This design comes from an exercise in tuning for small area and a short achievable clock period on the open sky130 flow, not from production work. Function was checked by simulation only, so behaviour that the tests miss may differ from the original.

### flow/config.mk
export PLATFORM = sky130hd
export DESIGN_NAME = MAC
export DESIGN_NICKNAME = MAC
export VERILOG_FILES = /design/flow/design.v
export SDC_FILE = /design/flow/constraint.sdc
export NUM_CORES = 4
export LEC_CHECK = 0
export CAP_MARGIN = 20
export CORE_MARGIN = 2
export CORE_UTILIZATION = 40
export SLEW_MARGIN = 20
### flow/constraint.sdc
create_clock -name core_clock -period 10.0 [get_ports {clock}]
set_input_delay 2.0000 -clock core_clock [delete_from_list [all_inputs] [get_ports {clock}]]
set_output_delay 2.0000 -clock core_clock [all_outputs]
set_load 0.01 [all_outputs]
### flow/design.v
module CounterHsk(
  input   clock,
  input   reset,
  input   io_validPre,
  output  io_readyPre,
  output  io_validNxt,
  input   io_readyNxt,
  input   io_lastPre,
  output  io_lastNxt,
  output  io_regen
);
  reg [2:0] counter;  
  wire  _counterEn_T = io_validNxt & io_readyNxt;  
  wire  counterEn = io_validNxt & io_readyNxt | io_regen;  
  wire  _counterNxt_T = counter == 3'h4;  
  wire  _counterNxt_T_1 = io_validPre & io_readyPre;  
  wire [2:0] _counterNxt_T_4 = counter + 3'h1;  
  wire  _io_regen_T_1 = counter == 3'h0;  
  wire  _io_lastNxt_T_1 = io_validPre & io_validNxt & io_regen;  
  reg  io_lastNxt_r;  
  assign io_readyPre = _io_regen_T_1 | _counterEn_T;  
  assign io_validNxt = counter == 3'h4;  
  assign io_lastNxt = io_lastNxt_r;  
  assign io_regen = _counterNxt_T_1 | ~(counter == 3'h0 | _counterNxt_T);  
  always @(posedge clock or posedge reset) begin
    if (reset) begin  
      counter <= 3'h0;  
    end else if (counterEn) begin  
      if (_counterNxt_T) begin
        if (io_validPre & io_readyPre) begin
          counter <= 3'h1;
        end else begin
          counter <= 3'h0;
        end
      end else begin
        counter <= _counterNxt_T_4;
      end
    end
  end
  always @(posedge clock or posedge reset) begin
    if (reset) begin  
      io_lastNxt_r <= 1'h0;  
    end else if (_io_lastNxt_T_1) begin  
      io_lastNxt_r <= io_lastPre;
    end
  end
endmodule
module Multiply(
  input         clock,
  input         reset,
  output        io_input_ready,
  input         io_input_valid,
  input  [7:0]  io_input_bits_x_0,
  input  [7:0]  io_input_bits_x_1,
  input         io_input_bits_last,
  input         io_output_ready,
  output        io_output_valid,
  output [19:0] io_output_bits_x_0,
  output        io_output_bits_last
);
  wire  counterHsk_clock;  
  wire  counterHsk_reset;  
  wire  counterHsk_io_validPre;  
  wire  counterHsk_io_readyPre;  
  wire  counterHsk_io_validNxt;  
  wire  counterHsk_io_readyNxt;  
  wire  counterHsk_io_lastPre;  
  wire  counterHsk_io_lastNxt;  
  wire  counterHsk_io_regen;  
  reg [7:0] in0;  
  wire  _in0Nxt_T = io_input_valid & io_input_ready;  
  wire [9:0] _in0Nxt_T_1 = {$signed(io_input_bits_x_0), 2'h0};  
  wire [9:0] _in0Nxt_T_2 = {$signed(in0), 2'h0};  
  wire [9:0] _in0Nxt_T_3 = io_input_valid & io_input_ready ? $signed(_in0Nxt_T_1) : $signed(_in0Nxt_T_2);  
  wire [7:0] in0Nxt = _in0Nxt_T_3[7:0];  
  wire  _in1_T_1 = _in0Nxt_T & counterHsk_io_regen;  
  reg [7:0] in1;  
  wire [7:0] in1Inc = _in0Nxt_T ? $signed(io_input_bits_x_1) : $signed(in1);  
  reg [15:0] out0;  
  wire [2:0] out0IncMux = _in0Nxt_T ? io_input_bits_x_0[7:5] : in0[7:5];  
  wire [7:0] _out0Inc_T_13 = 8'sh0 - $signed(in1Inc);  
  wire [8:0] _GEN_4 = {{1{in1Inc[7]}},in1Inc};  
  wire [8:0] _out0Inc_T_20 = 9'sh0 - $signed(_GEN_4);  
  wire [8:0] _out0Inc_T_21 = out0IncMux == 3'h5 | out0IncMux == 3'h6 ? $signed(_out0Inc_T_20) : $signed(9'sh0);  
  wire [8:0] _out0Inc_T_22 = out0IncMux == 3'h4 ? $signed({$signed(_out0Inc_T_13), 1'h0}) : $signed(_out0Inc_T_21);  
  wire [8:0] _out0Inc_T_23 = out0IncMux == 3'h3 ? $signed({$signed(in1Inc), 1'h0}) : $signed(_out0Inc_T_22);  
  wire [8:0] _out0Inc_T_24 = out0IncMux == 3'h1 | out0IncMux == 3'h2 ? $signed({{1{in1Inc[7]}},in1Inc}) : $signed(
    _out0Inc_T_23);  
  wire [8:0] _out0Inc_T_25 = out0IncMux == 3'h0 | out0IncMux == 3'h7 ? $signed(9'sh0) : $signed(_out0Inc_T_24);  
  wire [15:0] out0Inc = {{7{_out0Inc_T_25[8]}},_out0Inc_T_25};  
  wire [17:0] _GEN_5 = {$signed(out0), 2'h0};  
  wire [17:0] _GEN_6 = {{2{out0Inc[15]}},out0Inc};  
  wire [17:0] _out0Nxt_T_4 = $signed(_GEN_5) + $signed(_GEN_6);  
  wire [17:0] _out0Nxt_T_5 = _in0Nxt_T ? $signed({{2{out0Inc[15]}},out0Inc}) : $signed(_out0Nxt_T_4);  
  wire [15:0] out0Nxt = _out0Nxt_T_5[15:0];  
  CounterHsk counterHsk (  
    .clock(counterHsk_clock),
    .reset(counterHsk_reset),
    .io_validPre(counterHsk_io_validPre),
    .io_readyPre(counterHsk_io_readyPre),
    .io_validNxt(counterHsk_io_validNxt),
    .io_readyNxt(counterHsk_io_readyNxt),
    .io_lastPre(counterHsk_io_lastPre),
    .io_lastNxt(counterHsk_io_lastNxt),
    .io_regen(counterHsk_io_regen)
  );
  assign io_input_ready = counterHsk_io_readyPre;  
  assign io_output_valid = counterHsk_io_validNxt;  
  assign io_output_bits_x_0 = {{4{out0[15]}},out0};  
  assign io_output_bits_last = counterHsk_io_lastNxt;  
  assign counterHsk_clock = clock;
  assign counterHsk_reset = reset;
  assign counterHsk_io_validPre = io_input_valid;  
  assign counterHsk_io_readyNxt = io_output_ready;  
  assign counterHsk_io_lastPre = io_input_bits_last;  
  always @(posedge clock) begin
    if (counterHsk_io_regen) begin  
      in0 <= in0Nxt;  
    end
    if (_in1_T_1) begin  
      in1 <= io_input_bits_x_1;  
    end
    if (counterHsk_io_regen) begin  
      out0 <= out0Nxt;  
    end
  end
endmodule
module PipelineHsk(
  input   clock,
  input   reset,
  input   io_validPre,
  output  io_readyPre,
  input   io_lastPre,
  output  io_validNxt,
  input   io_readyNxt,
  output  io_regen_0,
  output  io_lastNxt
);
  reg  valid_1_r;  
  wire  ready_0 = io_readyNxt | ~valid_1_r;  
  reg  last_1_r;  
  assign io_readyPre = io_readyNxt | ~valid_1_r;  
  assign io_validNxt = valid_1_r;  
  assign io_regen_0 = io_validPre & ready_0;  
  assign io_lastNxt = last_1_r;  
  always @(posedge clock or posedge reset) begin
    if (reset) begin  
      valid_1_r <= 1'h0;  
    end else if (ready_0) begin  
      valid_1_r <= io_validPre;
    end
  end
  always @(posedge clock or posedge reset) begin
    if (reset) begin  
      last_1_r <= 1'h0;  
    end else if (io_regen_0) begin  
      last_1_r <= io_lastPre;
    end
  end
endmodule
module Adder2to1(
  input         clock,
  input         reset,
  output        io_input_ready,
  input         io_input_valid,
  input  [19:0] io_input_bits_x_0,
  input  [19:0] io_input_bits_x_1,
  input         io_input_bits_last,
  input         io_output_ready,
  output        io_output_valid,
  output [19:0] io_output_bits_x_0,
  output        io_output_bits_last
);
  wire  hsk_clock;  
  wire  hsk_reset;  
  wire  hsk_io_validPre;  
  wire  hsk_io_readyPre;  
  wire  hsk_io_lastPre;  
  wire  hsk_io_validNxt;  
  wire  hsk_io_readyNxt;  
  wire  hsk_io_regen_0;  
  wire  hsk_io_lastNxt;  
  wire [19:0] sum_0 = $signed(io_input_bits_x_0) + $signed(io_input_bits_x_1);  
  reg [19:0] r_0;  
  PipelineHsk hsk (  
    .clock(hsk_clock),
    .reset(hsk_reset),
    .io_validPre(hsk_io_validPre),
    .io_readyPre(hsk_io_readyPre),
    .io_lastPre(hsk_io_lastPre),
    .io_validNxt(hsk_io_validNxt),
    .io_readyNxt(hsk_io_readyNxt),
    .io_regen_0(hsk_io_regen_0),
    .io_lastNxt(hsk_io_lastNxt)
  );
  assign io_input_ready = hsk_io_readyPre;  
  assign io_output_valid = hsk_io_validNxt;  
  assign io_output_bits_x_0 = r_0;  
  assign io_output_bits_last = hsk_io_lastNxt;  
  assign hsk_clock = clock;
  assign hsk_reset = reset;
  assign hsk_io_validPre = io_input_valid;  
  assign hsk_io_lastPre = io_input_bits_last;  
  assign hsk_io_readyNxt = io_output_ready;  
  always @(posedge clock) begin
    if (hsk_io_regen_0) begin  
      r_0 <= sum_0;  
    end
  end
endmodule
module Hsknto1(
  output        io_input_0_ready,
  input         io_input_0_valid,
  input  [19:0] io_input_0_bits_x_0,
  output        io_input_1_ready,
  input         io_input_1_valid,
  input  [19:0] io_input_1_bits_x_0,
  input         io_input_1_bits_last,
  input         io_output_ready,
  output        io_output_valid,
  output [19:0] io_output_bits_0_x_0,
  output [19:0] io_output_bits_1_x_0,
  output        io_output_bits_1_last
);
  assign io_input_0_ready = io_output_ready & (~io_input_0_valid | io_input_1_valid);  
  assign io_input_1_ready = io_output_ready & (~io_input_1_valid | io_input_0_valid);  
  assign io_output_valid = io_input_0_valid & io_input_1_valid;  
  assign io_output_bits_0_x_0 = io_input_0_bits_x_0;  
  assign io_output_bits_1_x_0 = io_input_1_bits_x_0;  
  assign io_output_bits_1_last = io_input_1_bits_last;  
endmodule
module Accumulator2to1(
  input         clock,
  input         reset,
  output        io_input_ready,
  input         io_input_valid,
  input  [19:0] io_input_bits_x_0,
  input         io_input_bits_last,
  output        io_output_valid,
  output [19:0] io_output_bits_x_0,
  output        io_output_bits_last
);
  wire  _io_output_bits_last_T = io_input_valid & io_input_ready;  
  reg  io_output_bits_last_r;  
  reg [19:0] io_output_bits_x_0_r;  
  wire [19:0] _sumNxt_T_2 = $signed(io_output_bits_x_0) + $signed(io_input_bits_x_0);  
  assign io_input_ready = 1'h1;  
  assign io_output_valid = io_output_bits_last;  
  assign io_output_bits_x_0 = io_output_bits_x_0_r;  
  assign io_output_bits_last = io_output_bits_last_r;  
  always @(posedge clock or posedge reset) begin
    if (reset) begin  
      io_output_bits_last_r <= 1'h0;  
    end else if (_io_output_bits_last_T) begin  
      io_output_bits_last_r <= io_input_bits_last;
    end
  end
  always @(posedge clock or posedge reset) begin
    if (reset) begin  
      io_output_bits_x_0_r <= 20'sh0;  
    end else if (_io_output_bits_last_T) begin  
      if (io_output_bits_last) begin
        io_output_bits_x_0_r <= io_input_bits_x_0;
      end else begin
        io_output_bits_x_0_r <= _sumNxt_T_2;
      end
    end
  end
endmodule
module Arbiter1ton(
  output        io_input_ready,
  input         io_input_valid,
  input  [19:0] io_input_bits_x_0,
  input         io_input_bits_last,
  input         io_sel,
  input         io_output_0_ready,
  output        io_output_0_valid,
  output [19:0] io_output_0_bits_x_0,
  output        io_output_0_bits_last,
  output        io_output_1_valid,
  output [19:0] io_output_1_bits_x_0,
  output        io_output_1_bits_last
);
  assign io_input_ready = io_sel | io_output_0_ready;  
  assign io_output_0_valid = ~io_sel & io_input_valid;  
  assign io_output_0_bits_x_0 = io_input_bits_x_0;  
  assign io_output_0_bits_last = io_input_bits_last;  
  assign io_output_1_valid = io_sel & io_input_valid;  
  assign io_output_1_bits_x_0 = io_input_bits_x_0;  
  assign io_output_1_bits_last = io_input_bits_last;  
endmodule
module Arbiternto1(
  output        io_input_0_ready,
  input         io_input_0_valid,
  input  [19:0] io_input_0_bits_x_0,
  input         io_input_0_bits_last,
  input         io_input_1_valid,
  input  [19:0] io_input_1_bits_x_0,
  input         io_input_1_bits_last,
  input         io_sel,
  input         io_output_ready,
  output        io_output_valid,
  output [19:0] io_output_bits_x_0,
  output        io_output_bits_last
);
  assign io_input_0_ready = ~io_sel & io_output_ready;  
  assign io_output_valid = io_sel ? io_input_1_valid : io_input_0_valid;  
  assign io_output_bits_x_0 = io_sel ? $signed(io_input_1_bits_x_0) : $signed(io_input_0_bits_x_0);  
  assign io_output_bits_last = io_sel ? io_input_1_bits_last : io_input_0_bits_last;  
endmodule
module Hsknto1_1(
  output       io_input_0_ready,
  input        io_input_0_valid,
  input  [7:0] io_input_0_bits_x_0,
  input        io_input_0_bits_last,
  output       io_input_1_ready,
  input        io_input_1_valid,
  input  [7:0] io_input_1_bits_x_0,
  input        io_input_1_bits_last,
  input        io_output_ready,
  output       io_output_valid,
  output [7:0] io_output_bits_0_x_0,
  output       io_output_bits_0_last,
  output [7:0] io_output_bits_1_x_0,
  output       io_output_bits_1_last
);
  assign io_input_0_ready = io_output_ready & (~io_input_0_valid | io_input_1_valid);  
  assign io_input_1_ready = io_output_ready & (~io_input_1_valid | io_input_0_valid);  
  assign io_output_valid = io_input_0_valid & io_input_1_valid;  
  assign io_output_bits_0_x_0 = io_input_0_bits_x_0;  
  assign io_output_bits_0_last = io_input_0_bits_last;  
  assign io_output_bits_1_x_0 = io_input_1_bits_x_0;  
  assign io_output_bits_1_last = io_input_1_bits_last;  
endmodule
module Hsk1ton(
  output       io_input_ready,
  input        io_input_valid,
  input  [7:0] io_input_bits_0_x_0,
  input  [7:0] io_input_bits_0_x_1,
  input        io_input_bits_0_last,
  input  [7:0] io_input_bits_1_x_0,
  input  [7:0] io_input_bits_1_x_1,
  input        io_input_bits_1_last,
  input  [7:0] io_input_bits_2_x_0,
  input  [7:0] io_input_bits_2_x_1,
  input        io_input_bits_2_last,
  input        io_output_0_ready,
  output       io_output_0_valid,
  output [7:0] io_output_0_bits_x_0,
  output [7:0] io_output_0_bits_x_1,
  output       io_output_0_bits_last,
  input        io_output_1_ready,
  output       io_output_1_valid,
  output [7:0] io_output_1_bits_x_0,
  output [7:0] io_output_1_bits_x_1,
  output       io_output_1_bits_last,
  input        io_output_2_ready,
  output       io_output_2_valid,
  output [7:0] io_output_2_bits_x_0,
  output [7:0] io_output_2_bits_x_1,
  output       io_output_2_bits_last
);
  wire  _io_input_ready_T_1 = io_output_0_ready & io_output_1_ready;  
  wire  _io_output_0_valid_T_6 = io_output_1_ready & io_output_2_ready;  
  wire  _io_output_1_valid_T_6 = io_output_0_ready & io_output_2_ready;  
  assign io_input_ready = io_output_0_ready & io_output_1_ready & io_output_2_ready;  
  assign io_output_0_valid = io_input_valid & (~io_output_0_ready | _io_output_0_valid_T_6);  
  assign io_output_0_bits_x_0 = io_input_bits_0_x_0;  
  assign io_output_0_bits_x_1 = io_input_bits_0_x_1;  
  assign io_output_0_bits_last = io_input_bits_0_last;  
  assign io_output_1_valid = io_input_valid & (~io_output_1_ready | _io_output_1_valid_T_6);  
  assign io_output_1_bits_x_0 = io_input_bits_1_x_0;  
  assign io_output_1_bits_x_1 = io_input_bits_1_x_1;  
  assign io_output_1_bits_last = io_input_bits_1_last;  
  assign io_output_2_valid = io_input_valid & (~io_output_2_ready | _io_input_ready_T_1);  
  assign io_output_2_bits_x_0 = io_input_bits_2_x_0;  
  assign io_output_2_bits_x_1 = io_input_bits_2_x_1;  
  assign io_output_2_bits_last = io_input_bits_2_last;  
endmodule
module Arbiternto1_1(
  output       io_input_0_ready,
  input        io_input_0_valid,
  input  [7:0] io_input_0_bits_x_0,
  input        io_input_0_bits_last,
  input        io_sel,
  input        io_output_ready,
  output       io_output_valid,
  output [7:0] io_output_bits_x_0,
  output       io_output_bits_last
);
  assign io_input_0_ready = ~io_sel & io_output_ready;  
  assign io_output_valid = io_sel | io_input_0_valid;  
  assign io_output_bits_x_0 = io_sel ? $signed(8'sh0) : $signed(io_input_0_bits_x_0);  
  assign io_output_bits_last = io_sel ? 1'h0 : io_input_0_bits_last;  
endmodule
module Arbiter1ton_1(
  output       io_input_ready,
  input        io_input_valid,
  input  [7:0] io_input_bits_x_0,
  input  [7:0] io_input_bits_x_1,
  input        io_input_bits_last,
  input        io_sel,
  input        io_output_0_ready,
  output       io_output_0_valid,
  output [7:0] io_output_0_bits_x_0,
  output [7:0] io_output_0_bits_x_1,
  output       io_output_0_bits_last
);
  assign io_input_ready = io_sel | io_output_0_ready;  
  assign io_output_0_valid = ~io_sel & io_input_valid;  
  assign io_output_0_bits_x_0 = io_input_bits_x_0;  
  assign io_output_0_bits_x_1 = io_input_bits_x_1;  
  assign io_output_0_bits_last = io_input_bits_last;  
endmodule
module PECross(
  input         clock,
  input         reset,
  output        multiply_io_input_io_sumIn_ready,
  input         multiply_io_input_io_sumIn_valid,
  input  [19:0] multiply_io_input_io_sumIn_bits_x_0,
  input         multiply_io_input_io_sumIn_bits_last,
  input         multiply_io_input_io_sumOut_ready,
  output        multiply_io_input_io_sumOut_valid,
  output [19:0] multiply_io_input_io_sumOut_bits_x_0,
  output        multiply_io_input_io_sumOut_bits_last,
  input  [1:0]  multiply_io_input_io_statSel,
  input         multiply_io_input_io_weiEn,
  input         multiply_io_input_io_actEn,
  output        multiply_io_input_io_actIn_ready,
  input         multiply_io_input_io_actIn_valid,
  input  [7:0]  multiply_io_input_io_actIn_bits_x_0,
  input         multiply_io_input_io_actIn_bits_last,
  output        multiply_io_input_io_weiIn_ready,
  input         multiply_io_input_io_weiIn_valid,
  input  [7:0]  multiply_io_input_io_weiIn_bits_x_0,
  input         multiply_io_input_io_weiIn_bits_last,
  input         multiply_io_input_io_actOut_ready,
  output        multiply_io_input_io_actOut_valid,
  output [7:0]  multiply_io_input_io_actOut_bits_x_0,
  output        multiply_io_input_io_actOut_bits_last,
  input         multiply_io_input_io_weiOut_ready,
  output        multiply_io_input_io_weiOut_valid,
  output [7:0]  multiply_io_input_io_weiOut_bits_x_0,
  output        multiply_io_input_io_weiOut_bits_last
);
  wire  multiply_clock;  
  wire  multiply_reset;  
  wire  multiply_io_input_ready;  
  wire  multiply_io_input_valid;  
  wire [7:0] multiply_io_input_bits_x_0;  
  wire [7:0] multiply_io_input_bits_x_1;  
  wire  multiply_io_input_bits_last;  
  wire  multiply_io_output_ready;  
  wire  multiply_io_output_valid;  
  wire [19:0] multiply_io_output_bits_x_0;  
  wire  multiply_io_output_bits_last;  
  wire  adder_clock;  
  wire  adder_reset;  
  wire  adder_io_input_ready;  
  wire  adder_io_input_valid;  
  wire [19:0] adder_io_input_bits_x_0;  
  wire [19:0] adder_io_input_bits_x_1;  
  wire  adder_io_input_bits_last;  
  wire  adder_io_output_ready;  
  wire  adder_io_output_valid;  
  wire [19:0] adder_io_output_bits_x_0;  
  wire  adder_io_output_bits_last;  
  wire  adderInHsk_io_input_0_ready;  
  wire  adderInHsk_io_input_0_valid;  
  wire [19:0] adderInHsk_io_input_0_bits_x_0;  
  wire  adderInHsk_io_input_1_ready;  
  wire  adderInHsk_io_input_1_valid;  
  wire [19:0] adderInHsk_io_input_1_bits_x_0;  
  wire  adderInHsk_io_input_1_bits_last;  
  wire  adderInHsk_io_output_ready;  
  wire  adderInHsk_io_output_valid;  
  wire [19:0] adderInHsk_io_output_bits_0_x_0;  
  wire [19:0] adderInHsk_io_output_bits_1_x_0;  
  wire  adderInHsk_io_output_bits_1_last;  
  wire  accumulator_clock;  
  wire  accumulator_reset;  
  wire  accumulator_io_input_ready;  
  wire  accumulator_io_input_valid;  
  wire [19:0] accumulator_io_input_bits_x_0;  
  wire  accumulator_io_input_bits_last;  
  wire  accumulator_io_output_valid;  
  wire [19:0] accumulator_io_output_bits_x_0;  
  wire  accumulator_io_output_bits_last;  
  wire  multiplyOutMux_io_input_ready;  
  wire  multiplyOutMux_io_input_valid;  
  wire [19:0] multiplyOutMux_io_input_bits_x_0;  
  wire  multiplyOutMux_io_input_bits_last;  
  wire  multiplyOutMux_io_sel;  
  wire  multiplyOutMux_io_output_0_ready;  
  wire  multiplyOutMux_io_output_0_valid;  
  wire [19:0] multiplyOutMux_io_output_0_bits_x_0;  
  wire  multiplyOutMux_io_output_0_bits_last;  
  wire  multiplyOutMux_io_output_1_valid;  
  wire [19:0] multiplyOutMux_io_output_1_bits_x_0;  
  wire  multiplyOutMux_io_output_1_bits_last;  
  wire  sumOutMux_io_input_0_ready;  
  wire  sumOutMux_io_input_0_valid;  
  wire [19:0] sumOutMux_io_input_0_bits_x_0;  
  wire  sumOutMux_io_input_0_bits_last;  
  wire  sumOutMux_io_input_1_valid;  
  wire [19:0] sumOutMux_io_input_1_bits_x_0;  
  wire  sumOutMux_io_input_1_bits_last;  
  wire  sumOutMux_io_sel;  
  wire  sumOutMux_io_output_ready;  
  wire  sumOutMux_io_output_valid;  
  wire [19:0] sumOutMux_io_output_bits_x_0;  
  wire  sumOutMux_io_output_bits_last;  
  wire  actWeiInHsk_io_input_0_ready;  
  wire  actWeiInHsk_io_input_0_valid;  
  wire [7:0] actWeiInHsk_io_input_0_bits_x_0;  
  wire  actWeiInHsk_io_input_0_bits_last;  
  wire  actWeiInHsk_io_input_1_ready;  
  wire  actWeiInHsk_io_input_1_valid;  
  wire [7:0] actWeiInHsk_io_input_1_bits_x_0;  
  wire  actWeiInHsk_io_input_1_bits_last;  
  wire  actWeiInHsk_io_output_ready;  
  wire  actWeiInHsk_io_output_valid;  
  wire [7:0] actWeiInHsk_io_output_bits_0_x_0;  
  wire  actWeiInHsk_io_output_bits_0_last;  
  wire [7:0] actWeiInHsk_io_output_bits_1_x_0;  
  wire  actWeiInHsk_io_output_bits_1_last;  
  wire  multiplyInHsk_io_input_ready;  
  wire  multiplyInHsk_io_input_valid;  
  wire [7:0] multiplyInHsk_io_input_bits_0_x_0;  
  wire [7:0] multiplyInHsk_io_input_bits_0_x_1;  
  wire  multiplyInHsk_io_input_bits_0_last;  
  wire [7:0] multiplyInHsk_io_input_bits_1_x_0;  
  wire [7:0] multiplyInHsk_io_input_bits_1_x_1;  
  wire  multiplyInHsk_io_input_bits_1_last;  
  wire [7:0] multiplyInHsk_io_input_bits_2_x_0;  
  wire [7:0] multiplyInHsk_io_input_bits_2_x_1;  
  wire  multiplyInHsk_io_input_bits_2_last;  
  wire  multiplyInHsk_io_output_0_ready;  
  wire  multiplyInHsk_io_output_0_valid;  
  wire [7:0] multiplyInHsk_io_output_0_bits_x_0;  
  wire [7:0] multiplyInHsk_io_output_0_bits_x_1;  
  wire  multiplyInHsk_io_output_0_bits_last;  
  wire  multiplyInHsk_io_output_1_ready;  
  wire  multiplyInHsk_io_output_1_valid;  
  wire [7:0] multiplyInHsk_io_output_1_bits_x_0;  
  wire [7:0] multiplyInHsk_io_output_1_bits_x_1;  
  wire  multiplyInHsk_io_output_1_bits_last;  
  wire  multiplyInHsk_io_output_2_ready;  
  wire  multiplyInHsk_io_output_2_valid;  
  wire [7:0] multiplyInHsk_io_output_2_bits_x_0;  
  wire [7:0] multiplyInHsk_io_output_2_bits_x_1;  
  wire  multiplyInHsk_io_output_2_bits_last;  
  wire  weiInMux_io_input_0_ready;  
  wire  weiInMux_io_input_0_valid;  
  wire [7:0] weiInMux_io_input_0_bits_x_0;  
  wire  weiInMux_io_input_0_bits_last;  
  wire  weiInMux_io_sel;  
  wire  weiInMux_io_output_ready;  
  wire  weiInMux_io_output_valid;  
  wire [7:0] weiInMux_io_output_bits_x_0;  
  wire  weiInMux_io_output_bits_last;  
  wire  actInMux_io_input_0_ready;  
  wire  actInMux_io_input_0_valid;  
  wire [7:0] actInMux_io_input_0_bits_x_0;  
  wire  actInMux_io_input_0_bits_last;  
  wire  actInMux_io_sel;  
  wire  actInMux_io_output_ready;  
  wire  actInMux_io_output_valid;  
  wire [7:0] actInMux_io_output_bits_x_0;  
  wire  actInMux_io_output_bits_last;  
  wire  multiplyInMux_io_input_ready;  
  wire  multiplyInMux_io_input_valid;  
  wire [7:0] multiplyInMux_io_input_bits_x_0;  
  wire [7:0] multiplyInMux_io_input_bits_x_1;  
  wire  multiplyInMux_io_input_bits_last;  
  wire  multiplyInMux_io_sel;  
  wire  multiplyInMux_io_output_0_ready;  
  wire  multiplyInMux_io_output_0_valid;  
  wire [7:0] multiplyInMux_io_output_0_bits_x_0;  
  wire [7:0] multiplyInMux_io_output_0_bits_x_1;  
  wire  multiplyInMux_io_output_0_bits_last;  
  wire  actOutMux_io_input_ready;  
  wire  actOutMux_io_input_valid;  
  wire [7:0] actOutMux_io_input_bits_x_0;  
  wire [7:0] actOutMux_io_input_bits_x_1;  
  wire  actOutMux_io_input_bits_last;  
  wire  actOutMux_io_sel;  
  wire  actOutMux_io_output_0_ready;  
  wire  actOutMux_io_output_0_valid;  
  wire [7:0] actOutMux_io_output_0_bits_x_0;  
  wire [7:0] actOutMux_io_output_0_bits_x_1;  
  wire  actOutMux_io_output_0_bits_last;  
  wire  weiOutMux_io_input_ready;  
  wire  weiOutMux_io_input_valid;  
  wire [7:0] weiOutMux_io_input_bits_x_0;  
  wire [7:0] weiOutMux_io_input_bits_x_1;  
  wire  weiOutMux_io_input_bits_last;  
  wire  weiOutMux_io_sel;  
  wire  weiOutMux_io_output_0_ready;  
  wire  weiOutMux_io_output_0_valid;  
  wire [7:0] weiOutMux_io_output_0_bits_x_0;  
  wire [7:0] weiOutMux_io_output_0_bits_x_1;  
  wire  weiOutMux_io_output_0_bits_last;  
  wire  adderInMux_io_input_0_ready;  
  wire  adderInMux_io_input_0_valid;  
  wire [19:0] adderInMux_io_input_0_bits_x_0;  
  wire  adderInMux_io_input_0_bits_last;  
  wire  adderInMux_io_input_1_valid;  
  wire [19:0] adderInMux_io_input_1_bits_x_0;  
  wire  adderInMux_io_input_1_bits_last;  
  wire  adderInMux_io_sel;  
  wire  adderInMux_io_output_ready;  
  wire  adderInMux_io_output_valid;  
  wire [19:0] adderInMux_io_output_bits_x_0;  
  wire  adderInMux_io_output_bits_last;  
  wire  actOutHsk_clock;  
  wire  actOutHsk_reset;  
  wire  actOutHsk_io_validPre;  
  wire  actOutHsk_io_readyPre;  
  wire  actOutHsk_io_lastPre;  
  wire  actOutHsk_io_validNxt;  
  wire  actOutHsk_io_readyNxt;  
  wire  actOutHsk_io_regen_0;  
  wire  actOutHsk_io_lastNxt;  
  wire  weiOutHsk_clock;  
  wire  weiOutHsk_reset;  
  wire  weiOutHsk_io_validPre;  
  wire  weiOutHsk_io_readyPre;  
  wire  weiOutHsk_io_lastPre;  
  wire  weiOutHsk_io_validNxt;  
  wire  weiOutHsk_io_readyNxt;  
  wire  weiOutHsk_io_regen_0;  
  wire  weiOutHsk_io_lastNxt;  
  wire  _weiOut_T = multiply_io_input_io_statSel == 2'h1;  
  wire  _weiOut_T_1 = multiply_io_input_io_statSel == 2'h1 & multiply_io_input_io_weiEn;  
  wire  _multiplyOutMux_io_sel_T = multiply_io_input_io_statSel == 2'h2;  
  reg [7:0] io_actOut_bits_x_0_r;  
  reg [7:0] io_weiOut_bits_x_0_r;  
  wire  _actInMux_io_sel_T_1 = ~multiply_io_input_io_weiEn;  
  Multiply multiply (  
    .clock(multiply_clock),
    .reset(multiply_reset),
    .io_input_ready(multiply_io_input_ready),
    .io_input_valid(multiply_io_input_valid),
    .io_input_bits_x_0(multiply_io_input_bits_x_0),
    .io_input_bits_x_1(multiply_io_input_bits_x_1),
    .io_input_bits_last(multiply_io_input_bits_last),
    .io_output_ready(multiply_io_output_ready),
    .io_output_valid(multiply_io_output_valid),
    .io_output_bits_x_0(multiply_io_output_bits_x_0),
    .io_output_bits_last(multiply_io_output_bits_last)
  );
  Adder2to1 adder (  
    .clock(adder_clock),
    .reset(adder_reset),
    .io_input_ready(adder_io_input_ready),
    .io_input_valid(adder_io_input_valid),
    .io_input_bits_x_0(adder_io_input_bits_x_0),
    .io_input_bits_x_1(adder_io_input_bits_x_1),
    .io_input_bits_last(adder_io_input_bits_last),
    .io_output_ready(adder_io_output_ready),
    .io_output_valid(adder_io_output_valid),
    .io_output_bits_x_0(adder_io_output_bits_x_0),
    .io_output_bits_last(adder_io_output_bits_last)
  );
  Hsknto1 adderInHsk (  
    .io_input_0_ready(adderInHsk_io_input_0_ready),
    .io_input_0_valid(adderInHsk_io_input_0_valid),
    .io_input_0_bits_x_0(adderInHsk_io_input_0_bits_x_0),
    .io_input_1_ready(adderInHsk_io_input_1_ready),
    .io_input_1_valid(adderInHsk_io_input_1_valid),
    .io_input_1_bits_x_0(adderInHsk_io_input_1_bits_x_0),
    .io_input_1_bits_last(adderInHsk_io_input_1_bits_last),
    .io_output_ready(adderInHsk_io_output_ready),
    .io_output_valid(adderInHsk_io_output_valid),
    .io_output_bits_0_x_0(adderInHsk_io_output_bits_0_x_0),
    .io_output_bits_1_x_0(adderInHsk_io_output_bits_1_x_0),
    .io_output_bits_1_last(adderInHsk_io_output_bits_1_last)
  );
  Accumulator2to1 accumulator (  
    .clock(accumulator_clock),
    .reset(accumulator_reset),
    .io_input_ready(accumulator_io_input_ready),
    .io_input_valid(accumulator_io_input_valid),
    .io_input_bits_x_0(accumulator_io_input_bits_x_0),
    .io_input_bits_last(accumulator_io_input_bits_last),
    .io_output_valid(accumulator_io_output_valid),
    .io_output_bits_x_0(accumulator_io_output_bits_x_0),
    .io_output_bits_last(accumulator_io_output_bits_last)
  );
  Arbiter1ton multiplyOutMux (  
    .io_input_ready(multiplyOutMux_io_input_ready),
    .io_input_valid(multiplyOutMux_io_input_valid),
    .io_input_bits_x_0(multiplyOutMux_io_input_bits_x_0),
    .io_input_bits_last(multiplyOutMux_io_input_bits_last),
    .io_sel(multiplyOutMux_io_sel),
    .io_output_0_ready(multiplyOutMux_io_output_0_ready),
    .io_output_0_valid(multiplyOutMux_io_output_0_valid),
    .io_output_0_bits_x_0(multiplyOutMux_io_output_0_bits_x_0),
    .io_output_0_bits_last(multiplyOutMux_io_output_0_bits_last),
    .io_output_1_valid(multiplyOutMux_io_output_1_valid),
    .io_output_1_bits_x_0(multiplyOutMux_io_output_1_bits_x_0),
    .io_output_1_bits_last(multiplyOutMux_io_output_1_bits_last)
  );
  Arbiternto1 sumOutMux (  
    .io_input_0_ready(sumOutMux_io_input_0_ready),
    .io_input_0_valid(sumOutMux_io_input_0_valid),
    .io_input_0_bits_x_0(sumOutMux_io_input_0_bits_x_0),
    .io_input_0_bits_last(sumOutMux_io_input_0_bits_last),
    .io_input_1_valid(sumOutMux_io_input_1_valid),
    .io_input_1_bits_x_0(sumOutMux_io_input_1_bits_x_0),
    .io_input_1_bits_last(sumOutMux_io_input_1_bits_last),
    .io_sel(sumOutMux_io_sel),
    .io_output_ready(sumOutMux_io_output_ready),
    .io_output_valid(sumOutMux_io_output_valid),
    .io_output_bits_x_0(sumOutMux_io_output_bits_x_0),
    .io_output_bits_last(sumOutMux_io_output_bits_last)
  );
  Hsknto1_1 actWeiInHsk (  
    .io_input_0_ready(actWeiInHsk_io_input_0_ready),
    .io_input_0_valid(actWeiInHsk_io_input_0_valid),
    .io_input_0_bits_x_0(actWeiInHsk_io_input_0_bits_x_0),
    .io_input_0_bits_last(actWeiInHsk_io_input_0_bits_last),
    .io_input_1_ready(actWeiInHsk_io_input_1_ready),
    .io_input_1_valid(actWeiInHsk_io_input_1_valid),
    .io_input_1_bits_x_0(actWeiInHsk_io_input_1_bits_x_0),
    .io_input_1_bits_last(actWeiInHsk_io_input_1_bits_last),
    .io_output_ready(actWeiInHsk_io_output_ready),
    .io_output_valid(actWeiInHsk_io_output_valid),
    .io_output_bits_0_x_0(actWeiInHsk_io_output_bits_0_x_0),
    .io_output_bits_0_last(actWeiInHsk_io_output_bits_0_last),
    .io_output_bits_1_x_0(actWeiInHsk_io_output_bits_1_x_0),
    .io_output_bits_1_last(actWeiInHsk_io_output_bits_1_last)
  );
  Hsk1ton multiplyInHsk (  
    .io_input_ready(multiplyInHsk_io_input_ready),
    .io_input_valid(multiplyInHsk_io_input_valid),
    .io_input_bits_0_x_0(multiplyInHsk_io_input_bits_0_x_0),
    .io_input_bits_0_x_1(multiplyInHsk_io_input_bits_0_x_1),
    .io_input_bits_0_last(multiplyInHsk_io_input_bits_0_last),
    .io_input_bits_1_x_0(multiplyInHsk_io_input_bits_1_x_0),
    .io_input_bits_1_x_1(multiplyInHsk_io_input_bits_1_x_1),
    .io_input_bits_1_last(multiplyInHsk_io_input_bits_1_last),
    .io_input_bits_2_x_0(multiplyInHsk_io_input_bits_2_x_0),
    .io_input_bits_2_x_1(multiplyInHsk_io_input_bits_2_x_1),
    .io_input_bits_2_last(multiplyInHsk_io_input_bits_2_last),
    .io_output_0_ready(multiplyInHsk_io_output_0_ready),
    .io_output_0_valid(multiplyInHsk_io_output_0_valid),
    .io_output_0_bits_x_0(multiplyInHsk_io_output_0_bits_x_0),
    .io_output_0_bits_x_1(multiplyInHsk_io_output_0_bits_x_1),
    .io_output_0_bits_last(multiplyInHsk_io_output_0_bits_last),
    .io_output_1_ready(multiplyInHsk_io_output_1_ready),
    .io_output_1_valid(multiplyInHsk_io_output_1_valid),
    .io_output_1_bits_x_0(multiplyInHsk_io_output_1_bits_x_0),
    .io_output_1_bits_x_1(multiplyInHsk_io_output_1_bits_x_1),
    .io_output_1_bits_last(multiplyInHsk_io_output_1_bits_last),
    .io_output_2_ready(multiplyInHsk_io_output_2_ready),
    .io_output_2_valid(multiplyInHsk_io_output_2_valid),
    .io_output_2_bits_x_0(multiplyInHsk_io_output_2_bits_x_0),
    .io_output_2_bits_x_1(multiplyInHsk_io_output_2_bits_x_1),
    .io_output_2_bits_last(multiplyInHsk_io_output_2_bits_last)
  );
  Arbiternto1_1 weiInMux (  
    .io_input_0_ready(weiInMux_io_input_0_ready),
    .io_input_0_valid(weiInMux_io_input_0_valid),
    .io_input_0_bits_x_0(weiInMux_io_input_0_bits_x_0),
    .io_input_0_bits_last(weiInMux_io_input_0_bits_last),
    .io_sel(weiInMux_io_sel),
    .io_output_ready(weiInMux_io_output_ready),
    .io_output_valid(weiInMux_io_output_valid),
    .io_output_bits_x_0(weiInMux_io_output_bits_x_0),
    .io_output_bits_last(weiInMux_io_output_bits_last)
  );
  Arbiternto1_1 actInMux (  
    .io_input_0_ready(actInMux_io_input_0_ready),
    .io_input_0_valid(actInMux_io_input_0_valid),
    .io_input_0_bits_x_0(actInMux_io_input_0_bits_x_0),
    .io_input_0_bits_last(actInMux_io_input_0_bits_last),
    .io_sel(actInMux_io_sel),
    .io_output_ready(actInMux_io_output_ready),
    .io_output_valid(actInMux_io_output_valid),
    .io_output_bits_x_0(actInMux_io_output_bits_x_0),
    .io_output_bits_last(actInMux_io_output_bits_last)
  );
  Arbiter1ton_1 multiplyInMux (  
    .io_input_ready(multiplyInMux_io_input_ready),
    .io_input_valid(multiplyInMux_io_input_valid),
    .io_input_bits_x_0(multiplyInMux_io_input_bits_x_0),
    .io_input_bits_x_1(multiplyInMux_io_input_bits_x_1),
    .io_input_bits_last(multiplyInMux_io_input_bits_last),
    .io_sel(multiplyInMux_io_sel),
    .io_output_0_ready(multiplyInMux_io_output_0_ready),
    .io_output_0_valid(multiplyInMux_io_output_0_valid),
    .io_output_0_bits_x_0(multiplyInMux_io_output_0_bits_x_0),
    .io_output_0_bits_x_1(multiplyInMux_io_output_0_bits_x_1),
    .io_output_0_bits_last(multiplyInMux_io_output_0_bits_last)
  );
  Arbiter1ton_1 actOutMux (  
    .io_input_ready(actOutMux_io_input_ready),
    .io_input_valid(actOutMux_io_input_valid),
    .io_input_bits_x_0(actOutMux_io_input_bits_x_0),
    .io_input_bits_x_1(actOutMux_io_input_bits_x_1),
    .io_input_bits_last(actOutMux_io_input_bits_last),
    .io_sel(actOutMux_io_sel),
    .io_output_0_ready(actOutMux_io_output_0_ready),
    .io_output_0_valid(actOutMux_io_output_0_valid),
    .io_output_0_bits_x_0(actOutMux_io_output_0_bits_x_0),
    .io_output_0_bits_x_1(actOutMux_io_output_0_bits_x_1),
    .io_output_0_bits_last(actOutMux_io_output_0_bits_last)
  );
  Arbiter1ton_1 weiOutMux (  
    .io_input_ready(weiOutMux_io_input_ready),
    .io_input_valid(weiOutMux_io_input_valid),
    .io_input_bits_x_0(weiOutMux_io_input_bits_x_0),
    .io_input_bits_x_1(weiOutMux_io_input_bits_x_1),
    .io_input_bits_last(weiOutMux_io_input_bits_last),
    .io_sel(weiOutMux_io_sel),
    .io_output_0_ready(weiOutMux_io_output_0_ready),
    .io_output_0_valid(weiOutMux_io_output_0_valid),
    .io_output_0_bits_x_0(weiOutMux_io_output_0_bits_x_0),
    .io_output_0_bits_x_1(weiOutMux_io_output_0_bits_x_1),
    .io_output_0_bits_last(weiOutMux_io_output_0_bits_last)
  );
  Arbiternto1 adderInMux (  
    .io_input_0_ready(adderInMux_io_input_0_ready),
    .io_input_0_valid(adderInMux_io_input_0_valid),
    .io_input_0_bits_x_0(adderInMux_io_input_0_bits_x_0),
    .io_input_0_bits_last(adderInMux_io_input_0_bits_last),
    .io_input_1_valid(adderInMux_io_input_1_valid),
    .io_input_1_bits_x_0(adderInMux_io_input_1_bits_x_0),
    .io_input_1_bits_last(adderInMux_io_input_1_bits_last),
    .io_sel(adderInMux_io_sel),
    .io_output_ready(adderInMux_io_output_ready),
    .io_output_valid(adderInMux_io_output_valid),
    .io_output_bits_x_0(adderInMux_io_output_bits_x_0),
    .io_output_bits_last(adderInMux_io_output_bits_last)
  );
  PipelineHsk actOutHsk (  
    .clock(actOutHsk_clock),
    .reset(actOutHsk_reset),
    .io_validPre(actOutHsk_io_validPre),
    .io_readyPre(actOutHsk_io_readyPre),
    .io_lastPre(actOutHsk_io_lastPre),
    .io_validNxt(actOutHsk_io_validNxt),
    .io_readyNxt(actOutHsk_io_readyNxt),
    .io_regen_0(actOutHsk_io_regen_0),
    .io_lastNxt(actOutHsk_io_lastNxt)
  );
  PipelineHsk weiOutHsk (  
    .clock(weiOutHsk_clock),
    .reset(weiOutHsk_reset),
    .io_validPre(weiOutHsk_io_validPre),
    .io_readyPre(weiOutHsk_io_readyPre),
    .io_lastPre(weiOutHsk_io_lastPre),
    .io_validNxt(weiOutHsk_io_validNxt),
    .io_readyNxt(weiOutHsk_io_readyNxt),
    .io_regen_0(weiOutHsk_io_regen_0),
    .io_lastNxt(weiOutHsk_io_lastNxt)
  );
  assign multiply_io_input_io_sumIn_ready = adderInHsk_io_input_1_ready;  
  assign multiply_io_input_io_sumOut_valid = sumOutMux_io_output_valid;  
  assign multiply_io_input_io_sumOut_bits_x_0 = sumOutMux_io_output_bits_x_0;  
  assign multiply_io_input_io_sumOut_bits_last = sumOutMux_io_output_bits_last;  
  assign multiply_io_input_io_actIn_ready = actInMux_io_input_0_ready;  
  assign multiply_io_input_io_weiIn_ready = weiInMux_io_input_0_ready;  
  assign multiply_io_input_io_actOut_valid = actOutHsk_io_validNxt;  
  assign multiply_io_input_io_actOut_bits_x_0 = io_actOut_bits_x_0_r;  
  assign multiply_io_input_io_actOut_bits_last = actOutHsk_io_lastNxt;  
  assign multiply_io_input_io_weiOut_valid = weiOutHsk_io_validNxt;  
  assign multiply_io_input_io_weiOut_bits_x_0 = io_weiOut_bits_x_0_r;  
  assign multiply_io_input_io_weiOut_bits_last = weiOutHsk_io_lastNxt;  
  assign multiply_clock = clock;
  assign multiply_reset = reset;
  assign multiply_io_input_valid = multiplyInMux_io_output_0_valid;  
  assign multiply_io_input_bits_x_0 = multiplyInMux_io_output_0_bits_x_0;  
  assign multiply_io_input_bits_x_1 = _weiOut_T_1 ? $signed(multiply_io_input_io_weiOut_bits_x_0) : $signed(
    multiplyInMux_io_output_0_bits_x_1);  
  assign multiply_io_input_bits_last = multiplyInMux_io_output_0_bits_last;  
  assign multiply_io_output_ready = multiplyOutMux_io_input_ready;  
  assign adder_clock = clock;
  assign adder_reset = reset;
  assign adder_io_input_valid = adderInHsk_io_output_valid;  
  assign adder_io_input_bits_x_0 = adderInHsk_io_output_bits_0_x_0;  
  assign adder_io_input_bits_x_1 = adderInHsk_io_output_bits_1_x_0;  
  assign adder_io_input_bits_last = adderInHsk_io_output_bits_1_last;  
  assign adder_io_output_ready = sumOutMux_io_input_0_ready;  
  assign adderInHsk_io_input_0_valid = adderInMux_io_output_valid;  
  assign adderInHsk_io_input_0_bits_x_0 = adderInMux_io_output_bits_x_0;  
  assign adderInHsk_io_input_1_valid = multiply_io_input_io_sumIn_valid;  
  assign adderInHsk_io_input_1_bits_x_0 = multiply_io_input_io_sumIn_bits_x_0;  
  assign adderInHsk_io_input_1_bits_last = multiply_io_input_io_sumIn_bits_last;  
  assign adderInHsk_io_output_ready = adder_io_input_ready;  
  assign accumulator_clock = clock;
  assign accumulator_reset = reset;
  assign accumulator_io_input_valid = multiplyOutMux_io_output_1_valid;  
  assign accumulator_io_input_bits_x_0 = multiplyOutMux_io_output_1_bits_x_0;  
  assign accumulator_io_input_bits_last = multiplyOutMux_io_output_1_bits_last;  
  assign multiplyOutMux_io_input_valid = multiply_io_output_valid;  
  assign multiplyOutMux_io_input_bits_x_0 = multiply_io_output_bits_x_0;  
  assign multiplyOutMux_io_input_bits_last = multiply_io_output_bits_last;  
  assign multiplyOutMux_io_sel = multiply_io_input_io_statSel == 2'h2 & multiply_io_input_io_actEn;  
  assign multiplyOutMux_io_output_0_ready = adderInMux_io_input_0_ready;  
  assign sumOutMux_io_input_0_valid = adder_io_output_valid;  
  assign sumOutMux_io_input_0_bits_x_0 = adder_io_output_bits_x_0;  
  assign sumOutMux_io_input_0_bits_last = adder_io_output_bits_last;  
  assign sumOutMux_io_input_1_valid = accumulator_io_output_valid;  
  assign sumOutMux_io_input_1_bits_x_0 = accumulator_io_output_bits_x_0;  
  assign sumOutMux_io_input_1_bits_last = accumulator_io_output_bits_last;  
  assign sumOutMux_io_sel = _multiplyOutMux_io_sel_T & multiply_io_input_io_actEn;  
  assign sumOutMux_io_output_ready = multiply_io_input_io_sumOut_ready;  
  assign actWeiInHsk_io_input_0_valid = actInMux_io_output_valid;  
  assign actWeiInHsk_io_input_0_bits_x_0 = actInMux_io_output_bits_x_0;  
  assign actWeiInHsk_io_input_0_bits_last = actInMux_io_output_bits_last;  
  assign actWeiInHsk_io_input_1_valid = weiInMux_io_output_valid;  
  assign actWeiInHsk_io_input_1_bits_x_0 = weiInMux_io_output_bits_x_0;  
  assign actWeiInHsk_io_input_1_bits_last = weiInMux_io_output_bits_last;  
  assign actWeiInHsk_io_output_ready = multiplyInHsk_io_input_ready;  
  assign multiplyInHsk_io_input_valid = actWeiInHsk_io_output_valid;  
  assign multiplyInHsk_io_input_bits_0_x_0 = actWeiInHsk_io_output_bits_0_x_0;  
  assign multiplyInHsk_io_input_bits_0_x_1 = actWeiInHsk_io_output_bits_1_x_0;  
  assign multiplyInHsk_io_input_bits_0_last = actWeiInHsk_io_output_bits_0_last;  
  assign multiplyInHsk_io_input_bits_1_x_0 = actWeiInHsk_io_output_bits_0_x_0;  
  assign multiplyInHsk_io_input_bits_1_x_1 = actWeiInHsk_io_output_bits_1_x_0;  
  assign multiplyInHsk_io_input_bits_1_last = actWeiInHsk_io_output_bits_0_last;  
  assign multiplyInHsk_io_input_bits_2_x_0 = actWeiInHsk_io_output_bits_0_x_0;  
  assign multiplyInHsk_io_input_bits_2_x_1 = actWeiInHsk_io_output_bits_1_x_0;  
  assign multiplyInHsk_io_input_bits_2_last = actWeiInHsk_io_output_bits_1_last;  
  assign multiplyInHsk_io_output_0_ready = multiplyInMux_io_input_ready;  
  assign multiplyInHsk_io_output_1_ready = actOutMux_io_input_ready;  
  assign multiplyInHsk_io_output_2_ready = weiOutMux_io_input_ready;  
  assign weiInMux_io_input_0_valid = multiply_io_input_io_weiIn_valid;  
  assign weiInMux_io_input_0_bits_x_0 = multiply_io_input_io_weiIn_bits_x_0;  
  assign weiInMux_io_input_0_bits_last = multiply_io_input_io_weiIn_bits_last;  
  assign weiInMux_io_sel = _weiOut_T & multiply_io_input_io_weiEn;  
  assign weiInMux_io_output_ready = actWeiInHsk_io_input_1_ready;  
  assign actInMux_io_input_0_valid = multiply_io_input_io_actIn_valid;  
  assign actInMux_io_input_0_bits_x_0 = multiply_io_input_io_actIn_bits_x_0;  
  assign actInMux_io_input_0_bits_last = multiply_io_input_io_actIn_bits_last;  
  assign actInMux_io_sel = _weiOut_T & ~multiply_io_input_io_weiEn;  
  assign actInMux_io_output_ready = actWeiInHsk_io_input_0_ready;  
  assign multiplyInMux_io_input_valid = multiplyInHsk_io_output_0_valid;  
  assign multiplyInMux_io_input_bits_x_0 = multiplyInHsk_io_output_0_bits_x_0;  
  assign multiplyInMux_io_input_bits_x_1 = multiplyInHsk_io_output_0_bits_x_1;  
  assign multiplyInMux_io_input_bits_last = multiplyInHsk_io_output_0_bits_last;  
  assign multiplyInMux_io_sel = _weiOut_T & _actInMux_io_sel_T_1;  
  assign multiplyInMux_io_output_0_ready = multiply_io_input_ready;  
  assign actOutMux_io_input_valid = multiplyInHsk_io_output_1_valid;  
  assign actOutMux_io_input_bits_x_0 = multiplyInHsk_io_output_1_bits_x_0;  
  assign actOutMux_io_input_bits_x_1 = multiplyInHsk_io_output_1_bits_x_1;  
  assign actOutMux_io_input_bits_last = multiplyInHsk_io_output_1_bits_last;  
  assign actOutMux_io_sel = _weiOut_T & _actInMux_io_sel_T_1;  
  assign actOutMux_io_output_0_ready = actOutHsk_io_readyPre;  
  assign weiOutMux_io_input_valid = multiplyInHsk_io_output_2_valid;  
  assign weiOutMux_io_input_bits_x_0 = multiplyInHsk_io_output_2_bits_x_0;  
  assign weiOutMux_io_input_bits_x_1 = multiplyInHsk_io_output_2_bits_x_1;  
  assign weiOutMux_io_input_bits_last = multiplyInHsk_io_output_2_bits_last;  
  assign weiOutMux_io_sel = _weiOut_T & multiply_io_input_io_weiEn;  
  assign weiOutMux_io_output_0_ready = weiOutHsk_io_readyPre;  
  assign adderInMux_io_input_0_valid = multiplyOutMux_io_output_0_valid;  
  assign adderInMux_io_input_0_bits_x_0 = multiplyOutMux_io_output_0_bits_x_0;  
  assign adderInMux_io_input_0_bits_last = multiplyOutMux_io_output_0_bits_last;  
  assign adderInMux_io_input_1_valid = 1'h1;  
  assign adderInMux_io_input_1_bits_x_0 = 20'sh0;  
  assign adderInMux_io_input_1_bits_last = 1'h0;  
  assign adderInMux_io_sel = _multiplyOutMux_io_sel_T & ~multiply_io_input_io_actEn;  
  assign adderInMux_io_output_ready = adderInHsk_io_input_0_ready;  
  assign actOutHsk_clock = clock;
  assign actOutHsk_reset = reset;
  assign actOutHsk_io_validPre = actOutMux_io_output_0_valid;  
  assign actOutHsk_io_lastPre = actOutMux_io_output_0_bits_last;  
  assign actOutHsk_io_readyNxt = multiply_io_input_io_actOut_ready;  
  assign weiOutHsk_clock = clock;
  assign weiOutHsk_reset = reset;
  assign weiOutHsk_io_validPre = weiOutMux_io_output_0_valid;  
  assign weiOutHsk_io_lastPre = weiOutMux_io_output_0_bits_last;  
  assign weiOutHsk_io_readyNxt = multiply_io_input_io_weiOut_ready;  
  always @(posedge clock) begin
    if (actOutHsk_io_regen_0) begin  
      io_actOut_bits_x_0_r <= actOutMux_io_output_0_bits_x_0;  
    end
    if (weiOutHsk_io_regen_0) begin  
      io_weiOut_bits_x_0_r <= weiOutMux_io_output_0_bits_x_1;  
    end
  end
endmodule
module MAC(
  input         clock,
  output        io_actIn_0_ready,
  input         io_actIn_0_valid,
  input  [7:0]  io_actIn_0_bits_x_0,
  input         io_actIn_0_bits_last,
  output        io_actIn_1_ready,
  input         io_actIn_1_valid,
  input  [7:0]  io_actIn_1_bits_x_0,
  input         io_actIn_1_bits_last,
  output        io_actIn_2_ready,
  input         io_actIn_2_valid,
  input  [7:0]  io_actIn_2_bits_x_0,
  input         io_actIn_2_bits_last,
  output        io_actIn_3_ready,
  input         io_actIn_3_valid,
  input  [7:0]  io_actIn_3_bits_x_0,
  input         io_actIn_3_bits_last,
  output        io_weiIn_0_ready,
  input         io_weiIn_0_valid,
  input  [7:0]  io_weiIn_0_bits_x_0,
  input         io_weiIn_0_bits_last,
  output        io_weiIn_1_ready,
  input         io_weiIn_1_valid,
  input  [7:0]  io_weiIn_1_bits_x_0,
  input         io_weiIn_1_bits_last,
  output        io_weiIn_2_ready,
  input         io_weiIn_2_valid,
  input  [7:0]  io_weiIn_2_bits_x_0,
  input         io_weiIn_2_bits_last,
  output        io_weiIn_3_ready,
  input         io_weiIn_3_valid,
  input  [7:0]  io_weiIn_3_bits_x_0,
  input         io_weiIn_3_bits_last,
  output        io_sumIn_0_ready,
  input         io_sumIn_0_valid,
  input  [19:0] io_sumIn_0_bits_x_0,
  input         io_sumIn_0_bits_last,
  output        io_sumIn_1_ready,
  input         io_sumIn_1_valid,
  input  [19:0] io_sumIn_1_bits_x_0,
  input         io_sumIn_1_bits_last,
  output        io_sumIn_2_ready,
  input         io_sumIn_2_valid,
  input  [19:0] io_sumIn_2_bits_x_0,
  input         io_sumIn_2_bits_last,
  output        io_sumIn_3_ready,
  input         io_sumIn_3_valid,
  input  [19:0] io_sumIn_3_bits_x_0,
  input         io_sumIn_3_bits_last,
  input         io_sumOut_0_ready,
  output        io_sumOut_0_valid,
  output [19:0] io_sumOut_0_bits_x_0,
  output        io_sumOut_0_bits_last,
  input         io_sumOut_1_ready,
  output        io_sumOut_1_valid,
  output [19:0] io_sumOut_1_bits_x_0,
  output        io_sumOut_1_bits_last,
  input         io_sumOut_2_ready,
  output        io_sumOut_2_valid,
  output [19:0] io_sumOut_2_bits_x_0,
  output        io_sumOut_2_bits_last,
  input         io_sumOut_3_ready,
  output        io_sumOut_3_valid,
  output [19:0] io_sumOut_3_bits_x_0,
  output        io_sumOut_3_bits_last,
  input  [1:0]  io_statSel,
  input         io_actEn,
  input         io_weiEn,
  input         io_actOutReady,
  input         io_weiOutReady,
  input         rst
);
  wire pe_0_0_sumIn_ready;
  wire pe_0_0_sumOut_valid;
  wire [19:0] pe_0_0_sumOut_bits_x_0;
  wire pe_0_0_sumOut_bits_last;
  wire pe_0_0_actIn_ready;
  wire pe_0_0_weiIn_ready;
  wire pe_0_0_actOut_valid;
  wire [7:0] pe_0_0_actOut_bits_x_0;
  wire pe_0_0_actOut_bits_last;
  wire pe_0_0_weiOut_valid;
  wire [7:0] pe_0_0_weiOut_bits_x_0;
  wire pe_0_0_weiOut_bits_last;
  wire pe_0_1_sumIn_ready;
  wire pe_0_1_sumOut_valid;
  wire [19:0] pe_0_1_sumOut_bits_x_0;
  wire pe_0_1_sumOut_bits_last;
  wire pe_0_1_actIn_ready;
  wire pe_0_1_weiIn_ready;
  wire pe_0_1_actOut_valid;
  wire [7:0] pe_0_1_actOut_bits_x_0;
  wire pe_0_1_actOut_bits_last;
  wire pe_0_1_weiOut_valid;
  wire [7:0] pe_0_1_weiOut_bits_x_0;
  wire pe_0_1_weiOut_bits_last;
  wire pe_0_2_sumIn_ready;
  wire pe_0_2_sumOut_valid;
  wire [19:0] pe_0_2_sumOut_bits_x_0;
  wire pe_0_2_sumOut_bits_last;
  wire pe_0_2_actIn_ready;
  wire pe_0_2_weiIn_ready;
  wire pe_0_2_actOut_valid;
  wire [7:0] pe_0_2_actOut_bits_x_0;
  wire pe_0_2_actOut_bits_last;
  wire pe_0_2_weiOut_valid;
  wire [7:0] pe_0_2_weiOut_bits_x_0;
  wire pe_0_2_weiOut_bits_last;
  wire pe_0_3_sumIn_ready;
  wire pe_0_3_sumOut_valid;
  wire [19:0] pe_0_3_sumOut_bits_x_0;
  wire pe_0_3_sumOut_bits_last;
  wire pe_0_3_actIn_ready;
  wire pe_0_3_weiIn_ready;
  wire pe_0_3_actOut_valid;
  wire [7:0] pe_0_3_actOut_bits_x_0;
  wire pe_0_3_actOut_bits_last;
  wire pe_0_3_weiOut_valid;
  wire [7:0] pe_0_3_weiOut_bits_x_0;
  wire pe_0_3_weiOut_bits_last;
  wire pe_1_0_sumIn_ready;
  wire pe_1_0_sumOut_valid;
  wire [19:0] pe_1_0_sumOut_bits_x_0;
  wire pe_1_0_sumOut_bits_last;
  wire pe_1_0_actIn_ready;
  wire pe_1_0_weiIn_ready;
  wire pe_1_0_actOut_valid;
  wire [7:0] pe_1_0_actOut_bits_x_0;
  wire pe_1_0_actOut_bits_last;
  wire pe_1_0_weiOut_valid;
  wire [7:0] pe_1_0_weiOut_bits_x_0;
  wire pe_1_0_weiOut_bits_last;
  wire pe_1_1_sumIn_ready;
  wire pe_1_1_sumOut_valid;
  wire [19:0] pe_1_1_sumOut_bits_x_0;
  wire pe_1_1_sumOut_bits_last;
  wire pe_1_1_actIn_ready;
  wire pe_1_1_weiIn_ready;
  wire pe_1_1_actOut_valid;
  wire [7:0] pe_1_1_actOut_bits_x_0;
  wire pe_1_1_actOut_bits_last;
  wire pe_1_1_weiOut_valid;
  wire [7:0] pe_1_1_weiOut_bits_x_0;
  wire pe_1_1_weiOut_bits_last;
  wire pe_1_2_sumIn_ready;
  wire pe_1_2_sumOut_valid;
  wire [19:0] pe_1_2_sumOut_bits_x_0;
  wire pe_1_2_sumOut_bits_last;
  wire pe_1_2_actIn_ready;
  wire pe_1_2_weiIn_ready;
  wire pe_1_2_actOut_valid;
  wire [7:0] pe_1_2_actOut_bits_x_0;
  wire pe_1_2_actOut_bits_last;
  wire pe_1_2_weiOut_valid;
  wire [7:0] pe_1_2_weiOut_bits_x_0;
  wire pe_1_2_weiOut_bits_last;
  wire pe_1_3_sumIn_ready;
  wire pe_1_3_sumOut_valid;
  wire [19:0] pe_1_3_sumOut_bits_x_0;
  wire pe_1_3_sumOut_bits_last;
  wire pe_1_3_actIn_ready;
  wire pe_1_3_weiIn_ready;
  wire pe_1_3_actOut_valid;
  wire [7:0] pe_1_3_actOut_bits_x_0;
  wire pe_1_3_actOut_bits_last;
  wire pe_1_3_weiOut_valid;
  wire [7:0] pe_1_3_weiOut_bits_x_0;
  wire pe_1_3_weiOut_bits_last;
  wire pe_2_0_sumIn_ready;
  wire pe_2_0_sumOut_valid;
  wire [19:0] pe_2_0_sumOut_bits_x_0;
  wire pe_2_0_sumOut_bits_last;
  wire pe_2_0_actIn_ready;
  wire pe_2_0_weiIn_ready;
  wire pe_2_0_actOut_valid;
  wire [7:0] pe_2_0_actOut_bits_x_0;
  wire pe_2_0_actOut_bits_last;
  wire pe_2_0_weiOut_valid;
  wire [7:0] pe_2_0_weiOut_bits_x_0;
  wire pe_2_0_weiOut_bits_last;
  wire pe_2_1_sumIn_ready;
  wire pe_2_1_sumOut_valid;
  wire [19:0] pe_2_1_sumOut_bits_x_0;
  wire pe_2_1_sumOut_bits_last;
  wire pe_2_1_actIn_ready;
  wire pe_2_1_weiIn_ready;
  wire pe_2_1_actOut_valid;
  wire [7:0] pe_2_1_actOut_bits_x_0;
  wire pe_2_1_actOut_bits_last;
  wire pe_2_1_weiOut_valid;
  wire [7:0] pe_2_1_weiOut_bits_x_0;
  wire pe_2_1_weiOut_bits_last;
  wire pe_2_2_sumIn_ready;
  wire pe_2_2_sumOut_valid;
  wire [19:0] pe_2_2_sumOut_bits_x_0;
  wire pe_2_2_sumOut_bits_last;
  wire pe_2_2_actIn_ready;
  wire pe_2_2_weiIn_ready;
  wire pe_2_2_actOut_valid;
  wire [7:0] pe_2_2_actOut_bits_x_0;
  wire pe_2_2_actOut_bits_last;
  wire pe_2_2_weiOut_valid;
  wire [7:0] pe_2_2_weiOut_bits_x_0;
  wire pe_2_2_weiOut_bits_last;
  wire pe_2_3_sumIn_ready;
  wire pe_2_3_sumOut_valid;
  wire [19:0] pe_2_3_sumOut_bits_x_0;
  wire pe_2_3_sumOut_bits_last;
  wire pe_2_3_actIn_ready;
  wire pe_2_3_weiIn_ready;
  wire pe_2_3_actOut_valid;
  wire [7:0] pe_2_3_actOut_bits_x_0;
  wire pe_2_3_actOut_bits_last;
  wire pe_2_3_weiOut_valid;
  wire [7:0] pe_2_3_weiOut_bits_x_0;
  wire pe_2_3_weiOut_bits_last;
  wire pe_3_0_sumIn_ready;
  wire pe_3_0_sumOut_valid;
  wire [19:0] pe_3_0_sumOut_bits_x_0;
  wire pe_3_0_sumOut_bits_last;
  wire pe_3_0_actIn_ready;
  wire pe_3_0_weiIn_ready;
  wire pe_3_0_actOut_valid;
  wire [7:0] pe_3_0_actOut_bits_x_0;
  wire pe_3_0_actOut_bits_last;
  wire pe_3_0_weiOut_valid;
  wire [7:0] pe_3_0_weiOut_bits_x_0;
  wire pe_3_0_weiOut_bits_last;
  wire pe_3_1_sumIn_ready;
  wire pe_3_1_sumOut_valid;
  wire [19:0] pe_3_1_sumOut_bits_x_0;
  wire pe_3_1_sumOut_bits_last;
  wire pe_3_1_actIn_ready;
  wire pe_3_1_weiIn_ready;
  wire pe_3_1_actOut_valid;
  wire [7:0] pe_3_1_actOut_bits_x_0;
  wire pe_3_1_actOut_bits_last;
  wire pe_3_1_weiOut_valid;
  wire [7:0] pe_3_1_weiOut_bits_x_0;
  wire pe_3_1_weiOut_bits_last;
  wire pe_3_2_sumIn_ready;
  wire pe_3_2_sumOut_valid;
  wire [19:0] pe_3_2_sumOut_bits_x_0;
  wire pe_3_2_sumOut_bits_last;
  wire pe_3_2_actIn_ready;
  wire pe_3_2_weiIn_ready;
  wire pe_3_2_actOut_valid;
  wire [7:0] pe_3_2_actOut_bits_x_0;
  wire pe_3_2_actOut_bits_last;
  wire pe_3_2_weiOut_valid;
  wire [7:0] pe_3_2_weiOut_bits_x_0;
  wire pe_3_2_weiOut_bits_last;
  wire pe_3_3_sumIn_ready;
  wire pe_3_3_sumOut_valid;
  wire [19:0] pe_3_3_sumOut_bits_x_0;
  wire pe_3_3_sumOut_bits_last;
  wire pe_3_3_actIn_ready;
  wire pe_3_3_weiIn_ready;
  wire pe_3_3_actOut_valid;
  wire [7:0] pe_3_3_actOut_bits_x_0;
  wire pe_3_3_actOut_bits_last;
  wire pe_3_3_weiOut_valid;
  wire [7:0] pe_3_3_weiOut_bits_x_0;
  wire pe_3_3_weiOut_bits_last;
  PECross pe_0_0 (
    .clock(clock),
    .reset(rst),
    .multiply_io_input_io_sumIn_valid(io_sumIn_0_valid),
    .multiply_io_input_io_sumIn_bits_x_0(io_sumIn_0_bits_x_0),
    .multiply_io_input_io_sumIn_bits_last(io_sumIn_0_bits_last),
    .multiply_io_input_io_actIn_valid(io_actIn_0_valid),
    .multiply_io_input_io_actIn_bits_x_0(io_actIn_0_bits_x_0),
    .multiply_io_input_io_actIn_bits_last(io_actIn_0_bits_last),
    .multiply_io_input_io_weiIn_valid(io_weiIn_0_valid),
    .multiply_io_input_io_weiIn_bits_x_0(io_weiIn_0_bits_x_0),
    .multiply_io_input_io_weiIn_bits_last(io_weiIn_0_bits_last),
    .multiply_io_input_io_sumOut_ready(pe_0_1_sumIn_ready),
    .multiply_io_input_io_actOut_ready(pe_0_1_actIn_ready),
    .multiply_io_input_io_weiOut_ready(pe_1_0_weiIn_ready),
    .multiply_io_input_io_statSel(io_statSel),
    .multiply_io_input_io_weiEn(io_weiEn),
    .multiply_io_input_io_actEn(io_actEn),
    .multiply_io_input_io_sumIn_ready(pe_0_0_sumIn_ready),
    .multiply_io_input_io_sumOut_valid(pe_0_0_sumOut_valid),
    .multiply_io_input_io_sumOut_bits_x_0(pe_0_0_sumOut_bits_x_0),
    .multiply_io_input_io_sumOut_bits_last(pe_0_0_sumOut_bits_last),
    .multiply_io_input_io_actIn_ready(pe_0_0_actIn_ready),
    .multiply_io_input_io_weiIn_ready(pe_0_0_weiIn_ready),
    .multiply_io_input_io_actOut_valid(pe_0_0_actOut_valid),
    .multiply_io_input_io_actOut_bits_x_0(pe_0_0_actOut_bits_x_0),
    .multiply_io_input_io_actOut_bits_last(pe_0_0_actOut_bits_last),
    .multiply_io_input_io_weiOut_valid(pe_0_0_weiOut_valid),
    .multiply_io_input_io_weiOut_bits_x_0(pe_0_0_weiOut_bits_x_0),
    .multiply_io_input_io_weiOut_bits_last(pe_0_0_weiOut_bits_last)
  );
  PECross pe_0_1 (
    .clock(clock),
    .reset(rst),
    .multiply_io_input_io_sumIn_valid(pe_0_0_sumOut_valid),
    .multiply_io_input_io_sumIn_bits_x_0(pe_0_0_sumOut_bits_x_0),
    .multiply_io_input_io_sumIn_bits_last(pe_0_0_sumOut_bits_last),
    .multiply_io_input_io_actIn_valid(pe_0_0_actOut_valid),
    .multiply_io_input_io_actIn_bits_x_0(pe_0_0_actOut_bits_x_0),
    .multiply_io_input_io_actIn_bits_last(pe_0_0_actOut_bits_last),
    .multiply_io_input_io_weiIn_valid(io_weiIn_1_valid),
    .multiply_io_input_io_weiIn_bits_x_0(io_weiIn_1_bits_x_0),
    .multiply_io_input_io_weiIn_bits_last(io_weiIn_1_bits_last),
    .multiply_io_input_io_sumOut_ready(pe_0_2_sumIn_ready),
    .multiply_io_input_io_actOut_ready(pe_0_2_actIn_ready),
    .multiply_io_input_io_weiOut_ready(pe_1_1_weiIn_ready),
    .multiply_io_input_io_statSel(io_statSel),
    .multiply_io_input_io_weiEn(io_weiEn),
    .multiply_io_input_io_actEn(io_actEn),
    .multiply_io_input_io_sumIn_ready(pe_0_1_sumIn_ready),
    .multiply_io_input_io_sumOut_valid(pe_0_1_sumOut_valid),
    .multiply_io_input_io_sumOut_bits_x_0(pe_0_1_sumOut_bits_x_0),
    .multiply_io_input_io_sumOut_bits_last(pe_0_1_sumOut_bits_last),
    .multiply_io_input_io_actIn_ready(pe_0_1_actIn_ready),
    .multiply_io_input_io_weiIn_ready(pe_0_1_weiIn_ready),
    .multiply_io_input_io_actOut_valid(pe_0_1_actOut_valid),
    .multiply_io_input_io_actOut_bits_x_0(pe_0_1_actOut_bits_x_0),
    .multiply_io_input_io_actOut_bits_last(pe_0_1_actOut_bits_last),
    .multiply_io_input_io_weiOut_valid(pe_0_1_weiOut_valid),
    .multiply_io_input_io_weiOut_bits_x_0(pe_0_1_weiOut_bits_x_0),
    .multiply_io_input_io_weiOut_bits_last(pe_0_1_weiOut_bits_last)
  );
  PECross pe_0_2 (
    .clock(clock),
    .reset(rst),
    .multiply_io_input_io_sumIn_valid(pe_0_1_sumOut_valid),
    .multiply_io_input_io_sumIn_bits_x_0(pe_0_1_sumOut_bits_x_0),
    .multiply_io_input_io_sumIn_bits_last(pe_0_1_sumOut_bits_last),
    .multiply_io_input_io_actIn_valid(pe_0_1_actOut_valid),
    .multiply_io_input_io_actIn_bits_x_0(pe_0_1_actOut_bits_x_0),
    .multiply_io_input_io_actIn_bits_last(pe_0_1_actOut_bits_last),
    .multiply_io_input_io_weiIn_valid(io_weiIn_2_valid),
    .multiply_io_input_io_weiIn_bits_x_0(io_weiIn_2_bits_x_0),
    .multiply_io_input_io_weiIn_bits_last(io_weiIn_2_bits_last),
    .multiply_io_input_io_sumOut_ready(pe_0_3_sumIn_ready),
    .multiply_io_input_io_actOut_ready(pe_0_3_actIn_ready),
    .multiply_io_input_io_weiOut_ready(pe_1_2_weiIn_ready),
    .multiply_io_input_io_statSel(io_statSel),
    .multiply_io_input_io_weiEn(io_weiEn),
    .multiply_io_input_io_actEn(io_actEn),
    .multiply_io_input_io_sumIn_ready(pe_0_2_sumIn_ready),
    .multiply_io_input_io_sumOut_valid(pe_0_2_sumOut_valid),
    .multiply_io_input_io_sumOut_bits_x_0(pe_0_2_sumOut_bits_x_0),
    .multiply_io_input_io_sumOut_bits_last(pe_0_2_sumOut_bits_last),
    .multiply_io_input_io_actIn_ready(pe_0_2_actIn_ready),
    .multiply_io_input_io_weiIn_ready(pe_0_2_weiIn_ready),
    .multiply_io_input_io_actOut_valid(pe_0_2_actOut_valid),
    .multiply_io_input_io_actOut_bits_x_0(pe_0_2_actOut_bits_x_0),
    .multiply_io_input_io_actOut_bits_last(pe_0_2_actOut_bits_last),
    .multiply_io_input_io_weiOut_valid(pe_0_2_weiOut_valid),
    .multiply_io_input_io_weiOut_bits_x_0(pe_0_2_weiOut_bits_x_0),
    .multiply_io_input_io_weiOut_bits_last(pe_0_2_weiOut_bits_last)
  );
  PECross pe_0_3 (
    .clock(clock),
    .reset(rst),
    .multiply_io_input_io_sumIn_valid(pe_0_2_sumOut_valid),
    .multiply_io_input_io_sumIn_bits_x_0(pe_0_2_sumOut_bits_x_0),
    .multiply_io_input_io_sumIn_bits_last(pe_0_2_sumOut_bits_last),
    .multiply_io_input_io_actIn_valid(pe_0_2_actOut_valid),
    .multiply_io_input_io_actIn_bits_x_0(pe_0_2_actOut_bits_x_0),
    .multiply_io_input_io_actIn_bits_last(pe_0_2_actOut_bits_last),
    .multiply_io_input_io_weiIn_valid(io_weiIn_3_valid),
    .multiply_io_input_io_weiIn_bits_x_0(io_weiIn_3_bits_x_0),
    .multiply_io_input_io_weiIn_bits_last(io_weiIn_3_bits_last),
    .multiply_io_input_io_sumOut_ready(io_sumOut_0_ready),
    .multiply_io_input_io_actOut_ready(io_actOutReady),
    .multiply_io_input_io_weiOut_ready(pe_1_3_weiIn_ready),
    .multiply_io_input_io_statSel(io_statSel),
    .multiply_io_input_io_weiEn(io_weiEn),
    .multiply_io_input_io_actEn(io_actEn),
    .multiply_io_input_io_sumIn_ready(pe_0_3_sumIn_ready),
    .multiply_io_input_io_sumOut_valid(pe_0_3_sumOut_valid),
    .multiply_io_input_io_sumOut_bits_x_0(pe_0_3_sumOut_bits_x_0),
    .multiply_io_input_io_sumOut_bits_last(pe_0_3_sumOut_bits_last),
    .multiply_io_input_io_actIn_ready(pe_0_3_actIn_ready),
    .multiply_io_input_io_weiIn_ready(pe_0_3_weiIn_ready),
    .multiply_io_input_io_actOut_valid(pe_0_3_actOut_valid),
    .multiply_io_input_io_actOut_bits_x_0(pe_0_3_actOut_bits_x_0),
    .multiply_io_input_io_actOut_bits_last(pe_0_3_actOut_bits_last),
    .multiply_io_input_io_weiOut_valid(pe_0_3_weiOut_valid),
    .multiply_io_input_io_weiOut_bits_x_0(pe_0_3_weiOut_bits_x_0),
    .multiply_io_input_io_weiOut_bits_last(pe_0_3_weiOut_bits_last)
  );
  PECross pe_1_0 (
    .clock(clock),
    .reset(rst),
    .multiply_io_input_io_sumIn_valid(io_sumIn_1_valid),
    .multiply_io_input_io_sumIn_bits_x_0(io_sumIn_1_bits_x_0),
    .multiply_io_input_io_sumIn_bits_last(io_sumIn_1_bits_last),
    .multiply_io_input_io_actIn_valid(io_actIn_1_valid),
    .multiply_io_input_io_actIn_bits_x_0(io_actIn_1_bits_x_0),
    .multiply_io_input_io_actIn_bits_last(io_actIn_1_bits_last),
    .multiply_io_input_io_weiIn_valid(pe_0_0_weiOut_valid),
    .multiply_io_input_io_weiIn_bits_x_0(pe_0_0_weiOut_bits_x_0),
    .multiply_io_input_io_weiIn_bits_last(pe_0_0_weiOut_bits_last),
    .multiply_io_input_io_sumOut_ready(pe_1_1_sumIn_ready),
    .multiply_io_input_io_actOut_ready(pe_1_1_actIn_ready),
    .multiply_io_input_io_weiOut_ready(pe_2_0_weiIn_ready),
    .multiply_io_input_io_statSel(io_statSel),
    .multiply_io_input_io_weiEn(io_weiEn),
    .multiply_io_input_io_actEn(io_actEn),
    .multiply_io_input_io_sumIn_ready(pe_1_0_sumIn_ready),
    .multiply_io_input_io_sumOut_valid(pe_1_0_sumOut_valid),
    .multiply_io_input_io_sumOut_bits_x_0(pe_1_0_sumOut_bits_x_0),
    .multiply_io_input_io_sumOut_bits_last(pe_1_0_sumOut_bits_last),
    .multiply_io_input_io_actIn_ready(pe_1_0_actIn_ready),
    .multiply_io_input_io_weiIn_ready(pe_1_0_weiIn_ready),
    .multiply_io_input_io_actOut_valid(pe_1_0_actOut_valid),
    .multiply_io_input_io_actOut_bits_x_0(pe_1_0_actOut_bits_x_0),
    .multiply_io_input_io_actOut_bits_last(pe_1_0_actOut_bits_last),
    .multiply_io_input_io_weiOut_valid(pe_1_0_weiOut_valid),
    .multiply_io_input_io_weiOut_bits_x_0(pe_1_0_weiOut_bits_x_0),
    .multiply_io_input_io_weiOut_bits_last(pe_1_0_weiOut_bits_last)
  );
  PECross pe_1_1 (
    .clock(clock),
    .reset(rst),
    .multiply_io_input_io_sumIn_valid(pe_1_0_sumOut_valid),
    .multiply_io_input_io_sumIn_bits_x_0(pe_1_0_sumOut_bits_x_0),
    .multiply_io_input_io_sumIn_bits_last(pe_1_0_sumOut_bits_last),
    .multiply_io_input_io_actIn_valid(pe_1_0_actOut_valid),
    .multiply_io_input_io_actIn_bits_x_0(pe_1_0_actOut_bits_x_0),
    .multiply_io_input_io_actIn_bits_last(pe_1_0_actOut_bits_last),
    .multiply_io_input_io_weiIn_valid(pe_0_1_weiOut_valid),
    .multiply_io_input_io_weiIn_bits_x_0(pe_0_1_weiOut_bits_x_0),
    .multiply_io_input_io_weiIn_bits_last(pe_0_1_weiOut_bits_last),
    .multiply_io_input_io_sumOut_ready(pe_1_2_sumIn_ready),
    .multiply_io_input_io_actOut_ready(pe_1_2_actIn_ready),
    .multiply_io_input_io_weiOut_ready(pe_2_1_weiIn_ready),
    .multiply_io_input_io_statSel(io_statSel),
    .multiply_io_input_io_weiEn(io_weiEn),
    .multiply_io_input_io_actEn(io_actEn),
    .multiply_io_input_io_sumIn_ready(pe_1_1_sumIn_ready),
    .multiply_io_input_io_sumOut_valid(pe_1_1_sumOut_valid),
    .multiply_io_input_io_sumOut_bits_x_0(pe_1_1_sumOut_bits_x_0),
    .multiply_io_input_io_sumOut_bits_last(pe_1_1_sumOut_bits_last),
    .multiply_io_input_io_actIn_ready(pe_1_1_actIn_ready),
    .multiply_io_input_io_weiIn_ready(pe_1_1_weiIn_ready),
    .multiply_io_input_io_actOut_valid(pe_1_1_actOut_valid),
    .multiply_io_input_io_actOut_bits_x_0(pe_1_1_actOut_bits_x_0),
    .multiply_io_input_io_actOut_bits_last(pe_1_1_actOut_bits_last),
    .multiply_io_input_io_weiOut_valid(pe_1_1_weiOut_valid),
    .multiply_io_input_io_weiOut_bits_x_0(pe_1_1_weiOut_bits_x_0),
    .multiply_io_input_io_weiOut_bits_last(pe_1_1_weiOut_bits_last)
  );
  PECross pe_1_2 (
    .clock(clock),
    .reset(rst),
    .multiply_io_input_io_sumIn_valid(pe_1_1_sumOut_valid),
    .multiply_io_input_io_sumIn_bits_x_0(pe_1_1_sumOut_bits_x_0),
    .multiply_io_input_io_sumIn_bits_last(pe_1_1_sumOut_bits_last),
    .multiply_io_input_io_actIn_valid(pe_1_1_actOut_valid),
    .multiply_io_input_io_actIn_bits_x_0(pe_1_1_actOut_bits_x_0),
    .multiply_io_input_io_actIn_bits_last(pe_1_1_actOut_bits_last),
    .multiply_io_input_io_weiIn_valid(pe_0_2_weiOut_valid),
    .multiply_io_input_io_weiIn_bits_x_0(pe_0_2_weiOut_bits_x_0),
    .multiply_io_input_io_weiIn_bits_last(pe_0_2_weiOut_bits_last),
    .multiply_io_input_io_sumOut_ready(pe_1_3_sumIn_ready),
    .multiply_io_input_io_actOut_ready(pe_1_3_actIn_ready),
    .multiply_io_input_io_weiOut_ready(pe_2_2_weiIn_ready),
    .multiply_io_input_io_statSel(io_statSel),
    .multiply_io_input_io_weiEn(io_weiEn),
    .multiply_io_input_io_actEn(io_actEn),
    .multiply_io_input_io_sumIn_ready(pe_1_2_sumIn_ready),
    .multiply_io_input_io_sumOut_valid(pe_1_2_sumOut_valid),
    .multiply_io_input_io_sumOut_bits_x_0(pe_1_2_sumOut_bits_x_0),
    .multiply_io_input_io_sumOut_bits_last(pe_1_2_sumOut_bits_last),
    .multiply_io_input_io_actIn_ready(pe_1_2_actIn_ready),
    .multiply_io_input_io_weiIn_ready(pe_1_2_weiIn_ready),
    .multiply_io_input_io_actOut_valid(pe_1_2_actOut_valid),
    .multiply_io_input_io_actOut_bits_x_0(pe_1_2_actOut_bits_x_0),
    .multiply_io_input_io_actOut_bits_last(pe_1_2_actOut_bits_last),
    .multiply_io_input_io_weiOut_valid(pe_1_2_weiOut_valid),
    .multiply_io_input_io_weiOut_bits_x_0(pe_1_2_weiOut_bits_x_0),
    .multiply_io_input_io_weiOut_bits_last(pe_1_2_weiOut_bits_last)
  );
  PECross pe_1_3 (
    .clock(clock),
    .reset(rst),
    .multiply_io_input_io_sumIn_valid(pe_1_2_sumOut_valid),
    .multiply_io_input_io_sumIn_bits_x_0(pe_1_2_sumOut_bits_x_0),
    .multiply_io_input_io_sumIn_bits_last(pe_1_2_sumOut_bits_last),
    .multiply_io_input_io_actIn_valid(pe_1_2_actOut_valid),
    .multiply_io_input_io_actIn_bits_x_0(pe_1_2_actOut_bits_x_0),
    .multiply_io_input_io_actIn_bits_last(pe_1_2_actOut_bits_last),
    .multiply_io_input_io_weiIn_valid(pe_0_3_weiOut_valid),
    .multiply_io_input_io_weiIn_bits_x_0(pe_0_3_weiOut_bits_x_0),
    .multiply_io_input_io_weiIn_bits_last(pe_0_3_weiOut_bits_last),
    .multiply_io_input_io_sumOut_ready(io_sumOut_1_ready),
    .multiply_io_input_io_actOut_ready(io_actOutReady),
    .multiply_io_input_io_weiOut_ready(pe_2_3_weiIn_ready),
    .multiply_io_input_io_statSel(io_statSel),
    .multiply_io_input_io_weiEn(io_weiEn),
    .multiply_io_input_io_actEn(io_actEn),
    .multiply_io_input_io_sumIn_ready(pe_1_3_sumIn_ready),
    .multiply_io_input_io_sumOut_valid(pe_1_3_sumOut_valid),
    .multiply_io_input_io_sumOut_bits_x_0(pe_1_3_sumOut_bits_x_0),
    .multiply_io_input_io_sumOut_bits_last(pe_1_3_sumOut_bits_last),
    .multiply_io_input_io_actIn_ready(pe_1_3_actIn_ready),
    .multiply_io_input_io_weiIn_ready(pe_1_3_weiIn_ready),
    .multiply_io_input_io_actOut_valid(pe_1_3_actOut_valid),
    .multiply_io_input_io_actOut_bits_x_0(pe_1_3_actOut_bits_x_0),
    .multiply_io_input_io_actOut_bits_last(pe_1_3_actOut_bits_last),
    .multiply_io_input_io_weiOut_valid(pe_1_3_weiOut_valid),
    .multiply_io_input_io_weiOut_bits_x_0(pe_1_3_weiOut_bits_x_0),
    .multiply_io_input_io_weiOut_bits_last(pe_1_3_weiOut_bits_last)
  );
  PECross pe_2_0 (
    .clock(clock),
    .reset(rst),
    .multiply_io_input_io_sumIn_valid(io_sumIn_2_valid),
    .multiply_io_input_io_sumIn_bits_x_0(io_sumIn_2_bits_x_0),
    .multiply_io_input_io_sumIn_bits_last(io_sumIn_2_bits_last),
    .multiply_io_input_io_actIn_valid(io_actIn_2_valid),
    .multiply_io_input_io_actIn_bits_x_0(io_actIn_2_bits_x_0),
    .multiply_io_input_io_actIn_bits_last(io_actIn_2_bits_last),
    .multiply_io_input_io_weiIn_valid(pe_1_0_weiOut_valid),
    .multiply_io_input_io_weiIn_bits_x_0(pe_1_0_weiOut_bits_x_0),
    .multiply_io_input_io_weiIn_bits_last(pe_1_0_weiOut_bits_last),
    .multiply_io_input_io_sumOut_ready(pe_2_1_sumIn_ready),
    .multiply_io_input_io_actOut_ready(pe_2_1_actIn_ready),
    .multiply_io_input_io_weiOut_ready(pe_3_0_weiIn_ready),
    .multiply_io_input_io_statSel(io_statSel),
    .multiply_io_input_io_weiEn(io_weiEn),
    .multiply_io_input_io_actEn(io_actEn),
    .multiply_io_input_io_sumIn_ready(pe_2_0_sumIn_ready),
    .multiply_io_input_io_sumOut_valid(pe_2_0_sumOut_valid),
    .multiply_io_input_io_sumOut_bits_x_0(pe_2_0_sumOut_bits_x_0),
    .multiply_io_input_io_sumOut_bits_last(pe_2_0_sumOut_bits_last),
    .multiply_io_input_io_actIn_ready(pe_2_0_actIn_ready),
    .multiply_io_input_io_weiIn_ready(pe_2_0_weiIn_ready),
    .multiply_io_input_io_actOut_valid(pe_2_0_actOut_valid),
    .multiply_io_input_io_actOut_bits_x_0(pe_2_0_actOut_bits_x_0),
    .multiply_io_input_io_actOut_bits_last(pe_2_0_actOut_bits_last),
    .multiply_io_input_io_weiOut_valid(pe_2_0_weiOut_valid),
    .multiply_io_input_io_weiOut_bits_x_0(pe_2_0_weiOut_bits_x_0),
    .multiply_io_input_io_weiOut_bits_last(pe_2_0_weiOut_bits_last)
  );
  PECross pe_2_1 (
    .clock(clock),
    .reset(rst),
    .multiply_io_input_io_sumIn_valid(pe_2_0_sumOut_valid),
    .multiply_io_input_io_sumIn_bits_x_0(pe_2_0_sumOut_bits_x_0),
    .multiply_io_input_io_sumIn_bits_last(pe_2_0_sumOut_bits_last),
    .multiply_io_input_io_actIn_valid(pe_2_0_actOut_valid),
    .multiply_io_input_io_actIn_bits_x_0(pe_2_0_actOut_bits_x_0),
    .multiply_io_input_io_actIn_bits_last(pe_2_0_actOut_bits_last),
    .multiply_io_input_io_weiIn_valid(pe_1_1_weiOut_valid),
    .multiply_io_input_io_weiIn_bits_x_0(pe_1_1_weiOut_bits_x_0),
    .multiply_io_input_io_weiIn_bits_last(pe_1_1_weiOut_bits_last),
    .multiply_io_input_io_sumOut_ready(pe_2_2_sumIn_ready),
    .multiply_io_input_io_actOut_ready(pe_2_2_actIn_ready),
    .multiply_io_input_io_weiOut_ready(pe_3_1_weiIn_ready),
    .multiply_io_input_io_statSel(io_statSel),
    .multiply_io_input_io_weiEn(io_weiEn),
    .multiply_io_input_io_actEn(io_actEn),
    .multiply_io_input_io_sumIn_ready(pe_2_1_sumIn_ready),
    .multiply_io_input_io_sumOut_valid(pe_2_1_sumOut_valid),
    .multiply_io_input_io_sumOut_bits_x_0(pe_2_1_sumOut_bits_x_0),
    .multiply_io_input_io_sumOut_bits_last(pe_2_1_sumOut_bits_last),
    .multiply_io_input_io_actIn_ready(pe_2_1_actIn_ready),
    .multiply_io_input_io_weiIn_ready(pe_2_1_weiIn_ready),
    .multiply_io_input_io_actOut_valid(pe_2_1_actOut_valid),
    .multiply_io_input_io_actOut_bits_x_0(pe_2_1_actOut_bits_x_0),
    .multiply_io_input_io_actOut_bits_last(pe_2_1_actOut_bits_last),
    .multiply_io_input_io_weiOut_valid(pe_2_1_weiOut_valid),
    .multiply_io_input_io_weiOut_bits_x_0(pe_2_1_weiOut_bits_x_0),
    .multiply_io_input_io_weiOut_bits_last(pe_2_1_weiOut_bits_last)
  );
  PECross pe_2_2 (
    .clock(clock),
    .reset(rst),
    .multiply_io_input_io_sumIn_valid(pe_2_1_sumOut_valid),
    .multiply_io_input_io_sumIn_bits_x_0(pe_2_1_sumOut_bits_x_0),
    .multiply_io_input_io_sumIn_bits_last(pe_2_1_sumOut_bits_last),
    .multiply_io_input_io_actIn_valid(pe_2_1_actOut_valid),
    .multiply_io_input_io_actIn_bits_x_0(pe_2_1_actOut_bits_x_0),
    .multiply_io_input_io_actIn_bits_last(pe_2_1_actOut_bits_last),
    .multiply_io_input_io_weiIn_valid(pe_1_2_weiOut_valid),
    .multiply_io_input_io_weiIn_bits_x_0(pe_1_2_weiOut_bits_x_0),
    .multiply_io_input_io_weiIn_bits_last(pe_1_2_weiOut_bits_last),
    .multiply_io_input_io_sumOut_ready(pe_2_3_sumIn_ready),
    .multiply_io_input_io_actOut_ready(pe_2_3_actIn_ready),
    .multiply_io_input_io_weiOut_ready(pe_3_2_weiIn_ready),
    .multiply_io_input_io_statSel(io_statSel),
    .multiply_io_input_io_weiEn(io_weiEn),
    .multiply_io_input_io_actEn(io_actEn),
    .multiply_io_input_io_sumIn_ready(pe_2_2_sumIn_ready),
    .multiply_io_input_io_sumOut_valid(pe_2_2_sumOut_valid),
    .multiply_io_input_io_sumOut_bits_x_0(pe_2_2_sumOut_bits_x_0),
    .multiply_io_input_io_sumOut_bits_last(pe_2_2_sumOut_bits_last),
    .multiply_io_input_io_actIn_ready(pe_2_2_actIn_ready),
    .multiply_io_input_io_weiIn_ready(pe_2_2_weiIn_ready),
    .multiply_io_input_io_actOut_valid(pe_2_2_actOut_valid),
    .multiply_io_input_io_actOut_bits_x_0(pe_2_2_actOut_bits_x_0),
    .multiply_io_input_io_actOut_bits_last(pe_2_2_actOut_bits_last),
    .multiply_io_input_io_weiOut_valid(pe_2_2_weiOut_valid),
    .multiply_io_input_io_weiOut_bits_x_0(pe_2_2_weiOut_bits_x_0),
    .multiply_io_input_io_weiOut_bits_last(pe_2_2_weiOut_bits_last)
  );
  PECross pe_2_3 (
    .clock(clock),
    .reset(rst),
    .multiply_io_input_io_sumIn_valid(pe_2_2_sumOut_valid),
    .multiply_io_input_io_sumIn_bits_x_0(pe_2_2_sumOut_bits_x_0),
    .multiply_io_input_io_sumIn_bits_last(pe_2_2_sumOut_bits_last),
    .multiply_io_input_io_actIn_valid(pe_2_2_actOut_valid),
    .multiply_io_input_io_actIn_bits_x_0(pe_2_2_actOut_bits_x_0),
    .multiply_io_input_io_actIn_bits_last(pe_2_2_actOut_bits_last),
    .multiply_io_input_io_weiIn_valid(pe_1_3_weiOut_valid),
    .multiply_io_input_io_weiIn_bits_x_0(pe_1_3_weiOut_bits_x_0),
    .multiply_io_input_io_weiIn_bits_last(pe_1_3_weiOut_bits_last),
    .multiply_io_input_io_sumOut_ready(io_sumOut_2_ready),
    .multiply_io_input_io_actOut_ready(io_actOutReady),
    .multiply_io_input_io_weiOut_ready(pe_3_3_weiIn_ready),
    .multiply_io_input_io_statSel(io_statSel),
    .multiply_io_input_io_weiEn(io_weiEn),
    .multiply_io_input_io_actEn(io_actEn),
    .multiply_io_input_io_sumIn_ready(pe_2_3_sumIn_ready),
    .multiply_io_input_io_sumOut_valid(pe_2_3_sumOut_valid),
    .multiply_io_input_io_sumOut_bits_x_0(pe_2_3_sumOut_bits_x_0),
    .multiply_io_input_io_sumOut_bits_last(pe_2_3_sumOut_bits_last),
    .multiply_io_input_io_actIn_ready(pe_2_3_actIn_ready),
    .multiply_io_input_io_weiIn_ready(pe_2_3_weiIn_ready),
    .multiply_io_input_io_actOut_valid(pe_2_3_actOut_valid),
    .multiply_io_input_io_actOut_bits_x_0(pe_2_3_actOut_bits_x_0),
    .multiply_io_input_io_actOut_bits_last(pe_2_3_actOut_bits_last),
    .multiply_io_input_io_weiOut_valid(pe_2_3_weiOut_valid),
    .multiply_io_input_io_weiOut_bits_x_0(pe_2_3_weiOut_bits_x_0),
    .multiply_io_input_io_weiOut_bits_last(pe_2_3_weiOut_bits_last)
  );
  PECross pe_3_0 (
    .clock(clock),
    .reset(rst),
    .multiply_io_input_io_sumIn_valid(io_sumIn_3_valid),
    .multiply_io_input_io_sumIn_bits_x_0(io_sumIn_3_bits_x_0),
    .multiply_io_input_io_sumIn_bits_last(io_sumIn_3_bits_last),
    .multiply_io_input_io_actIn_valid(io_actIn_3_valid),
    .multiply_io_input_io_actIn_bits_x_0(io_actIn_3_bits_x_0),
    .multiply_io_input_io_actIn_bits_last(io_actIn_3_bits_last),
    .multiply_io_input_io_weiIn_valid(pe_2_0_weiOut_valid),
    .multiply_io_input_io_weiIn_bits_x_0(pe_2_0_weiOut_bits_x_0),
    .multiply_io_input_io_weiIn_bits_last(pe_2_0_weiOut_bits_last),
    .multiply_io_input_io_sumOut_ready(pe_3_1_sumIn_ready),
    .multiply_io_input_io_actOut_ready(pe_3_1_actIn_ready),
    .multiply_io_input_io_weiOut_ready(io_weiOutReady),
    .multiply_io_input_io_statSel(io_statSel),
    .multiply_io_input_io_weiEn(io_weiEn),
    .multiply_io_input_io_actEn(io_actEn),
    .multiply_io_input_io_sumIn_ready(pe_3_0_sumIn_ready),
    .multiply_io_input_io_sumOut_valid(pe_3_0_sumOut_valid),
    .multiply_io_input_io_sumOut_bits_x_0(pe_3_0_sumOut_bits_x_0),
    .multiply_io_input_io_sumOut_bits_last(pe_3_0_sumOut_bits_last),
    .multiply_io_input_io_actIn_ready(pe_3_0_actIn_ready),
    .multiply_io_input_io_weiIn_ready(pe_3_0_weiIn_ready),
    .multiply_io_input_io_actOut_valid(pe_3_0_actOut_valid),
    .multiply_io_input_io_actOut_bits_x_0(pe_3_0_actOut_bits_x_0),
    .multiply_io_input_io_actOut_bits_last(pe_3_0_actOut_bits_last),
    .multiply_io_input_io_weiOut_valid(pe_3_0_weiOut_valid),
    .multiply_io_input_io_weiOut_bits_x_0(pe_3_0_weiOut_bits_x_0),
    .multiply_io_input_io_weiOut_bits_last(pe_3_0_weiOut_bits_last)
  );
  PECross pe_3_1 (
    .clock(clock),
    .reset(rst),
    .multiply_io_input_io_sumIn_valid(pe_3_0_sumOut_valid),
    .multiply_io_input_io_sumIn_bits_x_0(pe_3_0_sumOut_bits_x_0),
    .multiply_io_input_io_sumIn_bits_last(pe_3_0_sumOut_bits_last),
    .multiply_io_input_io_actIn_valid(pe_3_0_actOut_valid),
    .multiply_io_input_io_actIn_bits_x_0(pe_3_0_actOut_bits_x_0),
    .multiply_io_input_io_actIn_bits_last(pe_3_0_actOut_bits_last),
    .multiply_io_input_io_weiIn_valid(pe_2_1_weiOut_valid),
    .multiply_io_input_io_weiIn_bits_x_0(pe_2_1_weiOut_bits_x_0),
    .multiply_io_input_io_weiIn_bits_last(pe_2_1_weiOut_bits_last),
    .multiply_io_input_io_sumOut_ready(pe_3_2_sumIn_ready),
    .multiply_io_input_io_actOut_ready(pe_3_2_actIn_ready),
    .multiply_io_input_io_weiOut_ready(io_weiOutReady),
    .multiply_io_input_io_statSel(io_statSel),
    .multiply_io_input_io_weiEn(io_weiEn),
    .multiply_io_input_io_actEn(io_actEn),
    .multiply_io_input_io_sumIn_ready(pe_3_1_sumIn_ready),
    .multiply_io_input_io_sumOut_valid(pe_3_1_sumOut_valid),
    .multiply_io_input_io_sumOut_bits_x_0(pe_3_1_sumOut_bits_x_0),
    .multiply_io_input_io_sumOut_bits_last(pe_3_1_sumOut_bits_last),
    .multiply_io_input_io_actIn_ready(pe_3_1_actIn_ready),
    .multiply_io_input_io_weiIn_ready(pe_3_1_weiIn_ready),
    .multiply_io_input_io_actOut_valid(pe_3_1_actOut_valid),
    .multiply_io_input_io_actOut_bits_x_0(pe_3_1_actOut_bits_x_0),
    .multiply_io_input_io_actOut_bits_last(pe_3_1_actOut_bits_last),
    .multiply_io_input_io_weiOut_valid(pe_3_1_weiOut_valid),
    .multiply_io_input_io_weiOut_bits_x_0(pe_3_1_weiOut_bits_x_0),
    .multiply_io_input_io_weiOut_bits_last(pe_3_1_weiOut_bits_last)
  );
  PECross pe_3_2 (
    .clock(clock),
    .reset(rst),
    .multiply_io_input_io_sumIn_valid(pe_3_1_sumOut_valid),
    .multiply_io_input_io_sumIn_bits_x_0(pe_3_1_sumOut_bits_x_0),
    .multiply_io_input_io_sumIn_bits_last(pe_3_1_sumOut_bits_last),
    .multiply_io_input_io_actIn_valid(pe_3_1_actOut_valid),
    .multiply_io_input_io_actIn_bits_x_0(pe_3_1_actOut_bits_x_0),
    .multiply_io_input_io_actIn_bits_last(pe_3_1_actOut_bits_last),
    .multiply_io_input_io_weiIn_valid(pe_2_2_weiOut_valid),
    .multiply_io_input_io_weiIn_bits_x_0(pe_2_2_weiOut_bits_x_0),
    .multiply_io_input_io_weiIn_bits_last(pe_2_2_weiOut_bits_last),
    .multiply_io_input_io_sumOut_ready(pe_3_3_sumIn_ready),
    .multiply_io_input_io_actOut_ready(pe_3_3_actIn_ready),
    .multiply_io_input_io_weiOut_ready(io_weiOutReady),
    .multiply_io_input_io_statSel(io_statSel),
    .multiply_io_input_io_weiEn(io_weiEn),
    .multiply_io_input_io_actEn(io_actEn),
    .multiply_io_input_io_sumIn_ready(pe_3_2_sumIn_ready),
    .multiply_io_input_io_sumOut_valid(pe_3_2_sumOut_valid),
    .multiply_io_input_io_sumOut_bits_x_0(pe_3_2_sumOut_bits_x_0),
    .multiply_io_input_io_sumOut_bits_last(pe_3_2_sumOut_bits_last),
    .multiply_io_input_io_actIn_ready(pe_3_2_actIn_ready),
    .multiply_io_input_io_weiIn_ready(pe_3_2_weiIn_ready),
    .multiply_io_input_io_actOut_valid(pe_3_2_actOut_valid),
    .multiply_io_input_io_actOut_bits_x_0(pe_3_2_actOut_bits_x_0),
    .multiply_io_input_io_actOut_bits_last(pe_3_2_actOut_bits_last),
    .multiply_io_input_io_weiOut_valid(pe_3_2_weiOut_valid),
    .multiply_io_input_io_weiOut_bits_x_0(pe_3_2_weiOut_bits_x_0),
    .multiply_io_input_io_weiOut_bits_last(pe_3_2_weiOut_bits_last)
  );
  PECross pe_3_3 (
    .clock(clock),
    .reset(rst),
    .multiply_io_input_io_sumIn_valid(pe_3_2_sumOut_valid),
    .multiply_io_input_io_sumIn_bits_x_0(pe_3_2_sumOut_bits_x_0),
    .multiply_io_input_io_sumIn_bits_last(pe_3_2_sumOut_bits_last),
    .multiply_io_input_io_actIn_valid(pe_3_2_actOut_valid),
    .multiply_io_input_io_actIn_bits_x_0(pe_3_2_actOut_bits_x_0),
    .multiply_io_input_io_actIn_bits_last(pe_3_2_actOut_bits_last),
    .multiply_io_input_io_weiIn_valid(pe_2_3_weiOut_valid),
    .multiply_io_input_io_weiIn_bits_x_0(pe_2_3_weiOut_bits_x_0),
    .multiply_io_input_io_weiIn_bits_last(pe_2_3_weiOut_bits_last),
    .multiply_io_input_io_sumOut_ready(io_sumOut_3_ready),
    .multiply_io_input_io_actOut_ready(io_actOutReady),
    .multiply_io_input_io_weiOut_ready(io_weiOutReady),
    .multiply_io_input_io_statSel(io_statSel),
    .multiply_io_input_io_weiEn(io_weiEn),
    .multiply_io_input_io_actEn(io_actEn),
    .multiply_io_input_io_sumIn_ready(pe_3_3_sumIn_ready),
    .multiply_io_input_io_sumOut_valid(pe_3_3_sumOut_valid),
    .multiply_io_input_io_sumOut_bits_x_0(pe_3_3_sumOut_bits_x_0),
    .multiply_io_input_io_sumOut_bits_last(pe_3_3_sumOut_bits_last),
    .multiply_io_input_io_actIn_ready(pe_3_3_actIn_ready),
    .multiply_io_input_io_weiIn_ready(pe_3_3_weiIn_ready),
    .multiply_io_input_io_actOut_valid(pe_3_3_actOut_valid),
    .multiply_io_input_io_actOut_bits_x_0(pe_3_3_actOut_bits_x_0),
    .multiply_io_input_io_actOut_bits_last(pe_3_3_actOut_bits_last),
    .multiply_io_input_io_weiOut_valid(pe_3_3_weiOut_valid),
    .multiply_io_input_io_weiOut_bits_x_0(pe_3_3_weiOut_bits_x_0),
    .multiply_io_input_io_weiOut_bits_last(pe_3_3_weiOut_bits_last)
  );
  assign io_actIn_0_ready = pe_0_0_actIn_ready;
  assign io_sumIn_0_ready = pe_0_0_sumIn_ready;
  assign io_sumOut_0_valid = pe_0_3_sumOut_valid;
  assign io_sumOut_0_bits_x_0 = pe_0_3_sumOut_bits_x_0;
  assign io_sumOut_0_bits_last = pe_0_3_sumOut_bits_last;
  assign io_actIn_1_ready = pe_1_0_actIn_ready;
  assign io_sumIn_1_ready = pe_1_0_sumIn_ready;
  assign io_sumOut_1_valid = pe_1_3_sumOut_valid;
  assign io_sumOut_1_bits_x_0 = pe_1_3_sumOut_bits_x_0;
  assign io_sumOut_1_bits_last = pe_1_3_sumOut_bits_last;
  assign io_actIn_2_ready = pe_2_0_actIn_ready;
  assign io_sumIn_2_ready = pe_2_0_sumIn_ready;
  assign io_sumOut_2_valid = pe_2_3_sumOut_valid;
  assign io_sumOut_2_bits_x_0 = pe_2_3_sumOut_bits_x_0;
  assign io_sumOut_2_bits_last = pe_2_3_sumOut_bits_last;
  assign io_actIn_3_ready = pe_3_0_actIn_ready;
  assign io_sumIn_3_ready = pe_3_0_sumIn_ready;
  assign io_sumOut_3_valid = pe_3_3_sumOut_valid;
  assign io_sumOut_3_bits_x_0 = pe_3_3_sumOut_bits_x_0;
  assign io_sumOut_3_bits_last = pe_3_3_sumOut_bits_last;
  assign io_weiIn_0_ready = pe_0_0_weiIn_ready;
  assign io_weiIn_1_ready = pe_0_1_weiIn_ready;
  assign io_weiIn_2_ready = pe_0_2_weiIn_ready;
  assign io_weiIn_3_ready = pe_0_3_weiIn_ready;
endmodule
### flow/run.sh
#!/bin/bash
# synth_recipe.tcl (not shown) runs the flow's synth.tcl, then flattens the netlist and writes it again
# the make line also repeats each setting of config.mk as NAME=value (left out here)
make -C /OpenROAD-flow-scripts/flow DESIGN_CONFIG=/design/flow/config.mk WORK_HOME=/design/flow/orfs CLKGATE_MAP_FILE= SYNTH_SCRIPT=/design/flow/synth_recipe.tcl finish
Figure 1. Met3 routing.
(1 px per um)
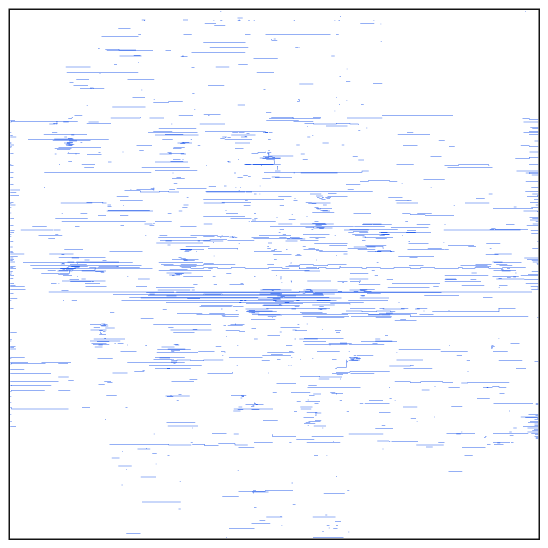
nets with wire on the layer: 830
share of all routed wire: 5.8%

Figure 2. The clock network.
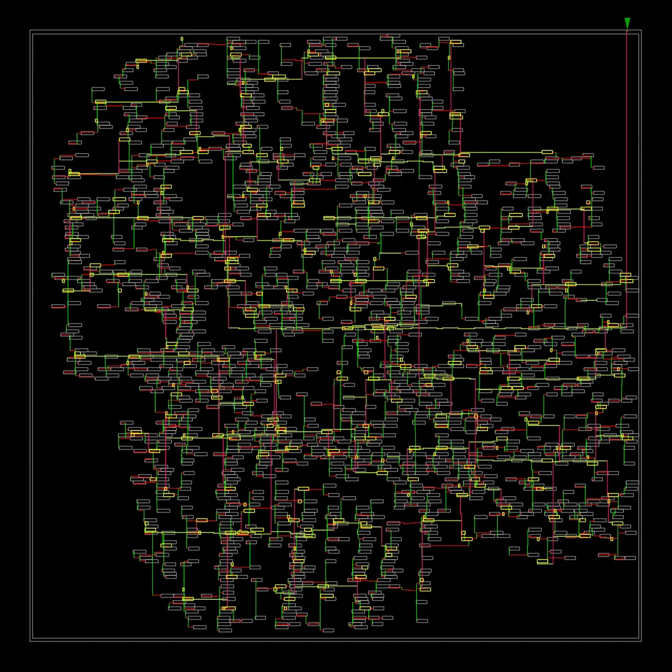
Inserted Clock Buffers: 180
clock buf count: 244
clk_skew: 0.06039 ns

Figure 3. Placed cells, one colour a class.
(1 px per um)
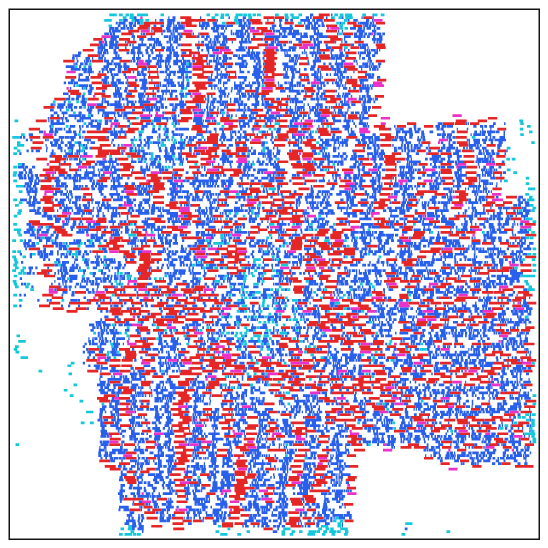
| class | colour | cells |
|---|---|---|
| remaining buffers and delay cells | cyan | 684 |
| remaining logic cells | blue | 10437 |
| registers | red | 1500 |
| clock drivers and dummy loads | magenta | 339 |

==> flow_summary.ini <==
[status]
status = no timing/DRC/antenna violations

[synthesis]
synth_flop_cell = edfxtp_1
netlist_area_sq_um = 110000
synth_nets = 13500
yosysSeqAreaShare_pct = 38.77
synth_xor_area_share_pct = 5.524
syn_area_per_cell_sq_um = 8.860
synthTopCellsByCount = 1978 x nand2_1, 1024 x edfxtp_1, 936 x o21ai_0
synth_top_family_by_area = simple AND/OR/NAND/NOR gates
synth_edf_count = 1024
syn_inst = 12420
async_flop_share_pct = 31.73
synth.distinct_cells = 96
synth.mux.area_fraction_pct = 4.031
yosysTopAreaCell = edfxtp_1

[power_and_ir_drop]
clockPowerShare_pct = 14.8
power.density_nw_per_um2 = 363.6
ir_drop_uv = 168.1
seq_cell_power_w = 0.0120
swShare_pct = 42.26
clk-power_w = 0.00673
leakage_nw = 53.25

[setup_path]
critPathLaunch = io_sumOut_3_ready
rr_worst_depth = 39
path_common_cell = a21oi_1
end_kind = flip-flop
path_max_fanout = 5
critical_path_class = input port to flip-flop
startpoint_type = input port
worstPathBufferInverterCount = 7
crit_required_ns = 10.61
crit_arrival_ns = 9.90
slowest_stage = clkdlybuf4s50_1
slowest_delay_ns = 0.51
r2r_end = pe_1_0.multiply.out0[15]

[global_routing]
use_met3_pct = 3.138
grt_pass1_vias = 83830
grt_max_degree = 137
grt_pass1_wl_um = 477800
antenna_found_initial = 32
grt_usage_pct = 21.51
overflow = 0

[clocking]
root_buffer = clkbuf_16
cts_hold_repair.buffers = 0
htree_levels = 4
cts_setup_buffers = 0
cts_resized = 0
clk_pin_slew_worst_paths_ns = 0.06
cts.path.max_buffers = 3

[sta]
hold_viol = 0
fin_ws_ns = 0.7028
final-setup-viol-count = 0
fin_setup_tns_ns = 0
period_minus_slack_ns = 9.297
maxSlewViolCount = 0

[drt]
topRoutingLayerUsed = met5
wl_met3_um = 17670
m1WireLength_um = 148300
drt_iter0_drc = 7103
wl_met2_um = 130200
vias = 89380
wl_per_cell_um = 18.52

[cells_and_area]
post-route-cell-area_sq_um = 124900
syn_to_final_growth_pct = 13.51
layout-drive-gt1-share_pct = 7.770
fill_cells = 26470
final_util_pct = 45.65

[floorplanning]
die-height_um = 528.5
start_util_pct = 40.21
design.core.area_sq_um = 273600
num_rows = 192

[worst_hold_path]
hold_start = pe_2_3.multiply.counterHsk.io_lastNxt_r
hold_class = flip-flop to flip-flop

[placed_design]
placedInstanceArea_sq_um = 118700
gp_congestion = 0.9298
numPlacedInstances = 16210
dpl.hpwl_um = 230100

[job]
max-cap-violations = 0
[layout by cell type (no fill, tap or decap), types with 53 or more instances in the layout]
cell / Yosys / layout
clkbuf_16: 0 / 180
nand3_1: 202 / 202
a21o_1: 266 / 266
o22ai_1: 54 / 54
o211ai_1: 53 / 53
buf_4: 2 / 398
mux2_2: 179 / 179
ha_1: 857 / 857
clkdlybuf4s50_1: 0 / 274
or3_1: 81 / 81
xor2_1: 186 / 186
inv_1: 696 / 695
mux2i_1: 235 / 235
o31ai_1: 63 / 63
o21a_1: 78 / 78
xnor2_1: 508 / 508
edfxtp_1: 1024 / 1024
nor2b_1: 196 / 194
nand2b_1: 101 / 98
a211oi_1: 114 / 114
a21oi_1: 895 / 891
nor2_1: 844 / 840
a31oi_1: 134 / 134
a21boi_0: 108 / 108
and2_1: 433 / 433
o21ai_0: 936 / 933
o21bai_1: 60 / 60
dfrtp_1: 476 / 476
nor3_1: 325 / 319
nand2_1: 1978 / 1971
and3_1: 115 / 115
[area by class of cell]
cell class              instances  area share (%)
diodes                         27         0.05410
clock inverters                95          0.8886
flip-flops and latches       1500           34.16
clock buffers                 244           3.943
multi-input cells            9724           50.44
well taps                    3589           3.595
inverters                     713           2.146
repair buffers                684           4.773

## static timing again, ports no longer ideal
In the flow no input, the clock included, has a driving cell. The finished layout below was timed again as built, in two steps. Step 1 (the two cells are an assumption about what drives the block):
set clk [get_ports {clock}]
set_driving_cell -lib_cell sky130_fd_sc_hd__clkbuf_16 $clk
set_driving_cell -lib_cell sky130_fd_sc_hd__buf_2 [delete_from_list [all_inputs] $clk]
Step 2 adds t to the input delays and takes it off the output delays; t is the mean of the earliest and latest rising clock arrival at the registers after step 1. Input paths then give back, and output paths get back, about the clock's delay inside the block. a / b / c = ideal / step 1 / step 2; a / b = the first two.
shift t [ns]: 0.937
setup slack, ns: 0.703 / 0.747 / -0.190
clock arrival spread, ns: 0.068 / 0.068
worst register clock-pin slew, ns: 0.07 / 0.07
cell pins on the clock port's net: 1
Met with ideal ports but missed after step 2: setup timing in this run. The setup slack of this run moves by +0.044 ns with the drivers and by -0.893 ns with both steps.
